From an optimization exercise on the open Yosys and OpenROAD flow, aimed at small area; shortcuts taken in it are not production practice. Function was checked by simulation only, so behaviour that the tests miss may differ from the original. The series may have gaps, and a smaller design here may also do less where the tests do not look. No driver is modelled on the clock port, so clocking that relies on it looks cheaper here than on a real chip.

File: design/flow/design.v
module master (
	input wire clk,
	input wire rst_n,
	input wire [4:0] paddr,
	input wire [31:0] pwdata,
	input wire pwrite_in,
	input wire pready,
	output reg psel,
	output reg penable,
	output reg pwrite,
	output reg [4:0] paddr_out,
	output reg [31:0] pwdata_out
);
reg [1:0] state, next_state;
localparam IDLE = 2'b00;
localparam SETUP = 2'b01;
localparam ACCESS = 2'b10;
localparam WAIT = 2'b11;
always @(posedge clk or negedge rst_n) begin
	if(!rst_n) begin
		state <= IDLE;
	end else begin
		state <= next_state;
	end
end
always @(*) begin
	case (state)
		IDLE: begin
			next_state <=  SETUP; 
		end
		SETUP: begin
			next_state <= ACCESS;
		end
		ACCESS: begin
			next_state <= (pready) ? IDLE : WAIT;
		end
		WAIT: begin
			next_state <= (pready) ? IDLE : WAIT;
		end
	endcase
end
always @(posedge clk or negedge rst_n) begin
	if(!rst_n) begin
		psel <= 1'b0;
		penable <= 1'b0;
		pwrite <= 1'b0;
		paddr_out = 5'h00;
		pwdata_out = 32'h00000000;
	end else begin
		case (state) 
			IDLE: begin
				psel <= 1'b0;
				penable <= 1'b0;
				pwrite <= 1'b0;
			end
			SETUP: begin
				psel <= 1'b1;
				pwrite <= pwrite_in;
			end
			ACCESS: begin
				penable <= 1'b1;
				if(!pready) begin
					paddr_out <= paddr;
					pwdata_out <= pwdata;
				end 
			end
			WAIT: begin	
				if(!pready) begin
					paddr_out <= paddr;
					pwdata_out <= pwdata;
				end
			end
		endcase
	end
end	
endmodule
module slave (
	input wire clk,
	input wire rst_n,
	input wire psel,
	input wire penable,
	input wire pwrite,
	input wire [4:0] paddr,
	input wire [31:0] pwdata,
	output reg pready,
	output reg [31:0] data
);
reg [1:0] state, next_state;
reg [31:0] memory[31:0];
integer i;
reg [2:0] slave_time;
localparam IDLE = 2'b00;
localparam SETUP = 2'b01;
localparam ACCESS = 2'b10;
always @(posedge clk or negedge rst_n) begin
	if(!rst_n) begin
		state <= IDLE;
	end else begin
		state <= next_state;
	end
end
always @(*) begin
	case (state) 
		IDLE: next_state <= (psel) ? SETUP : IDLE; 
		SETUP: next_state <= (psel && penable) ? ACCESS : SETUP;
		ACCESS: next_state <= IDLE;
		default: next_state <= IDLE;
	endcase
end
always @(posedge clk or negedge rst_n) begin
	if(!rst_n) begin
		pready <= 1'b0;
		data <= 32'h00000000;
		for(i = 0; i < 32; i = i + 1) begin
			memory[i] <= 32'h00000000;
		end
		slave_time <= 3'b000;
	end else begin
		if(state == ACCESS) begin
			if(slave_time == 3'b100) begin
				if(pwrite) begin
					memory[paddr] <= pwdata;
					pready <= 1'b1;
					data <= 32'h00000000;
				end else begin
					data <= memory[paddr];
					pready <= 1'b1;
				end
				slave_time <= 3'b000;
			end else begin
				slave_time <= slave_time + 1'b1;
			end
		end else begin
			pready <= 1'b0;
		end
	end
end
endmodule
module top(
	input wire clk,
	input wire rst_n,
	input wire [4:0] paddr,
	input wire [31:0] pwdata,
	input wire pwrite_in,
	output reg [31:0] data,
	output reg pready
);
wire psel, penable, pwrite, pready_internal;
wire [4:0] paddr_internal;
wire [31:0] pwdata_internal, data_out;
master ic1 (
	.clk(clk),
	.rst_n(rst_n),
	.paddr(paddr),
	.pwdata(pwdata),
	.pwrite_in(pwrite_in),
	.pready(pready_internal),
	.psel(psel),
	.penable(penable),
	.pwrite(pwrite),
	.paddr_out(paddr_internal),
	.pwdata_out(pwdata_internal)
);
slave ic2 (
	.clk(clk),
	.rst_n(rst_n),
	.psel(psel),
	.penable(penable),
	.pwrite(pwrite),
	.paddr(paddr_internal),
	.pwdata(pwdata_internal),
	.pready(pready_internal),
	.data(data_out)
);
always @(*) begin
	pready <= pready_internal;
	data <= data_out;
end
endmodule
File: design/flow/run.sh
#!/bin/bash
# synth_recipe.tcl (not shown) runs the flow's synth.tcl, then flattens the netlist and writes it again
# the make line also repeats each setting of config.mk as NAME=value (left out here)
make -C /OpenROAD-flow-scripts/flow DESIGN_CONFIG=/design/flow/config.mk WORK_HOME=/design/flow/orfs CLKGATE_MAP_FILE= SYNTH_SCRIPT=/design/flow/synth_recipe.tcl finish
File: design/flow/constraint.sdc
create_clock -name core_clock -period 5.0 [get_ports {clk}]
set_input_delay 1.0000 -clock core_clock [delete_from_list [all_inputs] [get_ports {clk}]]
set_output_delay 1.0000 -clock core_clock [all_outputs]
set_load 0.01 [all_outputs]
File: design/flow/config.mk
export PLATFORM = sky130hd
export DESIGN_NAME = top
export DESIGN_NICKNAME = top
export VERILOG_FILES = /design/flow/design.v
export SDC_FILE = /design/flow/constraint.sdc
export NUM_CORES = 4
export LEC_CHECK = 0
export CAP_MARGIN = 20
export CORE_MARGIN = 2
export CORE_UTILIZATION = 40
export PLACE_DENSITY = 0.6
export SLEW_MARGIN = 20
==> qor.yml, run 1 <==
run_status:
  status: "finished clean"
placed_design:
  gp_congestion: 0.818
  hpwl_mm: 83.7
  dp.cells: 4942
  io_buffers: 72
logic_synthesis:
  avgSynthCellArea_um2: 13.9
  synthTopCellsByCount: "dfrtp_1 (1104), mux2_2 (1073), mux2i_1 (188), clkbuf_1 (176), a22oi_1 (156)"
  ys_warn_count: 4
  ys_ff_latch: 1104
  syn-num-nets: 3536
  yosysTopAreaCell: "dfrtp_1"
  yosys.area.top_type_share: 0.568
  synthFlopType: "dfrtp_1"
  synth-edff-count: 0
  synthCells: 3494
  yosysMostFrequentCell: "dfrtp_1"
hold_path:
  min_path_type: "input pin to asynchronous set/reset pin"
sta:
  rsz0062_at_grt: "false"
  period_share: 0.683
  slew_headroom: 0.225
  setup_viol: 0
  report.final.hold_viol_count: 0
  period_needed_ns: 3.42
clock_tree:
  cts_buffer_depth: 3
  cts_root_buf: "clkbuf_16"
  cts_resized: 0
  htree_levels: 3
  hold_buffers: 0
  clk_pin_slew_ns: 0.06
  cts_setup_buffers: 0
die:
  die_w_um: 353
  coreArea_um2: 120000
  start_util: 0.404
  dieArea_um2: 124000
layout:
  final_nets: 3491
  stdcell_count: 5150
  area_delta_synth_final_pct: 13.2
route:
  antenna_left: 0
  drt-initial-drc-count: 2322
  avgRoutedWirePerCell_um: 27.9
  post-route-drc-count: 0
  vias_per_cell: 5.87
global_route:
  overflow: 0
  grt_pass1_vias: 31200
  grt_pass1_wl_mm: 214
worst_setup_path:
  rr_startpoint: "ic1.paddr_out[1]"
  rr_worst_depth: 6
  worst-setup-path-type: "register to register"
  cp_max_fo: 28
  cp-end-kind: "register"
  r2r_slack_ns: 1.58
  cp.arrival_ns: 3.97
[run 1: registers in the layout, indices dropped and copies added (netlist names)]
register / count
ic2.memory: 1024
ic1.pwdata_out: 32
ic2.data: 32
ic1.paddr_out: 5
ic2.slave_time: 3
ic1.state: 2
ic2.state: 2
ic1.penable: 1
ic1.psel: 1
ic1.pwrite: 1
ic2.pready: 1
[run 1: metrics by stage]
| step | util | setup WS (ns) | instance area, µm² |
|---|---|---|---|
| 2_1_floorplan | - | 3.07 | 48600 |
| 3_3_place_gp | 0.424 | 1.59 | 51000 |
| 3_5_place_dp | 0.425 | 1.63 | 51100 |
| 4_1_cts | 0.457 | 1.63 | 54900 |
| 5_1_grt | 0.457 | 1.50 | 55000 |
| 6_report | 0.457 | 1.58 | 55000 |
[run 1: final timing paths]
path,end
min in group core_clock,ic2.state[1]
min reg2reg,ic2.state[1]
max,ic2.data[0]
min,ic2.memory[15][2]
max in group asynchronous,ic1.pwdata_out[18]
max reg2reg,ic2.data[0]
[run 1: layer usage]
metal / track usage / vias up / wire length [µm]
met5: 0 / - / 0
met1: 0.319 / 16300 / 65000
met2: 0.371 / 775 / 67000
met4: 0.0703 / 0 / 4330
li1: - / 12900 / -
met3: 0.0348 / 241 / 7090
[run 1: cells in the final DEF, fill, tap and decap left out, types with 65 or more instances in the layout]
cell | synthesis | final
mux2i_1 | 188 | 188
and3_1 | 66 | 65
clkbuf_16 | 0 | 119
mux2_2 | 1073 | 1073
o22ai_1 | 93 | 93
clkdlybuf4s50_1 | 0 | 71
buf_4 | 3 | 73
a21oi_1 | 70 | 70
a22oi_1 | 156 | 156
dfrtp_1 | 1104 | 1085
[run 1: cell families (layout without fill, tap and decap cells)]
group	Yosys count	in the layout	share of synthesized area
compound gates	529	529	0.0818
fa+ha+maj	2	2	0.000515
buf+inv	331	374	0.0298
flops	1104	1104	0.568
mux	1281	1281	0.292
other cells	0	1	0
simple gates	247	247	0.0275
[run 1: critical path: stages (launching register included)]
cell      delay [ns]
dfrtp_4         0.72
buf_4           0.70
or3b_4          0.71
buf_12          0.27
o221ai_2        0.15
nor4_1          0.50
a32oi_1         0.19
[run 1: cell type report]
class / instances / area [µm²]
Clock inverter: 31 / 340
Clock buffer: 175 / 3530
Antenna cell: 1 / 2.50
Fill cell: 10800 / 65300
Tap cell: 1612 / 2020
Sequential cell: 1104 / 27700
Multi-Input combinational cell: 2059 / 19800
Timing Repair Buffer: 164 / 1650
Inverter: 4 / 15.0
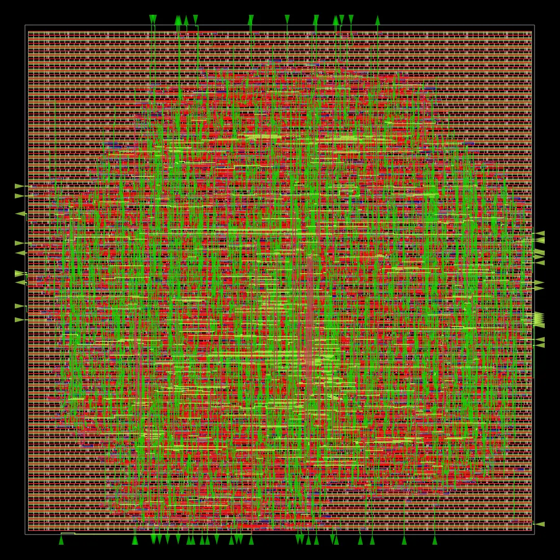
Figure 1: run 1, routing view.
Routed WL: 143 mm
routed vias: 30.2k

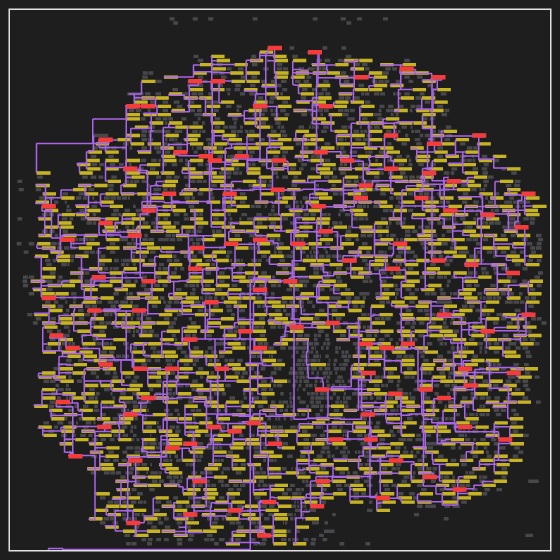
Figure 2: run 1, clock network drawn from the DEF.
legend:
  clock-net drivers:
    colour: red
    count: 116
  flip-flops:
    colour: yellow
    count: 1104
  clock wires:
    colour: purple
    length: 14000 µm
flops lie: widely spread
Clock Latency Late Sink: 0.71 ns

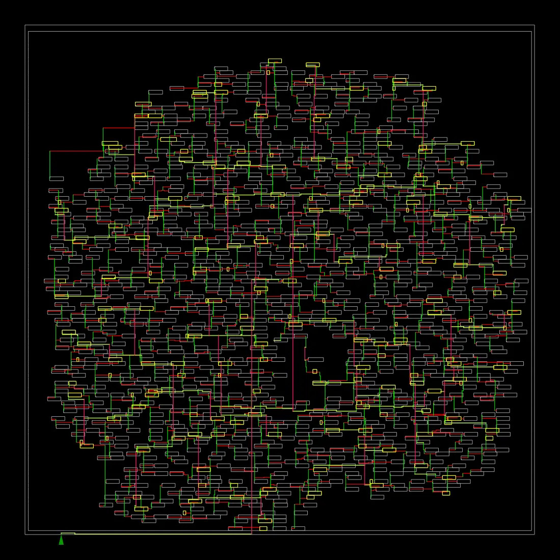
Figure 3: run 1, clock routing.
Num CTS Buffers: 116
clk sink count: 1104

==> run 2, diff against run 1 <==
==> design/flow/design.v (replaced) <==
module top(
	input wire clk,
	input wire rst_n,
	input wire [4:0] paddr,
	input wire [31:0] pwdata,
	input wire pwrite_in,
	output reg [31:0] data,
	output reg pready
);
reg [4:0] c;
wire dir_cap  = (c == 5'd1)  | (c == 5'd19);
wire addr_cap = (c == 5'd15) | (c == 5'd30);
wire complete = (c == 5'd16) | (c == 5'd31);
wire clear    = (c <= 5'd10);
always @(posedge clk or negedge rst_n)
	if (!rst_n) c <= 5'd0;
	else c <= (c == 5'd31) ? 5'd17 : c + 5'd1;
reg pw;
always @(posedge clk or negedge rst_n)
	if (!rst_n) pw <= 1'b0;
	else if (dir_cap) pw <= pwrite_in;
reg [4:0] rot;
always @(posedge clk or negedge rst_n)
	if (!rst_n) rot <= 5'd0;
	else rot <= rot + 5'd1;
reg [4:0] pa;
reg [31:0] pd;
reg pend;
always @(posedge clk or negedge rst_n)
	if (!rst_n) begin
		pa <= 5'd0;
		pd <= 32'd0;
	end else if (addr_cap) begin
		pa <= paddr;
		pd <= pwdata;
	end
wire [4:0] pos = pa + rot;
wire at0 = (pos == 5'd31);
wire at1 = (pos == 5'd10);
wire at2 = (pos == 5'd21);
wire ins0 = clear | (pend & at0);
wire ins1 = clear | (pend & at1);
wire ins2 = clear | (pend & at2);
always @(posedge clk or negedge rst_n)
	if (!rst_n) pend <= 1'b0;
	else if (addr_cap) pend <= pw;
	else if (at0 | at1 | at2) pend <= 1'b0;
reg [1023:0] ring;
wire [1023:0] shifted = {ring[991:0], ring[1023:992]};
always @(posedge clk) begin
	ring <= shifted;
	if (ins0) ring[0*32 +: 32]  <= pd;
	if (ins1) ring[11*32 +: 32] <= pd;
	if (ins2) ring[22*32 +: 32] <= pd;
end
reg [31:0] rdata;
integer k;
always @(*) begin
	rdata = 32'd0;
	for (k = 0; k < 32; k = k + 1)
		rdata = rdata | (ring[k*32 +: 32] & {32{pos == k}});
end
always @(posedge clk or negedge rst_n)
	if (!rst_n) begin
		data <= 32'd0;
		pready <= 1'b0;
	end else begin
		pready <= complete;
		if (complete) data <= pw ? 32'd0 : rdata;
	end
endmodule
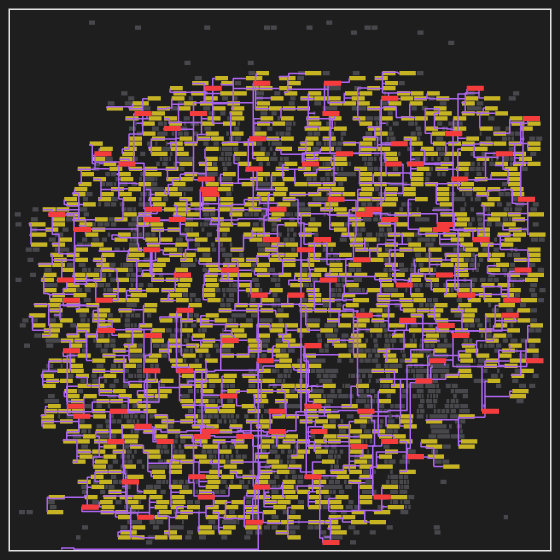
Figure 4: run 2, clock network drawn from the DEF.
legend:
  flip-flops:
    colour: yellow
    count: 1106
  clock-net drivers:
    colour: red
    count: 103
  clock wires:
    colour: purple
    length: 11500 µm
flops lie: widely spread
routed clock nets: 104

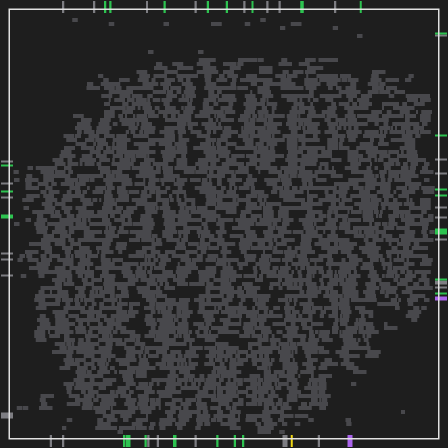
Figure 5: run 2, I/O pins on the die edge.
Pins as bars across the die edge, other pins in grey.
legend:
  pwrite_in:
    colour: yellow
    pins: 1
    direction: input
    edge: bottom
  data:
    colour: green
    pins: 32
    direction: output
    edge: 10 bottom, 9 top, 9 right, 4 left
  paddr:
    colour: purple
    pins: 5
    direction: input
    edge: 3 bottom, 2 right
DIE WIDTH: 291 µm
Port Buffer Count: 72
Die Y: 291 µm

==> run 2 against run 1 <==
Still clean on timing, DRC and antenna. First-iteration DRC count decreased by 27%. Cell count decreased by 29%. Flip-flop and latch count increased by 2. Synthesized cell count decreased by 30%. Routed wire length decreased by 30%. Register-to-register slack got worse by 0.52 ns.
==> qor.yml, run 2 <==
placed_design:
  gp_congestion: 0.867  # was 0.818
  pre_cts_ws_ns: 1.11  # was 1.63 ns
clock_tree:
  htree_levels: 3  # unchanged
  cts_resized: 0  # unchanged
  cts.sinks: 1106  # was 1104
  cts_buffer_depth: 3  # unchanged
  clock_latency_ns: 0.68  # was 0.71 ns
  cts_inserted_buffers: 103  # was 116
route:
  drt-initial-drc-count: 1705  # was 2322
  route.vias.total: 21100  # was 30.2k
  antenna_left: 0  # unchanged
  vias_per_cell: 5.75  # was 5.87
  post-route-drc-count: 0  # unchanged
  routed_wl_mm: 100  # was 143 mm
worst_setup_path:
  cpMaxStageDelayCell: "a2111o_2"  # was dfrtp_4
  cpPeakStageDelay_ns: 0.68  # was 0.72 ns
  cp_max_fo: 15  # was 28
  cp.arrival_ns: 4.51  # was 3.97 ns
logic_synthesis:
  synthFlopType: "dfxtp_1"  # was dfrtp_1
  ys_ff_latch: 1106  # was 1104
  synthCells: 2429  # was 3494
  syn-num-nets: 2479  # was 3536
  yosysMostFrequentCell: "dfxtp_1"  # was dfrtp_1
  yosys.area.top_type_share: 0.622  # was 0.568
  synth-edff-count: 0  # unchanged
layout:
  largest_register_ffs: 1024  # unchanged
  stdcell_count: 3665  # was 5150
  regMostFlops: "ring"  # was ic2.memory
  n_fill_cell: 7093  # was 10.8k
  fin_util: 0.475  # was 0.457
  reg_top3: "ring x1024, data x32, pd x32"  # was ic2.memory x1024, ic1.pwdata_out x32, ic2.data x32
  final_nets: 2555  # was 3491
global_route:
  grt_pass1_wl_mm: 146  # was 214 mm
  grt_pass1_vias: 21800  # was 31.2k
sta:
  report.final.hold_viol_count: 0  # unchanged
  setup_viol: 0  # unchanged
  slew_headroom: 0.212  # was 0.225
  rsz0062_at_grt: "false"  # unchanged
  fin_ws_ns: 1.06  # was 1.58 ns
hold_path:
  min_path_type: "register to register"  # was input pin to asynchronous set/reset pin
die:
  start_util: 0.403  # was 0.404
run_status:
  status: "finished clean"  # unchanged
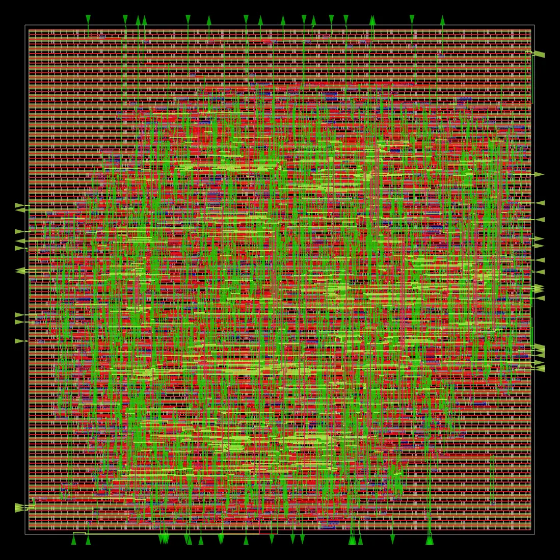
Figure 6: run 2, routing view.
met3 routed WL: 7.68 mm
Avg WL per Cell: 27.3 µm
Metal-1 WL: 43.7 mm

run 2: cell types whose count changed in the layout (fill, tap and decap cells not counted), sizes merged, moves of 35 or more:
cell     change
a22oi       -89
o22ai       -63
nor3        +35
o2bb2ai     +60
and3        -61
dfrtp     -1022
dfxtp     +1024
a21oi       +61
a22o       +119
mux2       -955
mux2i       -87
run 2: layout make-up:
cell class / instances / area (µm²) / area share
Timing Repair Buffer: 133 / 1320 / 0.0339
Multi-Input combinational cell: 1124 / 9820 / 0.253
Tap cell: 1070 / 1340 / 0.0344
Inverter: 37 / 139 / 0.00357
Sequential cell: 1106 / 22600 / 0.580
Clock inverter: 32 / 558 / 0.0144
Clock buffer: 162 / 3140 / 0.0809
Antenna cell: 1 / 2.50 / 0.0000644
run 2: critical path, delay by kind of cell (launching register included):
family | cells | cell delay, ns
AOI/OAI and AO/OA | 5 | 1.46
and+or+nand+nor | 1 | 0.37
DFF | 1 | 0.44
xor gates and xnor gates | 1 | 0.44
buffers and inverters | 1 | 0.41
adders and majority gates | 2 | 0.73
run 2: kinds of logic (layout without fill, tap and decap cells):
group | Yosys count | after routing | share of synthesized area
other | 0 | 1 | 0
AND/OR/NAND/NOR | 171 | 171 | 0.0295
flip-flops | 1106 | 1106 | 0.684
AO/OA/AOI/OAI | 662 | 662 | 0.155
buffers and inverters | 199 | 364 | 0.0252
XOR/XNOR | 11 | 11 | 0.00315
multiplexers | 270 | 270 | 0.0990
adder cells (fa/ha/maj) | 10 | 10 | 0.00402
run 2: worst paths after layout:
path / from / endpoint / slack, ns / cells after the start
min: ring[253] / ring[285] / 0.32 / 0
min in group asynchronous: rst_n / pd[7] / 0.42 / 1
max in group asynchronous: rst_n / pd[31] / 3.49 / 2
max reg2reg: rot[0] / data[12] / 1.06 / 10
max: rot[0] / data[12] / 1.06 / 10
min reg2reg: ring[253] / ring[285] / 0.32 / 0
run 2: metrics by stage:
step	hold WS (ns)
2_1_floorplan	0.323
3_3_place_gp	0.331
3_5_place_dp	0.331
4_1_cts	0.330
5_1_grt	0.338
6_report	0.325
run 2: routing by layer:
| layer | GRT usage | share of wire | up-vias | wire length, µm |
|---|---|---|---|---|
| li1 | - | - | 9159 | - |
| met1 | 0.316 | 0.44 | 10700 | 43700 |
| met2 | 0.365 | 0.45 | 993 | 45000 |
| met3 | 0.0467 | 0.077 | 243 | 7680 |
| met4 | 0.0875 | 0.035 | 0 | 3550 |
| met5 | 0 | 0 | - | 0 |
==> run 3, diff against run 2 <==
--- a/design/flow/design.v
+++ b/design/flow/design.v
@@ -55,8 +55,22 @@
 end
-reg [31:0] rdata;
-integer k;
-always @(*) begin
-	rdata = 32'd0;
-	for (k = 0; k < 32; k = k + 1)
-		rdata = rdata | (ring[k*32 +: 32] & {32{pos == k}});
+wire [32:0] sel;
+assign sel[32] = 1'b0;
+genvar k, b, g;
+for (k = 0; k < 32; k = k + 1) begin : dec
+	assign sel[k] = complete & ~pw & (pos == k);
+end
+wire [31:0] rdata;
+for (b = 0; b < 32; b = b + 1) begin : rd
+	wire [10:0] t;
+	wire [32:0] d;
+	for (k = 0; k < 32; k = k + 1) begin : col
+		assign d[k] = ring[k*32 + b];
+	end
+	assign d[32] = 1'b0;
+	for (g = 0; g < 10; g = g + 1) begin : grp
+		aoi222 u (.a0(d[3*g]), .b0(sel[3*g]), .a1(d[3*g+1]), .b1(sel[3*g+1]),
+		          .a2(d[3*g+2]), .b2(sel[3*g+2]), .y(t[g]));
+	end
+	aoi22 u10 (.a0(d[30]), .b0(sel[30]), .a1(d[31]), .b1(sel[31]), .y(t[10]));
+	assign rdata[b] = ~&t;
 end
@@ -68,4 +82,10 @@
 		pready <= complete;
-		if (complete) data <= pw ? 32'd0 : rdata;
+		data <= rdata | (data & {32{~complete}});
 	end
 endmodule
+module aoi222(input a0, b0, a1, b1, a2, b2, output y);
+assign y = ~((a0 & b0) | (a1 & b1) | (a2 & b2));
+endmodule
+module aoi22(input a0, b0, a1, b1, output y);
+assign y = ~((a0 & b0) | (a1 & b1));
+endmodule
--- a/design/flow/config.mk
+++ b/design/flow/config.mk
@@ -12 +12,3 @@
 export SLEW_MARGIN = 20
+export SYNTH_HIERARCHICAL = 1
+export SYNTH_MINIMUM_KEEP_SIZE = 0
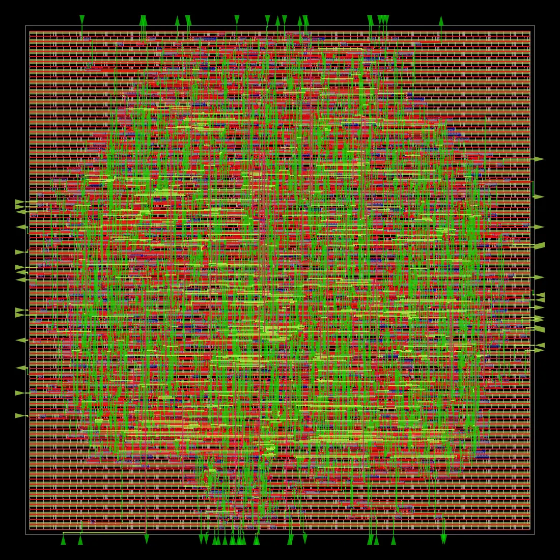
Figure 7: run 3, routing view.
routed vias: 18.1k
Metal-1 WL: 34.5 mm
met3 routed WL: 5.90 mm
Routed WL: 82.8 mm
Total GRT Usage: 0.218

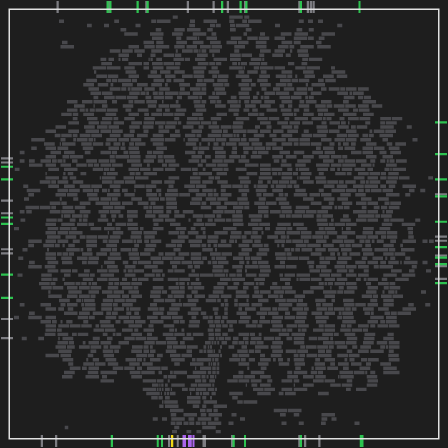
Figure 8: run 3, I/O pins on the die edge.
Pins as bars across the die edge, other pins in grey.
Die Y: 275 µm
DIE WIDTH: 275 µm

==> run 3 against run 2 <==
Setup slack worse by 0.21 ns. Global-route usage shrank 1.5 points. Still clean on timing, DRC and antenna. First-iteration DRC count rose by 64%. Hold slack gained 0.0066 ns. Highest routed layer unchanged. Routed wire length shrank 17%. Clock skew down 0.015 ns. Register-to-register slack got worse by 0.21 ns. Core utilization rose by 0.77 points. Synthesized area down 11%. Flip-flop and latch count did not move.
==> qor.yml, run 3 <==
run_status:
  status: "finished clean"  # unchanged
worst_setup_path:
  cp_cell_sequence: "ha_1 > fa_1 > xor2_1 > nor3b_1 > nand3_1 > nor2_4 > buf_4 > a22oi_2 > nand3_1 > a2111o_1"  # was ha_4 > fa_4 > xnor2_1 > o21ai_0 > a2111o_2 > nor2_4 > buf_4 > a22o_1 > a221oi_1 > a41oi_2
  cpPeakStageDelay_ns: 0.78  # was 0.68 ns
  cp.arrival_ns: 4.73  # was 4.51 ns
  cpMaxStageDelayCell: "nor2_4"  # was a2111o_2
  crit_family: "simple AND/OR/NAND/NOR gates"  # was compound AO/OA/AOI/OAI gates
  worst-setup-path-type: "register to register"  # unchanged
  crit_buf_inv: 1  # unchanged
sta:
  setup_viol: 0  # unchanged
  report.final.hold_viol_count: 0  # unchanged
  period_needed_ns: 4.15  # was 3.94 ns
  slew_headroom: 0.331  # was 0.212
placed_design:
  io_buffers: 72  # unchanged
  hpwl_mm: 45.9  # was 55.4 mm
  gp_congestion: 0.801  # was 0.867
layout:
  final_cell_area_um2: 35200  # was 38900 µm²
  final_common_cell: "dfxtp_1"  # unchanged
  final_nets: 2095  # was 2555
  diodes: 0  # was 1
  reg_top3: "ring x1024, data x32, pd x32"  # unchanged
  area_delta_synth_final_pct: 19.5  # was 18.0%
  most-common-layout-cells: "dfxtp_1 (1024), a222oi_1 (320), mux2_2 (129)"  # was dfxtp_1 (1024), a22o_1 (182), a21oi_1 (127)
route:
  vias_per_cell: 5.87  # was 5.75
  post-route-drc-count: 0  # unchanged
  avgRoutedWirePerCell_um: 26.9  # was 27.3 µm
  drt-initial-drc-count: 2798  # was 1705
  antenna_left: 0  # unchanged
die:
  dieArea_um2: 75700  # was 84700 µm²
  start_util: 0.404  # was 0.403
  coreArea_um2: 72800  # was 81800 µm²
logic_synthesis:
  yosys.area.top_type_share: 0.697  # was 0.622
  avgSynthCellArea_um2: 15.9  # was 13.6 µm²
  syn-num-nets: 1898  # was 2479
  yosysMostFrequentCell: "dfxtp_1"  # unchanged
  yosysTopAreaCell: "dfxtp_1"  # unchanged
  ys_ff_latch: 1106  # unchanged
  synthCells: 1848  # was 2429
  synth-edff-count: 0  # unchanged
  synthTopCellsByCount: "dfxtp_1 (1024), a222oi_1 (320), mux2_2 (129), dfrtp_1 (82), nand4_1 (64)"  # was dfxtp_1 (1024), a22o_1 (182), a21oi_1 (128), clkbuf_1 (101), mux2i_1 (101)
global_route:
  overflow: 0  # unchanged
  grt_pass1_wl_mm: 122  # was 146 mm
clock_tree:
  clock_latency_ns: 0.65  # was 0.68 ns
  cts_root_buf: "clkbuf_16"  # unchanged
  clk_pin_slew_ns: 0.06  # about the same
  cts_inserted_buffers: 101  # was 103
  htree_levels: 3  # unchanged
  cts.sinks: 1106  # unchanged
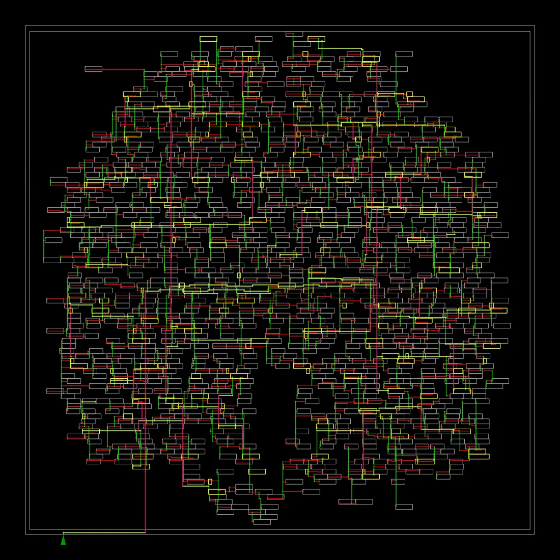
Figure 9: run 3, clock routing.
Layout Skew: 0.0261 ns
clock buffer count: 148

## run 3: changes by cell type after synthesis, sizes merged, moves of 63 or more
cell / before / now
a222oi: 1 / 320
a22o: 182 / 0
a21oi: 131 / 4
mux2i: 101 / 2
clkbuf: 101 / 4
nand4: 1 / 64
## run 3: stage by stage
stage	worst slack, ns	hold slack, ns	cells
3_3_place_gp	1.05	0.333	2901
6_report	0.847	0.331	3079
4_1_cts	0.928	0.330	3079
3_5_place_dp	0.952	0.335	2901
2_1_floorplan	0.815	0.330	1848
5_1_grt	0.737	0.337	3079
## run 3: layer usage
layer | global-route usage | vias up | routed length (µm)
met3 | 0.0313 | 164 | 5900
met2 | 0.363 | 805 | 39700
met4 | 0.0878 | 0 | 2680
met5 | 0 | - | 0
met1 | 0.285 | 9225 | 34500
li1 | - | 7887 | -
## run 3: path summary, 6_finish.rpt
kind                       startpoint         to  slack (ns)  depth (start not counted)
max                            rot[0]   data[17]        0.85                         10
min                         ring[894]  ring[926]        0.33                          0
max reg2reg                    rot[0]   data[17]        0.85                         10
min reg2reg                 ring[894]  ring[926]        0.33                          0
max in group asynchronous       rst_n   data[16]        3.73                          2
min in group asynchronous       rst_n    data[1]        0.34                          1
## run 3: cells by family after synthesis
logic type / Yosys count / synth area share
flops: 1106 / 0.767
compound gates: 401 / 0.140
simple gates: 161 / 0.0291
mux: 136 / 0.0522
buf+inv: 26 / 0.00536
fa+ha+maj: 10 / 0.00451
xor+xnor: 8 / 0.00238
## run 3: per-module statistics from Yosys, one instance, submodules excluded
module	cells inside	cell area (µm²)	flops+latches
top	1496	25800	1106
aoi222	1	10.0	0
aoi22	1	12.5	0
## run 3: final cells by class
| class | instances | area [µm²] | share of cell area |
|---|---|---|---|
| multi-input combinational | 716 | 6980 | 0.199 |
| inverter | 6 | 22.5 | 0.000641 |
| tap | 959 | 1200 | 0.0341 |
| clock buffer | 148 | 2940 | 0.0835 |
| timing repair buffer | 114 | 1200 | 0.0340 |
| clock inverter | 30 | 272 | 0.00772 |
| sequential | 1106 | 22600 | 0.641 |
==> run 4, diff against run 3 <==
==> design/flow/design.v (replaced) <==
module top(
	input wire clk,
	input wire rst_n,
	input wire [4:0] paddr,
	input wire [31:0] pwdata,
	input wire pwrite_in,
	output reg [31:0] data,
	output reg pready
);
reg [4:0] c;
wire dir_cap  = (c == 5'd1)  | (c == 5'd19);
wire addr_cap = (c == 5'd15) | (c == 5'd30);
wire complete = (c == 5'd16) | (c == 5'd31);
wire clear    = (c <= 5'd11);
always @(posedge clk or negedge rst_n)
	if (!rst_n) c <= 5'd0;
	else c <= (c == 5'd31) ? 5'd17 : c + 5'd1;
reg pw;
always @(posedge clk)
	if (dir_cap) pw <= pwrite_in;
reg [4:0] rot;
always @(posedge clk)
	rot <= rot + 5'd1;
reg [4:0] pa;
reg [31:0] pd;
reg pend;
always @(posedge clk)
	if (addr_cap) pa <= paddr;
wire pd_keep = ~addr_cap & ~clear;
wire [31:0] pd_next;
genvar k, b, g;
for (b = 0; b < 32; b = b + 1) begin : pdn
	ao22 u (.a0(pwdata[b]), .b0(addr_cap), .a1(pd[b]), .b1(pd_keep), .y(pd_next[b]));
end
always @(posedge clk)
	pd <= pd_next;
wire [4:0] pos = pa + rot;
wire at0 = (pos == 5'd31);
wire at1 = (pos == 5'd10);
wire at2 = (pos == 5'd21);
wire ins0 = clear | (pend & at0);
wire ins1 = clear | (pend & at1);
wire ins2 = clear | (pend & at2);
always @(posedge clk or negedge rst_n)
	if (!rst_n) pend <= 1'b0;
	else if (addr_cap) pend <= pw;
	else if (at0 | at1 | at2) pend <= 1'b0;
reg [1023:0] ring;
wire [1023:0] shifted = {ring[991:0], ring[1023:992]};
wire [1023:0] ring_next;
for (k = 0; k < 32; k = k + 1) begin : pos_k
	if (k == 0 || k == 11 || k == 22) begin : ins
		wire s = (k == 0) ? ins0 : (k == 11) ? ins1 : ins2;
		assign ring_next[k*32 +: 32] = s ? pd : shifted[k*32 +: 32];
	end else begin : pass
		assign ring_next[k*32 +: 32] = shifted[k*32 +: 32];
	end
end
always @(posedge clk)
	ring <= ring_next;
wire hold = ~complete;
wire [32:0] sel;
assign sel[32] = hold;
for (k = 0; k < 32; k = k + 1) begin : dec
	assign sel[k] = complete & ~pw & (pos == k);
end
wire [31:0] dnext;
for (b = 0; b < 32; b = b + 1) begin : rd
	wire [10:0] t;
	for (g = 0; g < 10; g = g + 1) begin : grp
		aoi222 u (.a0(ring[(3*g)*32 + b]), .b0(sel[3*g]),
		          .a1(ring[(3*g+1)*32 + b]), .b1(sel[3*g+1]),
		          .a2(ring[(3*g+2)*32 + b]), .b2(sel[3*g+2]), .y(t[g]));
	end
	aoi222 u10 (.a0(ring[30*32 + b]), .b0(sel[30]), .a1(ring[31*32 + b]), .b1(sel[31]),
	            .a2(data[b]), .b2(sel[32]), .y(t[10]));
	nd11 u11 (.t(t), .y(dnext[b]));
end
always @(posedge clk or negedge rst_n)
	if (!rst_n) begin
		data <= 32'd0;
		pready <= 1'b0;
	end else begin
		pready <= complete;
		data <= dnext;
	end
endmodule
module aoi222(input a0, b0, a1, b1, a2, b2, output y);
assign y = ~((a0 & b0) | (a1 & b1) | (a2 & b2));
endmodule
module nd11(input [10:0] t, output y);
assign y = ~&t;
endmodule
module ao22(input a0, b0, a1, b1, output y);
assign y = (a0 & b0) | (a1 & b1);
endmodule
==> design/flow/flow/run.sh (new file) <==
#!/bin/bash
set -euo pipefail
export BUFFER_PORTS_ARGS="-buffer_cell sky130_fd_sc_hd__buf_1"
export CTS_ARGS="-sink_clustering_enable -repair_clock_nets -dont_use_dummy_load -sink_clustering_size 30 -sink_clustering_max_diameter 70"
bash standard.sh finish > standard.log 2>&1
==> design/flow/standard.sh (new file) <==
#!/bin/bash
# synth_recipe.tcl (not shown) runs the flow's synth.tcl, then flattens the netlist and writes it again
# the make line also repeats each setting of config.mk as NAME=value (left out here)
make -C /OpenROAD-flow-scripts/flow DESIGN_CONFIG=/design/flow/config.mk WORK_HOME=/design/flow/orfs CLKGATE_MAP_FILE= SYNTH_SCRIPT=/design/flow/synth_recipe.tcl "${@:-finish}"
--- a/design/flow/config.mk
+++ b/design/flow/config.mk
@@ -9,4 +9,4 @@
 export CORE_MARGIN = 2
-export CORE_UTILIZATION = 40
-export PLACE_DENSITY = 0.6
+export CORE_UTILIZATION = 70
+export PLACE_DENSITY = 0.85
 export SLEW_MARGIN = 20
removed: design/flow/run.sh
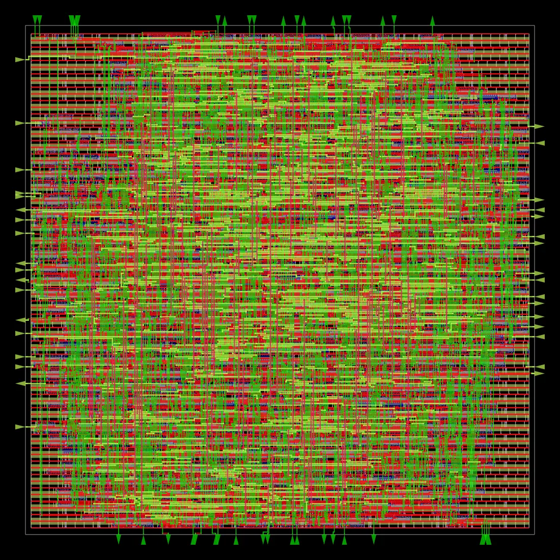
Figure 10: run 4, routing view.
met3 routed WL: 11.5 mm
DR top layer: met4
Avg WL per Cell: 33.0 µm
Metal-1 WL: 30.0 mm

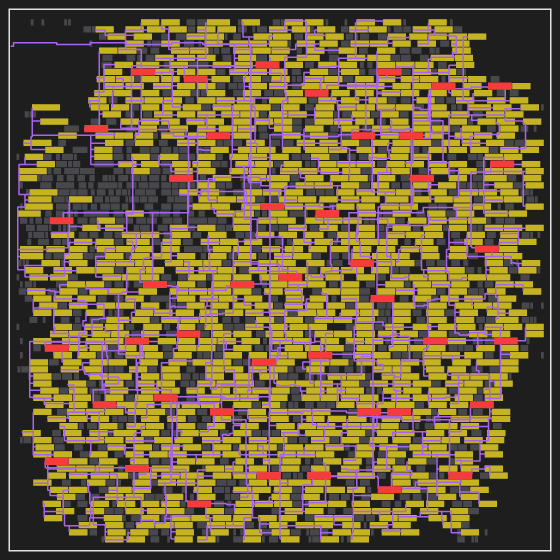
Figure 11: run 4, clock network drawn from the DEF.
Layout Skew: 0.0389 ns
Clock Latency Late Sink: 0.62 ns

==> run 4 against run 3 <==
Still clean. Non-clock buffer count up 6. Core utilization is 29 points higher. Setup slack improved by 0.098 ns. Hold slack got worse by 0.028 ns. Critical endpoint is now data[23].
==> qor.yml, run 4 <==
run_status:
  status: "finished clean"  # unchanged
logic_synthesis:
  muxShareOfSynthArea: 0.0384  # was 0.0522
  synth_top_family_by_area: "compound AO/OA/AOI/OAI gates"  # unchanged
  synthTopCellsByCount: "dfxtp_1 (1061), a222oi_1 (352), mux2_2 (87), nand4_1 (67), nand3_1 (40)"  # was dfxtp_1 (1024), a222oi_1 (320), mux2_2 (129), dfrtp_1 (82), nand4_1 (64)
  yosysTopAreaCell: "dfxtp_1"  # unchanged
  yosys.area.top_type_share: 0.733  # was 0.697
  synthSimpleGateAreaFrac: 0.0370  # was 0.0291
  ys_ff_latch: 1106  # unchanged
layout:
  fin_util: 0.773  # was 0.483
  stdcell_count: 2522  # was 3079
  reg_top3: "ring x1024, data x32, pd x32"  # unchanged
worst_setup_path:
  cpMaxStageDelayCell: "nor2_4"  # unchanged
  crit_family: "simple AND/OR/NAND/NOR gates"  # unchanged
  crit_buf_inv: 1  # unchanged
  cp.arrival_ns: 4.60  # was 4.73 ns
sta:
  period_share: 0.811  # was 0.831
  report.final.hold_viol_count: 0  # unchanged
route:
  vias_per_cell: 7.61  # was 5.87
  antenna_left: 0  # unchanged
clock_tree:
  cts.sinks: 1106  # unchanged
  cts_root_buf: "clkbuf_16"  # unchanged
  cts_inserted_buffers: 43  # was 101
placed_design:
  placed_area_um2: 30500  # was 32000 µm²
  hpwl_mm: 46.5  # was 45.9 mm
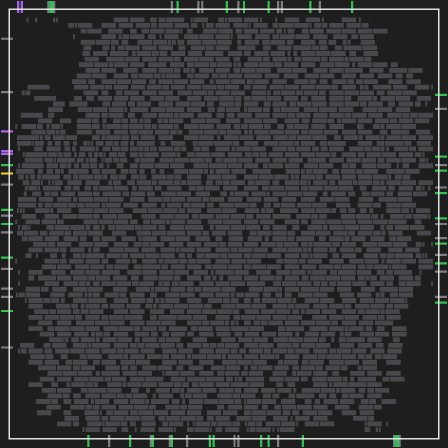
Figure 12: run 4, I/O pins on the die edge.
Pins as bars across the die edge, other pins in grey.
Die Y: 207 µm
DIE WIDTH: 207 µm

-- run 4: stage by stage --
step | setup WS, ns
after floorplan | 1.37
after global placement | 1.24
after detailed placement | 1.08
after CTS | 1.04
after global routing | 0.837
final | 0.945
-- run 4: cell families (layout without fill, tap and decap cells) --
kind of cell               Yosys count  in the layout
muxes                               99             99
AOI/OAI and AO/OA                  401            401
xor gates and xnor gates            10             10
and+or+nand+nor                    193            193
other                                0              1
buffers and inverters               22            170
adders and majority gates           10             10
DFF                               1106           1106
-- run 4: final cells by class --
type / count / area (µm²) / share of cell area
sequential: 1106 / 22400 / 0.710
multi-input combinational: 713 / 6670 / 0.211
clock buffer: 43 / 1080 / 0.0341
timing repair buffer: 120 / 719 / 0.0228
tap: 532 / 666 / 0.0211
inverter: 7 / 26.3 / 0.000833
antenna: 1 / 2.50 / 0.0000793
-- run 4: worst min-delay path by stage --
| stage | from | to | slack (ns) | depth (start not counted) |
|---|---|---|---|---|
| 2_1_floorplan | ring[968] | ring[1000] | 0.33 | 0 |
| 3_3_place_gp | ring[966] | ring[998] | 0.33 | 0 |
| 3_5_place_dp | ring[969] | ring[1001] | 0.34 | 0 |
| 4_1_cts | ring[224] | ring[256] | 0.32 | 0 |
| 5_1_grt | ring[224] | ring[256] | 0.31 | 0 |
| 6_report | ring[224] | ring[256] | 0.30 | 0 |
-- run 4: modules after synthesis (local to each module, per instance) --
module / copies in the design / flip-flops and latches
ao22: 32 / 0
aoi222: 352 / 0
nd11: 32 / 0
top: 1 / 1106
-- run 4: layer usage --
metal,vias to the layer above,global-route usage,wire length [µm]
li1,7731,-,-
met1,9486,0.495,30000
met3,316,0.0983,11500
met5,-,0,0
met2,1668,0.579,37800
met4,0,0.182,3880
==> run 5, diff against run 4 <==
--- a/design/flow/config.mk
+++ b/design/flow/config.mk
@@ -9,4 +9,4 @@
 export CORE_MARGIN = 2
-export CORE_UTILIZATION = 70
-export PLACE_DENSITY = 0.85
+export CORE_UTILIZATION = 55
+export PLACE_DENSITY = 0.7
 export SLEW_MARGIN = 20
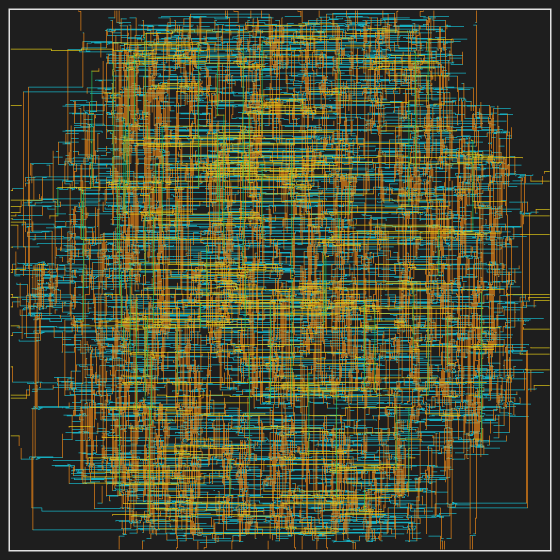
Figure 13: run 5, metal layers overlaid.
legend:
  M1:
    colour: cyan
    wire_length: 34.4 mm
  M3:
    colour: yellow
    wire_length: 8790 µm
  M4:
    colour: green
    wire_length: 2250 µm
  M2:
    colour: orange
    wire_length: 35.3 mm
Avg WL per Cell: 30.1 µm
routed vias: 18.2k
Total GRT Usage: 0.290
Routed WL: 80.7 mm

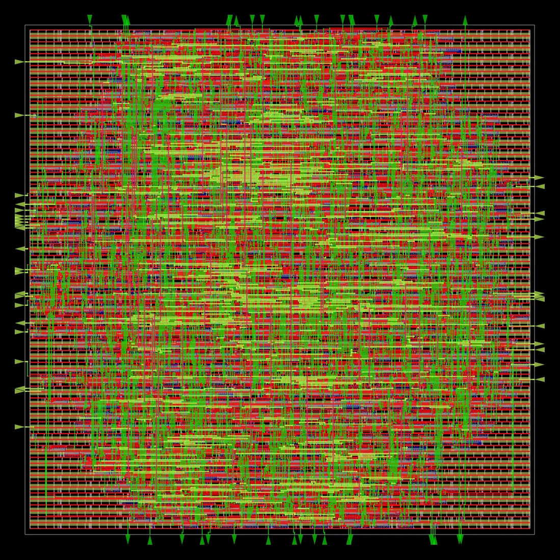
Figure 14: run 5, routing view.
metal2 WL: 35.3 mm
met3 routed WL: 8.79 mm
Metal-1 WL: 34.4 mm

==> run 5 against run 4 <==
Via count is 5.3% lower. Synthesized cell count stayed put. Sequential share of layout area is 0.96 points lower. Routed wire length is 2.9% lower. First-iteration DRC count is 3.5% lower. Non-clock buffer count is 6 higher. Clock skew is 0.018 ns higher. Critical path depth is 1 higher. Global-route usage is 8.5 points lower. Largest cell class unchanged. Highest routed layer unchanged.
==> qor.yml, run 5 <==
sta:
  report.final.hold_viol_count: 0  # unchanged
  setup_viol: 0  # unchanged
  rsz0062_at_grt: "false"  # unchanged
  period_share: 0.776  # was 0.811
  period_needed_ns: 3.88  # was 4.06 ns
  slew_headroom: 0.293  # was 0.260
clock_tree:
  htree_levels: 2  # unchanged
  clock_latency_ns: 0.63  # was 0.62 ns
  cts_root_buf: "clkbuf_16"  # unchanged
  cts_buffer_depth: 3  # unchanged
  cts_resized: 0  # unchanged
  cts_inserted_buffers: 46  # was 43
layout:
  diodes: 0  # was 1
  area_delta_synth_final_pct: 10.5  # was 8.97%
  reg_top3: "ring x1024, data x32, pd x32"  # unchanged
  final_nets: 2050  # was 2041
  largest_register_ffs: 1024  # unchanged
logic_synthesis:
  synthTopCellsByCount: "dfxtp_1 (1061), a222oi_1 (352), mux2_2 (87), nand4_1 (67), nand3_1 (40)"  # unchanged
  yosys.area.top_type_share: 0.733  # unchanged
  avgSynthCellArea_um2: 15.7  # unchanged
run_status:
  status: "finished clean"  # unchanged
hold_path:
  min_path_type: "register to register"  # unchanged
  whs_path_depth: 0  # unchanged
die:
  dieArea_um2: 54500  # was 43000 µm²
  die_w_um: 233  # was 207 µm
  start_util: 0.553  # was 0.709
  die_h_um: 233  # was 207 µm
route:
  drt-initial-drc-count: 4181  # was 4331
placed_design:
  hpwl_mm: 46.1  # was 46.5 mm
worst_setup_path:
  cp_max_fo: 23  # was 17
  cp.arrival_ns: 4.45  # was 4.60 ns
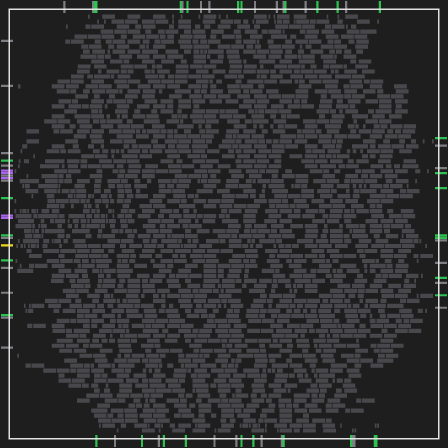
Figure 15: run 5, I/O pins on the die edge.
Pins as bars across the die edge, other pins in grey.
legend:
  paddr:
    colour: purple
    pins: 5
    direction: input
    edge: left
  pwrite_in:
    colour: yellow
    pins: 1
    direction: input
    edge: left
  data:
    colour: green
    pins: 32
    direction: output
    edge: 10 top, 10 bottom, 7 right, 5 left
all pins by edge: 22 left, 20 top, 18 bottom, 13 right

## run 5: worst paths after layout
kind	start	to
max	pa[0]	data[19]
min	ring[115]	ring[147]
max reg2reg	pa[0]	data[19]
min reg2reg	ring[115]	ring[147]
max in group asynchronous	rst_n	data[23]
min in group asynchronous	rst_n	data[7]
## run 5: area by class of cell
type                            count  area (µm²)
Sequential cell                  1106       22400
Timing Repair Buffer              126         877
Tap cell                          688         861
Clock buffer                       46        1150
Fill cell                        3915       20300
Multi-Input combinational cell    713        6680
Inverter                            7        26.3
## run 5: per-module statistics from Yosys, one instance, submodules excluded
module	area, µm²	cells
aoi222	10.0	1
ao22	8.76	1
top	24400	1329
nd11	23.8	4
## run 5: logic make-up (layout without fill, tap and decap cells)
| group | count (synthesis) | after routing | synth area share |
|---|---|---|---|
| DFF | 1106 | 1106 | 0.773 |
| and+or+nand+nor | 193 | 193 | 0.0370 |
| adders and majority gates | 10 | 10 | 0.00458 |
| xor gates and xnor gates | 10 | 10 | 0.00406 |
| buffers and inverters | 22 | 179 | 0.00523 |
| AOI/OAI and AO/OA | 401 | 401 | 0.137 |
| muxes | 99 | 99 | 0.0384 |
## run 5: stage by stage
stage          hold WS (ns)   util  area (µm²)
2_1_floorplan         0.330      -       29000
3_3_place_gp          0.332  0.589       30800
3_5_place_dp          0.335  0.589       30800
4_1_cts               0.294  0.611       32000
5_1_grt               0.285  0.611       32000
6_report              0.292  0.611       32000
## run 5: worst max-delay path, stage by stage, from the launching register on
cell	delay, ns
edfxtp_1	0.39
ha_1	0.22
fa_1	0.43
nand3_1	0.11
nand2_1	0.09
xnor2_2	0.49
nand4_1	0.50
nor2_4	0.95
buf_4	0.34
a222oi_1	0.14
nand4_1	0.09
or3_1	0.12
## run 5: routing by layer
layer  up-vias  track usage  wire (µm)
met5         -            0          0
met4         0       0.0837       2250
met3       164       0.0637       8790
met2      1059        0.431      35300
met1      9221        0.427      34400
li1       7743            -          -
## Run 6: files that changed since run 5, shown whole
==> design/flow/design.v <==
module top(
	input wire clk,
	input wire rst_n,
	input wire [4:0] paddr,
	input wire [31:0] pwdata,
	input wire pwrite_in,
	output reg [31:0] data,
	output reg pready
);
genvar k, b, g;
reg [4:0] c;
wire dir_cap  = (c == 5'd1)  | (c == 5'd19);
wire addr_cap = (c == 5'd15) | (c == 5'd30);
wire complete = (c == 5'd16) | (c == 5'd31);
wire clear    = ~c[4];
always @(posedge clk or negedge rst_n)
	if (!rst_n) c <= 5'd0;
	else c <= (c == 5'd31) ? 5'd17 : c + 5'd1;
reg tg;
always @(posedge clk or negedge rst_n)
	if (!rst_n) tg <= 1'b0;
	else tg <= ~tg;
reg pw, pend;
reg [4:0] pa;
reg [31:0] pd;
always @(posedge clk)
	if (dir_cap) pw <= pwrite_in;
always @(posedge clk)
	if (addr_cap) begin
		pa <= paddr;
		pend <= pw;
	end
wire pd_keep = ~addr_cap & ~clear;
wire [31:0] pd_next;
for (b = 0; b < 32; b = b + 1) begin : pdn
	ao22 u (.a0(pwdata[b]), .b0(addr_cap), .a1(pd[b]), .b1(pd_keep), .y(pd_next[b]));
end
always @(posedge clk)
	pd <= pd_next;
wire in_c = (pa[3:0] == 4'd15);
wire hit = (pa[3:0] == c[3:0]) | ((pa[3:0] == 4'd0) & (c[3:0] == 4'd15));
wire insA = clear | (pend & ~pa[4] & ~in_c & hit);
wire insB = clear | (pend &  pa[4] & ~in_c & hit);
wire insC = clear | (pend & in_c & (tg ^ pa[4]));
reg [479:0] ra, rb;
reg [63:0] rc;
always @(posedge clk) begin
	ra <= {ra[447:32], insA ? pd : ra[31:0], ra[479:448]};
	rb <= {rb[447:32], insB ? pd : rb[31:0], rb[479:448]};
	rc <= {rc[31:0], insC ? pd : rc[63:32]};
end
wire rd_en = complete & ~pw;
wire hold = ~complete;
wire [3:0] hi;
wire [7:0] lo;
for (k = 0; k < 4; k = k + 1) begin : dhi
	assign hi[k] = pa[3:2] == k;
end
for (k = 0; k < 8; k = k + 1) begin : dlo
	assign lo[k] = rd_en & (pa[4] == k / 4) & (pa[1:0] == k % 4);
end
wire [32:0] sel;
wire [1055:0] word;
for (k = 0; k < 15; k = k + 1) begin : dab
	localparam integer I = (15 - k) % 15;
	an2 ua (.a(hi[I / 4]), .b(lo[I % 4]), .y(sel[k]));
	an2 ub (.a(hi[I / 4]), .b(lo[4 + I % 4]), .y(sel[15 + k]));
	assign word[k*32 +: 32] = ra[k*32 +: 32];
	assign word[(15 + k)*32 +: 32] = rb[k*32 +: 32];
end
wire rd_c = rd_en & in_c;
assign sel[30] = rd_c & ~(tg ^ pa[4]);
assign sel[31] = rd_c &  (tg ^ pa[4]);
assign sel[32] = hold;
assign word[30*32 +: 32] = rc[31:0];
assign word[31*32 +: 32] = rc[63:32];
wire [31:0] dnext;
for (b = 0; b < 32; b = b + 1) begin : rd
	wire [10:0] t;
	for (g = 0; g < 10; g = g + 1) begin : grp
		aoi222 u (.a0(word[(3*g)*32 + b]), .b0(sel[3*g]),
		          .a1(word[(3*g+1)*32 + b]), .b1(sel[3*g+1]),
		          .a2(word[(3*g+2)*32 + b]), .b2(sel[3*g+2]), .y(t[g]));
	end
	aoi222 u10 (.a0(word[30*32 + b]), .b0(sel[30]), .a1(word[31*32 + b]), .b1(sel[31]),
	            .a2(data[b]), .b2(sel[32]), .y(t[10]));
	nd11 u11 (.t(t), .y(dnext[b]));
end
always @(posedge clk or negedge rst_n)
	if (!rst_n) begin
		data <= 32'd0;
		pready <= 1'b0;
	end else begin
		pready <= complete;
		data <= dnext;
	end
endmodule
module aoi222(input a0, b0, a1, b1, a2, b2, output y);
assign y = ~((a0 & b0) | (a1 & b1) | (a2 & b2));
endmodule
module nd11(input [10:0] t, output y);
assign y = ~&t;
endmodule
module ao22(input a0, b0, a1, b1, output y);
assign y = (a0 & b0) | (a1 & b1);
endmodule
module an2(input a, b, output y);
assign y = a & b;
endmodule
==> design/flow/flow/run.sh <==
#!/bin/bash
set -euo pipefail
export PRE_FLOORPLAN_TCL="$PWD/flow/downsize.tcl"
export BUFFER_PORTS_ARGS="-buffer_cell sky130_fd_sc_hd__buf_1"
export CTS_ARGS="-sink_clustering_enable -repair_clock_nets -dont_use_dummy_load -sink_clustering_size 30 -sink_clustering_max_diameter 70"
bash standard.sh finish > standard.log 2>&1
==> design/flow/flow/downsize.tcl <==
# Before floorplanning: give every combinational cell the smallest-area
# variant of its own function (same cell name with another drive strength).
# Repair during placement and after clock tree synthesis sizes up again where
# slew, capacitance or timing needs it. Flip-flops and tie cells are left.
set n 0
set saved 0.0
foreach inst [get_cells *] {
  set m [get_property $inst ref_name]
  if {![regexp {^(sky130_fd_sc_hd__[a-z0-9]+)_([0-9]+)$} $m -> base drv]} { continue }
  if {[regexp {__(df|ed|sdf|sed|dl|conb|clk)} $base]} { continue }
  set cur [get_lib_cells */$m]
  set best $cur
  set barea [get_property $cur area]
  foreach d {0 1 2} {
    set c [get_lib_cells -quiet */${base}_$d]
    if {$c == ""} { continue }
    if {[get_property $c dont_use]} { continue }
    set a [get_property $c area]
    if {$a < $barea} { set best $c; set barea $a }
  }
  if {$best != $cur} {
    set saved [expr {$saved + [get_property $cur area] - $barea}]
    replace_cell $inst $best
    incr n
  }
}
puts "downsize: replaced $n cells, [format %.1f $saved] um2 less"
==> design/flow/config.mk <==
export PLATFORM = sky130hd
export DESIGN_NAME = top
export DESIGN_NICKNAME = top
export VERILOG_FILES = /design/flow/design.v
export SDC_FILE = /design/flow/constraint.sdc
export NUM_CORES = 4
export LEC_CHECK = 0
export CAP_MARGIN = 20
export CORE_MARGIN = 2
export CORE_UTILIZATION = 70
export PLACE_DENSITY = 0.85
export SLEW_MARGIN = 20
export SYNTH_HIERARCHICAL = 1
export SYNTH_MINIMUM_KEEP_SIZE = 0
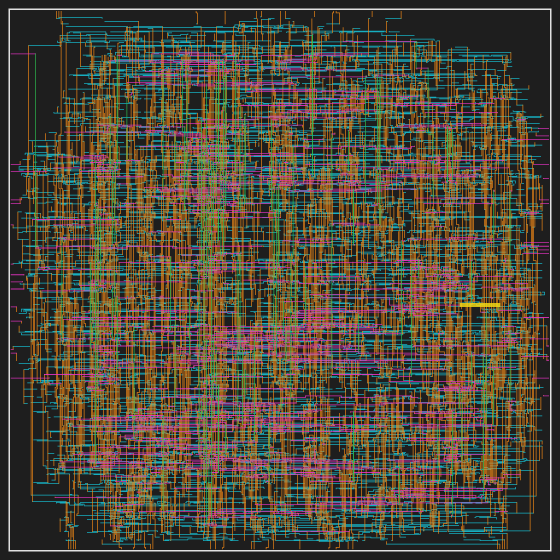
Figure 16: run 6, metal layers overlaid.
legend:
  M5:
    colour: yellow
    wire_length: 13.8 µm
  M1:
    colour: cyan
    wire_length: 28.5 mm
  M4:
    colour: green
    wire_length: 3490 µm
  M2:
    colour: orange
    wire_length: 36.0 mm
  M3:
    colour: magenta
    wire_length: 8770 µm
Total GRT Usage: 0.357
routed vias: 18.0k
Avg WL per Cell: 31.2 µm
Routed WL: 76.7 mm

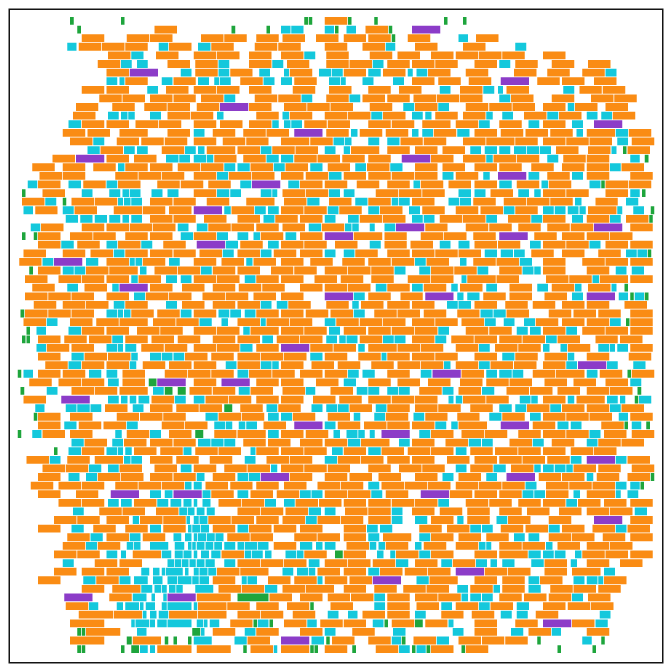
Figure 17: run 6, placement by cell class.
legend:
  clock-net drivers:
    colour: purple
    cells: 43
  registers:
    colour: orange
    cells: 1102
  remaining logic cells:
    colour: cyan
    cells: 699
  remaining buffers and delay cells:
    colour: green
    cells: 82
core region area: 40600 µm²
Std-Cell Rows: 74

==> run 6 against run 5 <==
Global-route usage increased by 6.7 points. Setup slack got worse by 0.079 ns. Die area decreased by 22%. Maximum frequency decreased by 2.0%. Final area decreased by 3.8%. First-iteration DRC count decreased by 5.2%. Flip-flop and latch count decreased by 4. Core utilization increased by 15 points. Critical path depth decreased by 2. Critical endpoint is now data[6].
==> qor.yml, run 6 <==
hold_path:
  min_to: "rb[448]"  # was ring[147]
  hold_start: "rb[416]"  # was ring[115]
  min_path_type: "register to register"  # unchanged
  whs_path_depth: 0  # unchanged
worst_setup_path:
  crit_path_frequent_cell: "or3_1"  # was nand4_1
  crit_family: "simple AND/OR/NAND/NOR gates"  # unchanged
  r2r_end: "data[6]"  # was data[19]
  cpMaxStageDelayCell: "a222oi_1"  # was nor2_4
  rr_startpoint: "c[0]"  # was pa[0]
  crit_buf_inv: 0  # was 1
  cp.arrival_ns: 4.46  # was 4.45 ns
  cp_max_fo: 32  # was 23
  cpPeakStageDelay_ns: 0.65  # was 0.95 ns
  rr_worst_depth: 9  # was 11
clock_tree:
  cts_resized: 0  # unchanged
  cts.sinks: 1102  # was 1106
  htree_levels: 2  # unchanged
  cts_setup_buffers: 0  # unchanged
  cts_inserted_buffers: 43  # was 46
  hold_buffers: 0  # unchanged
layout:
  most-common-layout-cells: "dfxtp_1 (1056), a222oi_1 (352), buf_1 (71)"  # was dfxtp_1 (1061), a222oi_1 (352), mux2_2 (87)
  final_nets: 1972  # was 2050
  final_common_cell: "dfxtp_1"  # unchanged
  n_fill_cell: 2396  # was 3915
die:
  die_h_um: 206  # was 233 µm
  die_w_um: 206  # was 233 µm
  dieArea_um2: 42500  # was 54500 µm²
sta:
  fin_worst_skew_ns: 0.0470  # was 0.0571 ns
  fin_hold_ws_ns: 0.307  # was 0.292 ns
  period_needed_ns: 3.96  # was 3.88 ns
  rsz0062_at_grt: "false"  # unchanged
  report.final.hold_viol_count: 0  # unchanged
  setup_viol: 0  # unchanged
  period_share: 0.792  # was 0.776
logic_synthesis:
  ys_warn_count: 7  # unchanged
  syn-num-nets: 1859  # was 1891
  synthCells: 1815  # was 1841
route:
  antenna_left: 0  # unchanged
  vias_per_cell: 7.33  # was 6.77
  drt-initial-drc-count: 3962  # was 4181
  post-route-drc-count: 0  # unchanged
placed_design:
  hpwl_mm: 39.7  # was 46.1 mm
  io_buffers: 72  # unchanged
global_route:
  grt_pass1_wl_mm: 112  # was 115 mm
  grt_pass1_vias: 18400  # was 17.8k
run_status:
  status: "finished clean"  # unchanged
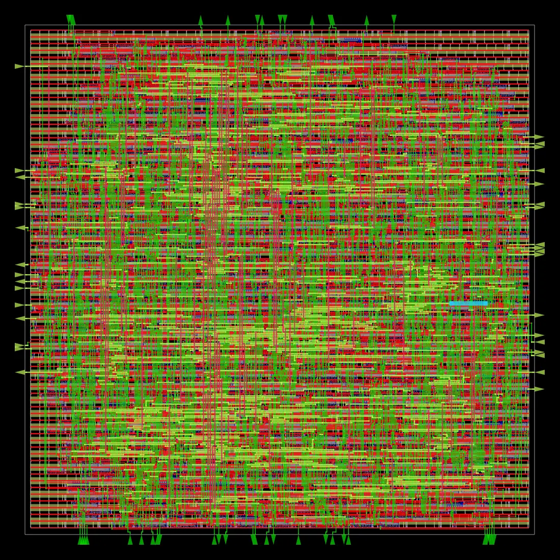
Figure 18: run 6, routing view.
Metal-1 WL: 28.5 mm
DR top layer: met5
metal2 WL: 36.0 mm
met3 routed WL: 8.77 mm

==> run 6: changes by cell type in the layout (fill, tap and decap cells not counted), sizes merged, moves of 4 or more <==
| cell | delta |
|---|---|
| and2 | +32 |
| a31oi | +4 |
| ha | -5 |
| buf | -44 |
| nand3 | -7 |
| dfxtp | -5 |
| nor2 | -26 |
==> run 6: how the worst max path moves through the flow <==
stage | slack (ns) | cells after the start | to | from
6_report | 1.04 | 9 | data[6] | c[0]
5_1_grt | 0.96 | 10 | data[6] | c[0]
4_1_cts | 1.20 | 9 | data[28] | c[0]
3_5_place_dp | 1.25 | 9 | data[6] | c[0]
3_3_place_gp | 1.43 | 9 | data[16] | c[0]
2_1_floorplan | 0.45 | 7 | data[0] | c[0]
==> run 6: area by class of cell <==
type / count / area (µm²) / share of cell area
clock buffer: 43 / 1080 / 0.0350
timing repair buffer: 82 / 367 / 0.0119
inverter: 7 / 26.3 / 0.000854
tap: 532 / 666 / 0.0216
multi-input combinational: 692 / 6300 / 0.205
sequential: 1102 / 22300 / 0.726
==> run 6: worst reg2reg max path: cells and delay by family (launching register included) <==
family | cells | cell delay (ns)
AOI/OAI and AO/OA | 2 | 1.31
adders and majority gates | 1 | 0.31
DFF | 1 | 0.46
and+or+nand+nor | 6 | 1.80
==> run 6: metrics by stage <==
| step | setup slack, ns | std cells | instance area, µm² | util |
|---|---|---|---|---|
| 2_1_floorplan | 0.454 | 1815 | 28600 | - |
| 3_3_place_gp | 1.43 | 2414 | 29700 | 0.731 |
| 3_5_place_dp | 1.25 | 2414 | 29700 | 0.731 |
| 4_1_cts | 1.20 | 2457 | 30700 | 0.758 |
| 5_1_grt | 0.960 | 2458 | 30800 | 0.759 |
| 6_report | 1.04 | 2458 | 30800 | 0.759 |
==> run 6: layer usage <==
layer / track usage / up-vias / wire, µm
li1: - / 7551 / -
met1: 0.455 / 8919 / 28500
met2: 0.584 / 1298 / 36000
met3: 0.0788 / 256 / 8770
met4: 0.170 / 2 / 3490
met5: 0 / - / 13
==> run 7, diff against run 6 <==
==> design/flow/flow/run.sh (replaced) <==
#!/bin/bash
set -euo pipefail
export PRE_FLOORPLAN_TCL="$PWD/flow/downsize.tcl"
export BUFFER_PORTS_ARGS="-buffer_cell sky130_fd_sc_hd__buf_1"
export CTS_ARGS="-sink_clustering_enable -repair_clock_nets -dont_use_dummy_load -sink_clustering_size 12 -sink_clustering_max_diameter 40 -buf_list sky130_fd_sc_hd__buf_4"
bash standard.sh finish > standard.log 2>&1
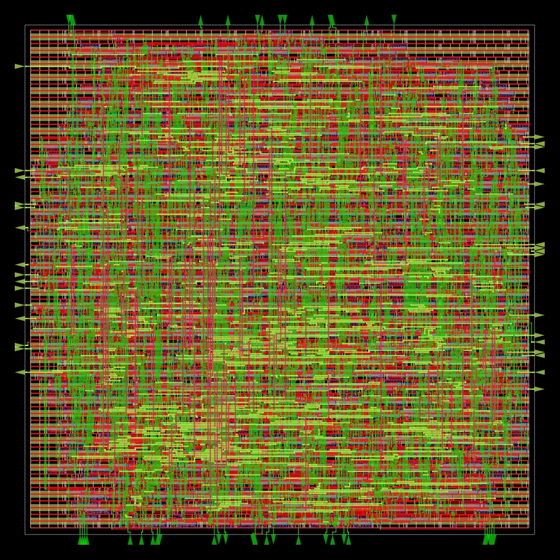
Figure 19: run 7, routing view.
metal2 WL: 35.4 mm
met3 routed WL: 8.60 mm
DR top layer: met4
Total GRT Usage: 0.354

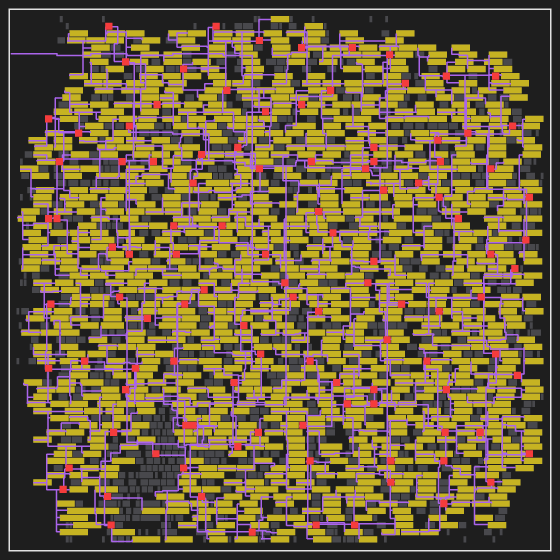
Figure 20: run 7, clock network drawn from the DEF.
legend:
  flip-flops:
    colour: yellow
    count: 1102
  clock wires:
    colour: purple
    length: 9440 µm
  clock-net drivers:
    colour: red
    count: 109
routed clock nets: 110
flops lie: widely spread

==> run 7 against run 6 <==
Synthesized cell count unchanged. Clock-buffer cell count increased by 66. Critical endpoint is now data[16]. Setup slack better by 0.076 ns. Routed wire length decreased by 1.8%. Still clean. Highest routed layer is now met4. Cell count is 2.7% higher.
==> qor.yml, run 7 <==
sta:
  report.final.hold_viol_count: 0  # unchanged
  fin_ws_ns: 1.12  # was 1.04 ns
  fin_worst_skew_ns: 0.0809  # was 0.0470 ns
  rsz0062_at_grt: "false"  # unchanged
  slew_headroom: 0.148  # was 0.129
  period_needed_ns: 3.88  # was 3.96 ns
global_route:
  grt_pass1_wl_mm: 111  # was 112 mm
  grt_use_met3: 0.0763  # was 0.0788
  grt_pass1_vias: 18700  # was 18.4k
  grtUsageMet1: 0.454  # was 0.455
  overflow: 0  # unchanged
worst_setup_path:
  cp_max_fo: 32  # unchanged
  cp-end-kind: "register"  # unchanged
  cp.arrival_ns: 4.54  # was 4.46 ns
die:
  coreArea_um2: 40600  # unchanged
  dieArea_um2: 42500  # unchanged
  die_w_um: 206  # unchanged
  rows: 74  # unchanged
  die_h_um: 206  # unchanged
clock_tree:
  htree_levels: 3  # was 2
  cts_resized: 0  # unchanged
  hold_buffers: 0  # unchanged
  cts_root_buf: "buf_4"  # was clkbuf_16
run_status:
  status: "finished clean"  # unchanged
placed_design:
  gp_congestion: 0.855  # unchanged
logic_synthesis:
  syn-num-nets: 1859  # unchanged
layout:
  most-common-layout-cells: "dfxtp_1 (1056), a222oi_1 (352), buf_4 (118)"  # was dfxtp_1 (1056), a222oi_1 (352), buf_1 (71)
  reg_top3: "ra x480, rb x480, rc x64"  # unchanged
  final_common_cell: "dfxtp_1"  # unchanged
  final_nets: 2037  # was 1972
route:
  drt-initial-drc-count: 3650  # was 3962
  vias_per_cell: 7.29  # was 7.33
  antenna_left: 0  # unchanged
  post-route-drc-count: 0  # unchanged
  route.vias.total: 18400  # was 18.0k
hold_path:
  min_path_type: "register to register"  # unchanged
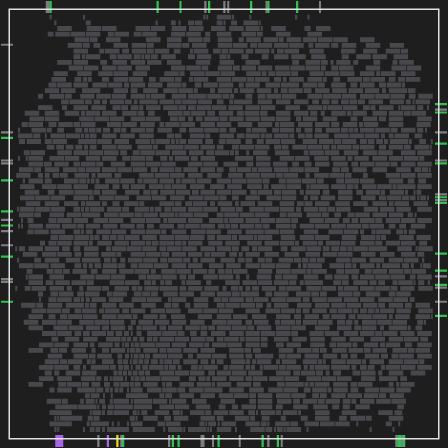
Figure 21: run 7, I/O pins on the die edge.
Pins as bars across the die edge, other pins in grey.
legend:
  paddr:
    colour: purple
    pins: 5
    direction: input
    edge: bottom
  pwrite_in:
    colour: yellow
    pins: 1
    direction: input
    edge: bottom
  data:
    colour: green
    pins: 32
    direction: output
    edge: 10 right, 9 bottom, 7 top, 6 left

==> run 7: layout make-up <==
cell class	count	area (µm²)
timing repair buffer	81	339
multi-input combinational	692	6300
fill	2457	10100
sequential	1102	22300
clock buffer	109	818
tap	532	666
inverter	7	26.3
antenna	1	2.50
==> run 7: final timing paths <==
check	start	to	slack [ns]	depth (start not counted)
max in group asynchronous	rst_n	data[14]	3.95	2
min reg2reg	ra[94]	ra[126]	0.30	0
min in group asynchronous	rst_n	pready	0.42	2
max reg2reg	c[0]	data[16]	1.12	9
max	c[0]	data[16]	1.12	9
min	ra[94]	ra[126]	0.30	0
==> run 7: critical path, cell delays in order (launching register included) <==
cell,delay (ns)
dfrtp_1,0.45
ha_1,0.31
and3_1,0.26
o21ai_4,0.65
or3_1,0.28
nor3_1,0.09
and2_2,0.59
a222oi_1,0.63
nand4_1,0.19
or3_1,0.37
==> run 7: metal layers <==
layer / share of wire / vias to the layer above
met5: 0 / -
met4: 0.047 / 0
met3: 0.11 / 260
met2: 0.47 / 1381
met1: 0.37 / 9066
li1: - / 7682
==> run 7: metrics by stage <==
step | instance area [µm²] | hold slack, ns | cells | util
final | 30500 | 0.298 | 2524 | 0.752
after global routing | 30500 | 0.298 | 2524 | 0.752
after floorplan | 28600 | 0.330 | 1815 | -
after CTS | 30500 | 0.285 | 2523 | 0.751
after global placement | 29700 | 0.334 | 2414 | 0.731
after detailed placement | 29700 | 0.334 | 2414 | 0.731
==> run 8, diff against run 7 <==
--- a/design/flow/design.v
+++ b/design/flow/design.v
@@ -46,6 +46,13 @@
 reg [63:0] rc;
+wire [31:0] na, nb, nc;
+wire keepA = ~insA, keepB = ~insB, keepC = ~insC;
+for (b = 0; b < 32; b = b + 1) begin : ins
+	ao22 ua (.a0(pd[b]), .b0(insA), .a1(ra[b]), .b1(keepA), .y(na[b]));
+	ao22 ub (.a0(pd[b]), .b0(insB), .a1(rb[b]), .b1(keepB), .y(nb[b]));
+	ao22 uc (.a0(pd[b]), .b0(insC), .a1(rc[32 + b]), .b1(keepC), .y(nc[b]));
+end
 always @(posedge clk) begin
-	ra <= {ra[447:32], insA ? pd : ra[31:0], ra[479:448]};
-	rb <= {rb[447:32], insB ? pd : rb[31:0], rb[479:448]};
-	rc <= {rc[31:0], insC ? pd : rc[63:32]};
+	ra <= {ra[447:32], na, ra[479:448]};
+	rb <= {rb[447:32], nb, rb[479:448]};
+	rc <= {rc[31:0], nc};
 end
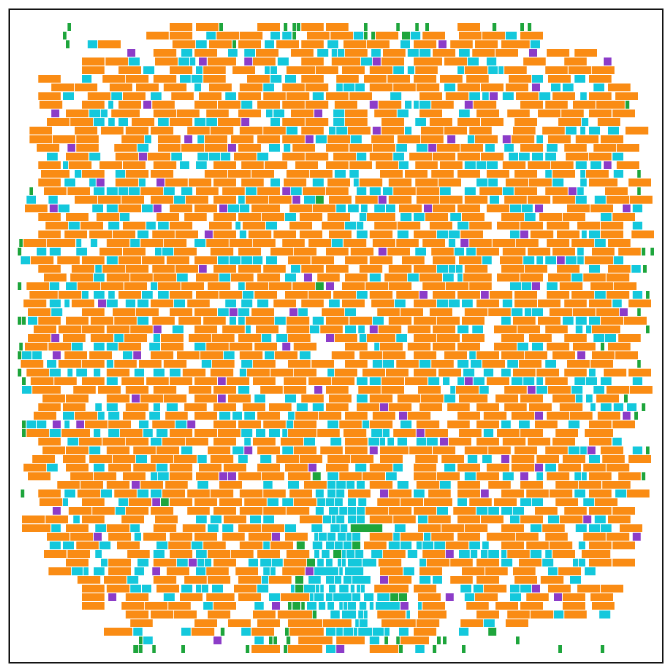
Figure 22: run 8, placement by cell class.
legend:
  registers:
    colour: orange
    cells: 1102
  remaining buffers and delay cells:
    colour: green
    cells: 88
  clock-net drivers:
    colour: purple
    cells: 106
  remaining logic cells:
    colour: cyan
    cells: 704

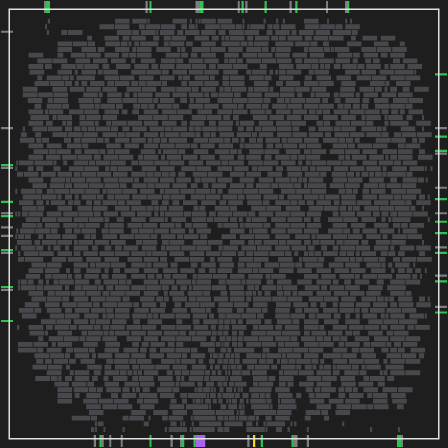
Figure 23: run 8, I/O pins on the die edge.
Pins as bars across the die edge, other pins in grey.
legend:
  data:
    colour: green
    pins: 32
    direction: output
    edge: 9 right, 9 top, 8 bottom, 6 left
  pwrite_in:
    colour: yellow
    pins: 1
    direction: input
    edge: bottom
  paddr:
    colour: purple
    pins: 5
    direction: input
    edge: bottom

==> run 8 against run 7 <==
Still clean. Register-to-register slack got worse by 0.12 ns. Global-route usage rose by 1.8 points. Core utilization rose by 0.98 points. Routed wire length rose by 4.4%. Die area fell by 0.82%. Flip-flop and latch count did not move. Cell count barely moved. Synthesized cell count fell by 0.17%. Hold slack improved by 0.0059 ns. Final area fell by 0.52%. Critical path type unchanged.
==> qor.yml, run 8 <==
logic_synthesis:
  avgSynthCellArea_um2: 15.6
  synth_top_family_by_area: "compound AO/OA/AOI/OAI gates"
  synth-edff-count: 7
  synthSimpleGateAreaFrac: 0.0402
  synth-xor-area-share: 0.00185
  ys_ff_latch: 1102
  ys_warn_count: 7  # unchanged
  synthFlopType: "dfxtp_1"
  synthCells: 1812  # was 1815
  yosysTopAreaCell: "dfxtp_1"
  yosysMostFrequentCell: "dfxtp_1"
  synthTopCellsByCount: "dfxtp_1 (1056), a222oi_1 (352), a22o_1 (128), nand4_1 (66), dfrtp_1 (39)"
worst_setup_path:
  startpoint: "c[0]"  # unchanged
  rr_worst_depth: 9  # unchanged
  cpMaxStageDelayCell: "and2_2"  # was o21ai_4
  path_depth: 9  # unchanged
  rr_startpoint: "c[0]"  # unchanged
  worst-setup-path-type: "register to register"  # unchanged
  crit_family: "simple AND/OR/NAND/NOR gates"  # unchanged
  cp-end-kind: "register"  # unchanged
  cp_max_fo: 32  # unchanged
  cp_cell_sequence: "inv_1 > ha_1 > nor3b_1 > o211ai_1 > nor4b_1 > and2_2 > a222oi_1 > nand4_1 > or3_1"  # was ha_1 > and3_1 > o21ai_4 > or3_1 > nor3_1 > and2_2 > a222oi_1 > nand4_1 > or3_1
die:
  die_h_um: 205  # was 206 µm
  die_w_um: 205  # was 206 µm
  rows: 73  # was 74
  start_util: 0.712  # was 0.705
route:
  vias_per_cell: 7.48  # was 7.29
  avgRoutedWirePerCell_um: 31.1  # was 29.9 µm
  route.vias.total: 18900  # was 18.4k
  drt-initial-drc-count: 3942  # was 3650
  post-route-drc-count: 0  # unchanged
  antenna_left: 0  # unchanged
placed_design:
  placed_area_um2: 29500  # was 29700 µm²
  hpwl_mm: 41.5  # was 39.7 mm
  io_buffers: 72  # unchanged
global_route:
  grtUsageMet1: 0.474  # was 0.454
  grt_use_met3: 0.0889  # was 0.0763
  grt_pass1_vias: 19200  # was 18.7k
  overflow: 0  # unchanged
  grtUsageMet2: 0.586  # was 0.568
clock_tree:
  cts_resized: 0  # unchanged
  cts_setup_buffers: 0  # unchanged
sta:
  fin_hold_ws_ns: 0.304  # was 0.298 ns
  period_needed_ns: 4.01  # was 3.88 ns
  rsz0062_at_grt: "false"  # unchanged
  period_share: 0.801  # was 0.777
  slew_headroom: 0.143  # was 0.148
  setup_viol: 0  # unchanged
hold_path:
  min_path_type: "register to register"  # unchanged
  hold_start: "rb[57]"  # was ra[94]
  whs_path_depth: 0  # unchanged
layout:
  final_nets: 2046  # was 2037
  reg_top3: "ra x480, rb x480, rc x64"  # unchanged
  fin_util: 0.761  # was 0.752
  stdcell_count: 2526  # was 2524
run_status:
  status: "finished clean"  # unchanged
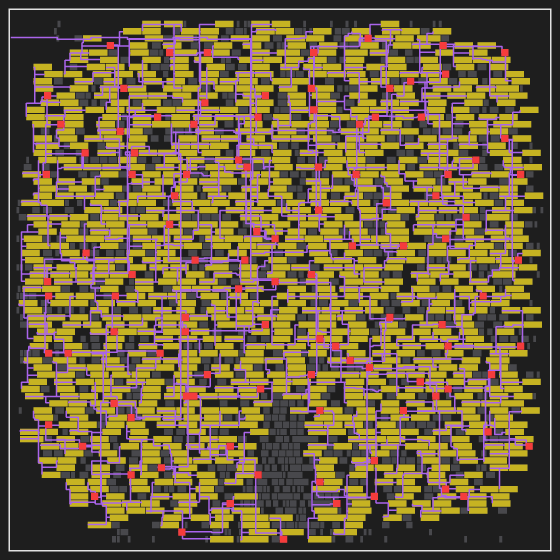
Figure 24: run 8, clock network drawn from the DEF.
legend:
  clock wires:
    colour: purple
    length: 9350 µm
  flip-flops:
    colour: yellow
    count: 1102
  clock-net drivers:
    colour: red
    count: 106
flops lie: widely spread
routed clock nets: 107
Layout Skew: 0.0952 ns
Clock Latency Late Sink: 0.76 ns

-- run 8: worst reg2reg max path, delay by kind of cell (launching register included) --
family / cells / cell delay, ns
fa+ha+maj: 1 / 0.15
simple gates: 5 / 2.42
buf+inv: 1 / 0.15
flops: 1 / 0.44
compound gates: 2 / 0.84
-- run 8: layout make-up --
type	count	area, µm²
inverters	10	37.5
well taps	525	657
flip-flops and latches	1102	22300
clock buffers	106	796
diodes	1	2.50
fillers	2457	9500
repair buffers	88	412
multi-input cells	694	6090
-- run 8: final timing paths --
kind                                 end  slack [ns]
worst max-delay path             data[8]        0.99
worst min-delay path              rb[89]        0.30
worst max register to register   data[8]        0.99
worst min register to register    rb[89]        0.30
max in group asynchronous           c[2]        3.51
min in group asynchronous       data[21]        0.41
-- run 8: per-layer routing --
metal	wire [µm]	share of wire
met3	9520	0.12
met1	29000	0.37
met5	0	0
met4	4180	0.053
met2	36000	0.46
-- run 8: cells by family after synthesis --
logic type,count (synthesis)
and+or+nand+nor,189
adders and majority gates,4
AOI/OAI and AO/OA,494
buffers and inverters,16
muxes,1
DFF,1102
xor gates and xnor gates,6
-- run 8: per-module statistics from Yosys, one instance, submodules excluded --
module | cells inside | flip-flops and latches
ao22 | 1 | 0
top | 1174 | 1102
aoi222 | 1 | 0
nd11 | 4 | 0
an2 | 1 | 0
==> run 9, diff against run 8 <==
--- a/design/flow/design.v
+++ b/design/flow/design.v
@@ -58,4 +58,23 @@
 end
-wire rd_en = complete & ~pw;
-wire hold = ~complete;
+reg rvA, rvB, rvC;
+reg dw;
+reg [3:0] dp;
+wire rd = ~pw;
+always @(posedge clk or negedge rst_n)
+	if (!rst_n) begin
+		rvA <= 1'b0;
+		rvB <= 1'b0;
+		rvC <= 1'b0;
+	end else if (complete) begin
+		rvA <= rd & ~pa[4] & ~in_c;
+		rvB <= rd &  pa[4] & ~in_c;
+		rvC <= rd & in_c;
+	end
+always @(posedge clk)
+	if (complete) begin
+		dw <= pa[4];
+		dp <= (pa[3:0] <= 4'd1) ? 4'd1 - pa[3:0] : 4'd0 - pa[3:0];    
+	end else begin
+		dp <= (dp == 4'd14) ? 4'd0 : dp + 4'd1;
+	end
 wire [3:0] hi;
@@ -63,13 +82,13 @@
 for (k = 0; k < 4; k = k + 1) begin : dhi
-	assign hi[k] = pa[3:2] == k;
+	assign hi[k] = dp[3:2] == k;
 end
-for (k = 0; k < 8; k = k + 1) begin : dlo
-	assign lo[k] = rd_en & (pa[4] == k / 4) & (pa[1:0] == k % 4);
+for (k = 0; k < 4; k = k + 1) begin : dlo
+	assign lo[k] = rvA & (dp[1:0] == k);
+	assign lo[4 + k] = rvB & (dp[1:0] == k);
 end
-wire [32:0] sel;
-wire [1055:0] word;
+wire [31:0] sel;
+wire [1023:0] word;
 for (k = 0; k < 15; k = k + 1) begin : dab
-	localparam integer I = (15 - k) % 15;
-	an2 ua (.a(hi[I / 4]), .b(lo[I % 4]), .y(sel[k]));
-	an2 ub (.a(hi[I / 4]), .b(lo[4 + I % 4]), .y(sel[15 + k]));
+	an2 ua (.a(hi[k / 4]), .b(lo[k % 4]), .y(sel[k]));
+	an2 ub (.a(hi[k / 4]), .b(lo[4 + k % 4]), .y(sel[15 + k]));
 	assign word[k*32 +: 32] = ra[k*32 +: 32];
@@ -77,10 +96,8 @@
 end
-wire rd_c = rd_en & in_c;
-assign sel[30] = rd_c & ~(tg ^ pa[4]);
-assign sel[31] = rd_c &  (tg ^ pa[4]);
-assign sel[32] = hold;
+assign sel[30] = rvC & ~(tg ^ dw);
+assign sel[31] = rvC &  (tg ^ dw);
 assign word[30*32 +: 32] = rc[31:0];
 assign word[31*32 +: 32] = rc[63:32];
-wire [31:0] dnext;
-for (b = 0; b < 32; b = b + 1) begin : rd
+wire [31:0] dout;
+for (b = 0; b < 32; b = b + 1) begin : rdb
 	wire [10:0] t;
@@ -91,14 +108,10 @@
 	end
-	aoi222 u10 (.a0(word[30*32 + b]), .b0(sel[30]), .a1(word[31*32 + b]), .b1(sel[31]),
-	            .a2(data[b]), .b2(sel[32]), .y(t[10]));
-	nd11 u11 (.t(t), .y(dnext[b]));
+	aoi22 u10 (.a0(word[30*32 + b]), .b0(sel[30]), .a1(word[31*32 + b]), .b1(sel[31]),
+	           .y(t[10]));
+	nd11 u11 (.t(t), .y(dout[b]));
 end
-always @(posedge clk or negedge rst_n)
-	if (!rst_n) begin
-		data <= 32'd0;
-		pready <= 1'b0;
-	end else begin
-		pready <= complete;
-		data <= dnext;
-	end
+always @(*) begin
+	data = dout;
+	pready = (c == 5'd17);
+end
 endmodule
@@ -106,2 +119,5 @@
 assign y = ~((a0 & b0) | (a1 & b1) | (a2 & b2));
+endmodule
+module aoi22(input a0, b0, a1, b1, output y);
+assign y = ~((a0 & b0) | (a1 & b1));
 endmodule
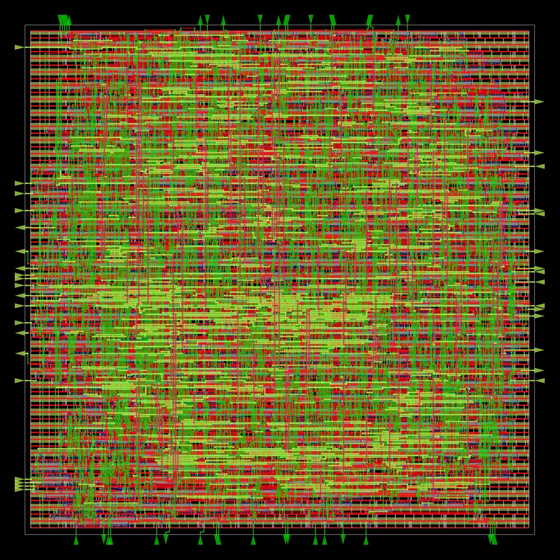
Figure 25: run 9, routing view.
Total GRT Usage: 0.367
Avg WL per Cell: 30.6 µm
routed vias: 18.7k
metal2 WL: 35.0 mm
Routed WL: 77.4 mm

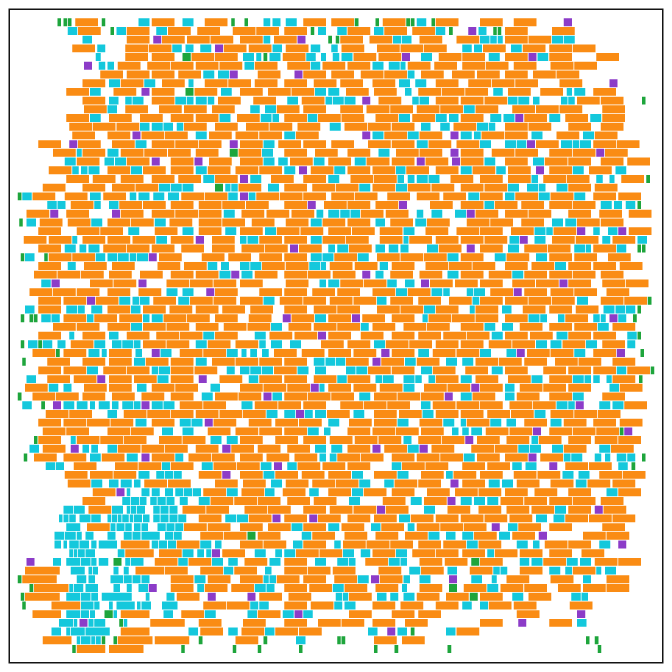
Figure 26: run 9, placement by cell class.
legend:
  clock-net drivers:
    colour: purple
    cells: 105
  remaining logic cells:
    colour: cyan
    cells: 740
  registers:
    colour: orange
    cells: 1077
  remaining buffers and delay cells:
    colour: green
    cells: 82

==> run 9 against run 8 <==
Still clean on timing, DRC and antenna. Highest routed layer unchanged. Global-route usage decreased by 0.45 points. Critical path depth decreased by 3.
==> qor.yml, run 9 <==
logic_synthesis:
  synthTopCellsByCount: "dfxtp_1 (1060), a222oi_1 (320), a22o_1 (128), nand4_1 (65)"  # was dfxtp_1 (1056), a222oi_1 (352), a22o_1 (128), nand4_1 (66), dfrtp_1 (39)
  syn-num-nets: 1873  # was 1856
  yosysTopAreaCell: "dfxtp_1"  # unchanged
  ys_ff_latch: 1077  # was 1102
  synthFlopType: "dfxtp_1"  # unchanged
  synth-edff-count: 8  # was 7
  ys_warn_count: 7  # unchanged
  synthCells: 1826  # was 1812
  yosys.area.top_type_share: 0.754  # was 0.744
  yosysMostFrequentCell: "dfxtp_1"  # unchanged
die:
  die_h_um: 204  # was 205 µm
  start_util: 0.706  # was 0.712
  dieArea_um2: 41500  # was 42100 µm²
  die_w_um: 204  # was 205 µm
  rows: 73  # unchanged
  coreArea_um2: 39500  # was 39800 µm²
run_status:
  status: "finished clean"  # unchanged
layout:
  most-common-layout-cells: "dfxtp_1 (1060), a222oi_1 (320), a22o_1 (128)"  # was dfxtp_1 (1056), a222oi_1 (352), a22o_1 (128)
  regArea_um2: 21700  # was 22300 µm²
  reg_top3: "ra x480, rb x480, rc x64"  # unchanged
  n_fill_cell: 2375  # was 2457
  multiInputGateArea_um2: 6290  # was 6090 µm²
  final_nets: 2053  # was 2046
  final_cell_area_um2: 29800  # was 30300 µm²
clock_tree:
  cts_setup_buffers: 0  # unchanged
  clk_pin_slew_ns: 0.11  # was 0.10 ns
  cts_resized: 0  # unchanged
  hold_buffers: 0  # unchanged
  cts_inserted_buffers: 105  # was 106
  clock_latency_ns: 0.75  # was 0.76 ns
  cts_root_buf: "buf_4"  # unchanged
  htree_levels: 3  # unchanged
hold_path:
  min_path_type: "input pin to asynchronous set/reset pin"  # was register to register
global_route:
  overflow: 0  # unchanged
  grt_pass1_wl_mm: 113  # was 115 mm
  grt_pass1_vias: 18800  # was 19.2k
sta:
  period_share: 0.925  # was 0.801
  fin_hold_ws_ns: 0.198  # was 0.304 ns
  setup_viol: 0  # unchanged
  slew_headroom: 0.173  # was 0.143
  report.final.hold_viol_count: 0  # unchanged
  period_needed_ns: 4.62  # was 4.01 ns
  tightestPinTransition_ns: 1.24  # was 1.29 ns
  fin_ws_ns: 0.375  # was 0.995 ns
route:
  post-route-drc-count: 0  # unchanged
  vias_per_cell: 7.38  # was 7.48
  drt-initial-drc-count: 4028  # was 3942
worst_setup_path:
  rr_startpoint: "c[0]"  # unchanged
  startpoint: "dp[1]"  # was c[0]
  cp.arrival_ns: 3.62  # was 4.70 ns
  cp_max_fo: 32  # unchanged
  cp-end-kind: "output port"  # was register
placed_design:
  gp_congestion: 0.845  # was 0.821
  io_buffers: 72  # unchanged
  placed_area_um2: 29000  # was 29500 µm²
  hpwl_mm: 40.3  # was 41.5 mm
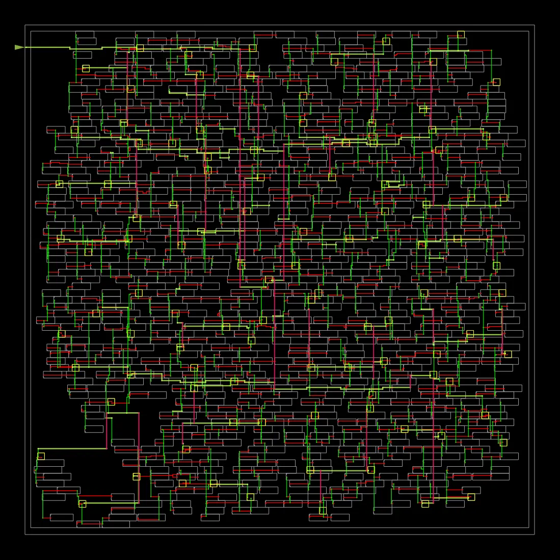
Figure 27: run 9, clock routing.
Seq cells: 1077
clock buffer count: 105
clk sink count: 1077

-- run 9: per-module statistics from Yosys (local to each module, per instance) --
module  cell area [µm²]  copies in the design
top               22500                     1
nd11               23.8                    32
aoi22              12.5                    32
aoi222             10.0                   320
ao22               8.76                   128
an2                6.26                    30
-- run 9: worst max-delay path, cell delays in order (launching register included) --
cell and delay [ns]:
dfxtp_1 0.41, nor3b_1 0.47, and2_2 1.02, a222oi_1 0.36, nand4_1 0.20, or3_1 0.22
buf_1 0.18
-- run 9: per-layer routing --
layer,global-route usage,share of wire,vias to the layer above
met5,0.00714,0,-
met2,0.569,0.45,1478
met3,0.101,0.13,264
li1,-,-,7780
met4,0.157,0.037,0
met1,0.487,0.38,9146
-- run 9: area by class of cell --
| cell class | instances | area share |
|---|---|---|
| Antenna cell | 1 | 0.0000840 |
| Clock buffer | 105 | 0.0264 |
| Inverter | 11 | 0.00139 |
| Multi-Input combinational cell | 729 | 0.211 |
| Sequential cell | 1077 | 0.728 |
| Tap cell | 525 | 0.0220 |
| Timing Repair Buffer | 82 | 0.0116 |
-- run 9: final timing paths --
path                       endpoint  slack, ns  depth (start not counted)
setup / recovery            data[4]       0.38                          6
hold / removal                  rvB       0.20                          1
setup reg to reg             rb[37]       2.05                          6
hold reg to reg             rb[115]       0.29                          0
max in group asynchronous       rvA       4.43                          1
min in group core_clock     rb[115]       0.29                          0
-- run 9: logic make-up after synthesis --
| logic type | synth area share |
|---|---|
| XOR/XNOR | 0.00249 |
| flip-flops | 0.770 |
| AO/OA/AOI/OAI | 0.175 |
| multiplexers | 0.00160 |
| buffers and inverters | 0.00342 |
| AND/OR/NAND/NOR | 0.0437 |
| adder cells (fa/ha/maj) | 0.00311 |
-- run 9: metrics by stage --
step | utilization | std cells
6_report | 0.754 | 2530
5_1_grt | 0.754 | 2530
4_1_cts | 0.754 | 2529
3_5_place_dp | 0.734 | 2424
3_3_place_gp | 0.734 | 2424
2_1_floorplan | - | 1826
==> run 10, diff against run 9 <==
--- a/design/flow/config.mk
+++ b/design/flow/config.mk
@@ -9,4 +9,4 @@
 export CORE_MARGIN = 2
-export CORE_UTILIZATION = 70
-export PLACE_DENSITY = 0.85
+export CORE_UTILIZATION = 78
+export PLACE_DENSITY = 0.9
 export SLEW_MARGIN = 20
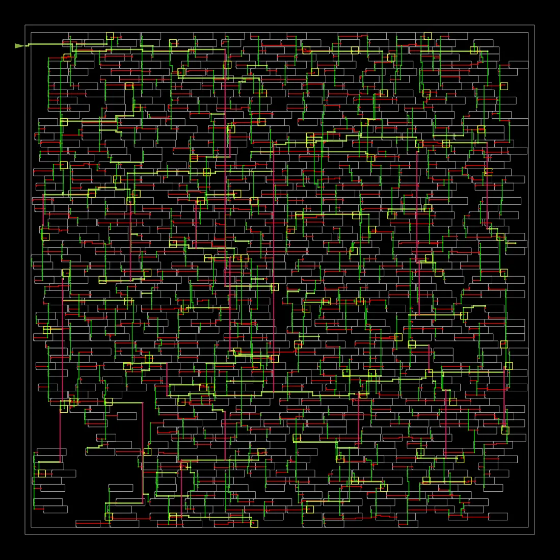
Figure 28: run 10, clock routing.
Clock Latency Late Sink: 0.77 ns
Layout Skew: 0.0764 ns

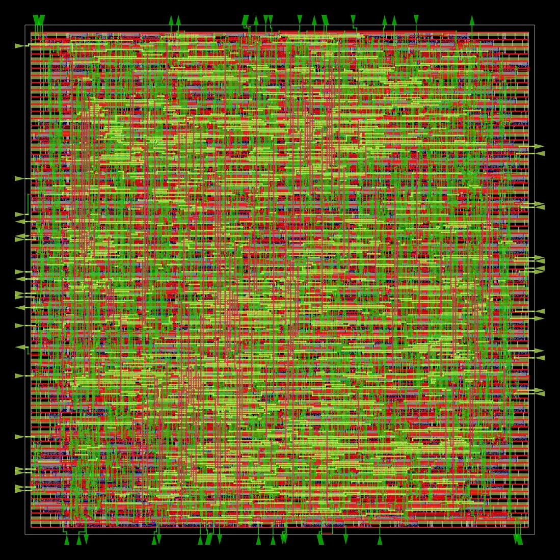
Figure 29: run 10, routing view.
Routed WL: 80.8 mm
Avg WL per Cell: 32.8 µm

==> run 10 against run 9 <==
Still clean on timing, DRC and antenna. Maximum frequency shrank 0.71%. Final area shrank 0.11%. Non-clock buffer count grew 3. First-iteration DRC count grew 13%. Global-route usage grew 5.4 points. Setup slack lost 0.033 ns. Largest cell class unchanged.
==> qor.yml, run 10 <==
logic_synthesis:
  yosysTopAreaCell: "dfxtp_1"  # unchanged
  syn-num-nets: 1873  # unchanged
  synth-edff-count: 8  # unchanged
  yosysMostFrequentCell: "dfxtp_1"  # unchanged
  synthCells: 1826  # unchanged
  synthFlopType: "dfxtp_1"  # unchanged
  yosys.area.top_type_share: 0.754  # unchanged
die:
  die_w_um: 193  # was 204 µm
  coreArea_um2: 35400  # was 39500 µm²
  start_util: 0.789  # was 0.706
worst_setup_path:
  worst-setup-path-type: "register to output port"  # unchanged
  rr_worst_depth: 5  # was 6
  cp.arrival_ns: 3.66  # was 3.62 ns
  rr_startpoint: "c[0]"  # unchanged
  cp-end-kind: "output port"  # unchanged
clock_tree:
  cts_inserted_buffers: 103  # was 105
  clk_pin_slew_ns: 0.11  # about the same
  hold_buffers: 0  # unchanged
  cts_setup_buffers: 0  # unchanged
  htree_levels: 3  # unchanged
layout:
  n_fill_cell: 1760  # was 2375
  final_cell_area_um2: 29800  # about the same
  stdcell_count: 2467  # was 2530
  most-common-layout-cells: "dfxtp_1 (1060), a222oi_1 (320), a22o_1 (128)"  # unchanged
  final_common_cell: "dfxtp_1"  # unchanged
route:
  vias_per_cell: 7.86  # was 7.38
  route.vias.total: 19400  # was 18.7k
  antenna_left: 0  # unchanged
sta:
  period_needed_ns: 4.66  # was 4.62 ns
  tightestPinTransition_ns: 1.34  # was 1.24 ns
  rsz0062_at_grt: "false"  # unchanged
  slew_headroom: 0.108  # was 0.173
  period_share: 0.932  # was 0.925
  setup_viol: 0  # unchanged
global_route:
  grt_pass1_wl_mm: 119  # was 113 mm
  overflow: 0  # unchanged
placed_design:
  gp_congestion: 0.819  # was 0.845
run_status:
  status: "finished clean"  # unchanged
hold_path:
  min_path_type: "input pin to asynchronous set/reset pin"  # unchanged
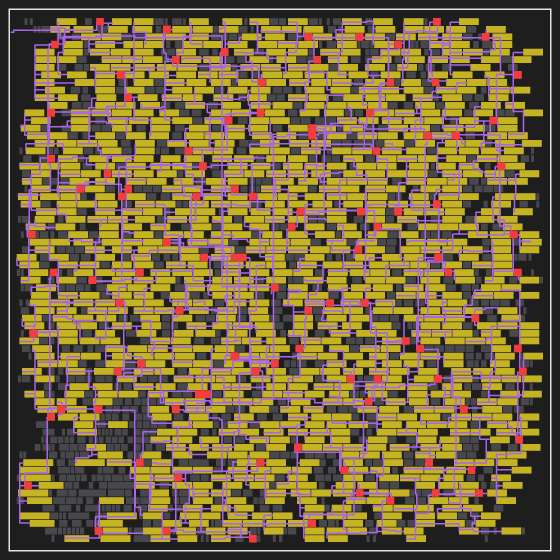
Figure 30: run 10, clock network drawn from the DEF.

## run 10: changes by cell type in the layout (fill, tap and decap cells not counted)
cell    before  now
and2_2      31   26
and2_4       0    5
buf_12       0    1
buf_16       0    1
buf_4      115  114
## run 10: kinds of logic after synthesis
group                      synth area share
DFF                                   0.770
AOI/OAI and AO/OA                     0.175
and+or+nand+nor                      0.0437
buffers and inverters               0.00342
xor gates and xnor gates            0.00249
adders and majority gates           0.00311
muxes                               0.00160
## run 10: per-stage QoR
stage	util	setup WS [ns]
global route	0.841	0.333
finish	0.841	0.342
detailed placement	0.818	1.28
CTS	0.840	0.448
global placement	0.818	1.46
floorplan	-	1.50
## run 10: worst paths after layout
kind                            end  slack, ns
setup / recovery           data[10]       0.34
hold / removal                  rvB       0.20
setup reg to reg             ra[63]       2.30
hold reg to reg             rb[113]       0.28
max in group asynchronous      c[0]       4.43
min in group core_clock     rb[113]       0.28
## run 10: area by class of cell
cell class,instances,area [µm²],share of cell area
diodes,1,2.50,0.0000841
clock buffers,103,773,0.0260
inverters,11,41.3,0.00139
multi-input cells,729,6290,0.211
flip-flops and latches,1077,21700,0.728
well taps,461,577,0.0194
repair buffers,85,400,0.0134
## run 10: worst max-delay path, stage by stage (launching register included)
cell and delay [ns]:
dfxtp_1 0.44, nor2b_1 0.45, and2_2 1.09, a222oi_1 0.32, nand4_1 0.19, or3_1 0.24
buf_1 0.18
## run 10: per-module statistics from Yosys (local to each module, per instance)
module / cell area [µm²] / times used / flops+latches / cells inside
an2: 6.26 / 30 / 0 / 1
ao22: 8.76 / 128 / 0 / 1
aoi22: 12.5 / 32 / 0 / 1
aoi222: 10.0 / 320 / 0 / 1
nd11: 23.8 / 32 / 0 / 4
top: 22500 / 1 / 1077 / 1188
## run 10: metal layers
| metal | wire (µm) | track usage | vias to the layer above |
|---|---|---|---|
| met3 | 11500 | 0.122 | 399 |
| met2 | 36300 | 0.637 | 1887 |
| met5 | 0 | 0 | - |
| li1 | - | - | 7772 |
| met4 | 4710 | 0.276 | 0 |
| met1 | 28300 | 0.533 | 9332 |

[port drivers added, routing unchanged]
Ports are ideal in the flow. The routed layouts listed here were re-timed in OpenROAD. Step 1 assumes that a clkbuf_16 drives the clock port and a buf_2 every other input. Step 2 moves the port delays by t, midway between the first and last clock arrival at a register: inputs arrive t later, outputs are due t later. That takes back most of the time a late clock gives input paths. Three values: no drivers, after step 1, after step 2; two values: the first two.
run	t, ns	setup slack, ns	worst setup path after step 2
run 1	0.773	1.583 / 1.583 / 1.583	register to register
run 2	0.718	1.061 / 1.061 / 1.061	register to register
run 3	0.704	0.847 / 0.847 / 0.847	register to register
run 4	0.659	0.945 / 0.945 / 0.945	register to register
run 5	0.659	1.120 / 1.120 / 1.120	register to register
run 6	0.643	1.041 / 1.041 / 1.041	register to register
run 7	0.782	1.117 / 1.117 / 1.117	register to register
run 8	0.771	0.995 / 0.995 / 0.995	register to register
run 9	0.765	0.375 / 0.319 / 1.084	register to output
run 10	0.770	0.342 / 0.287 / 1.057	register to output
After both steps every run listed still meets setup and hold.
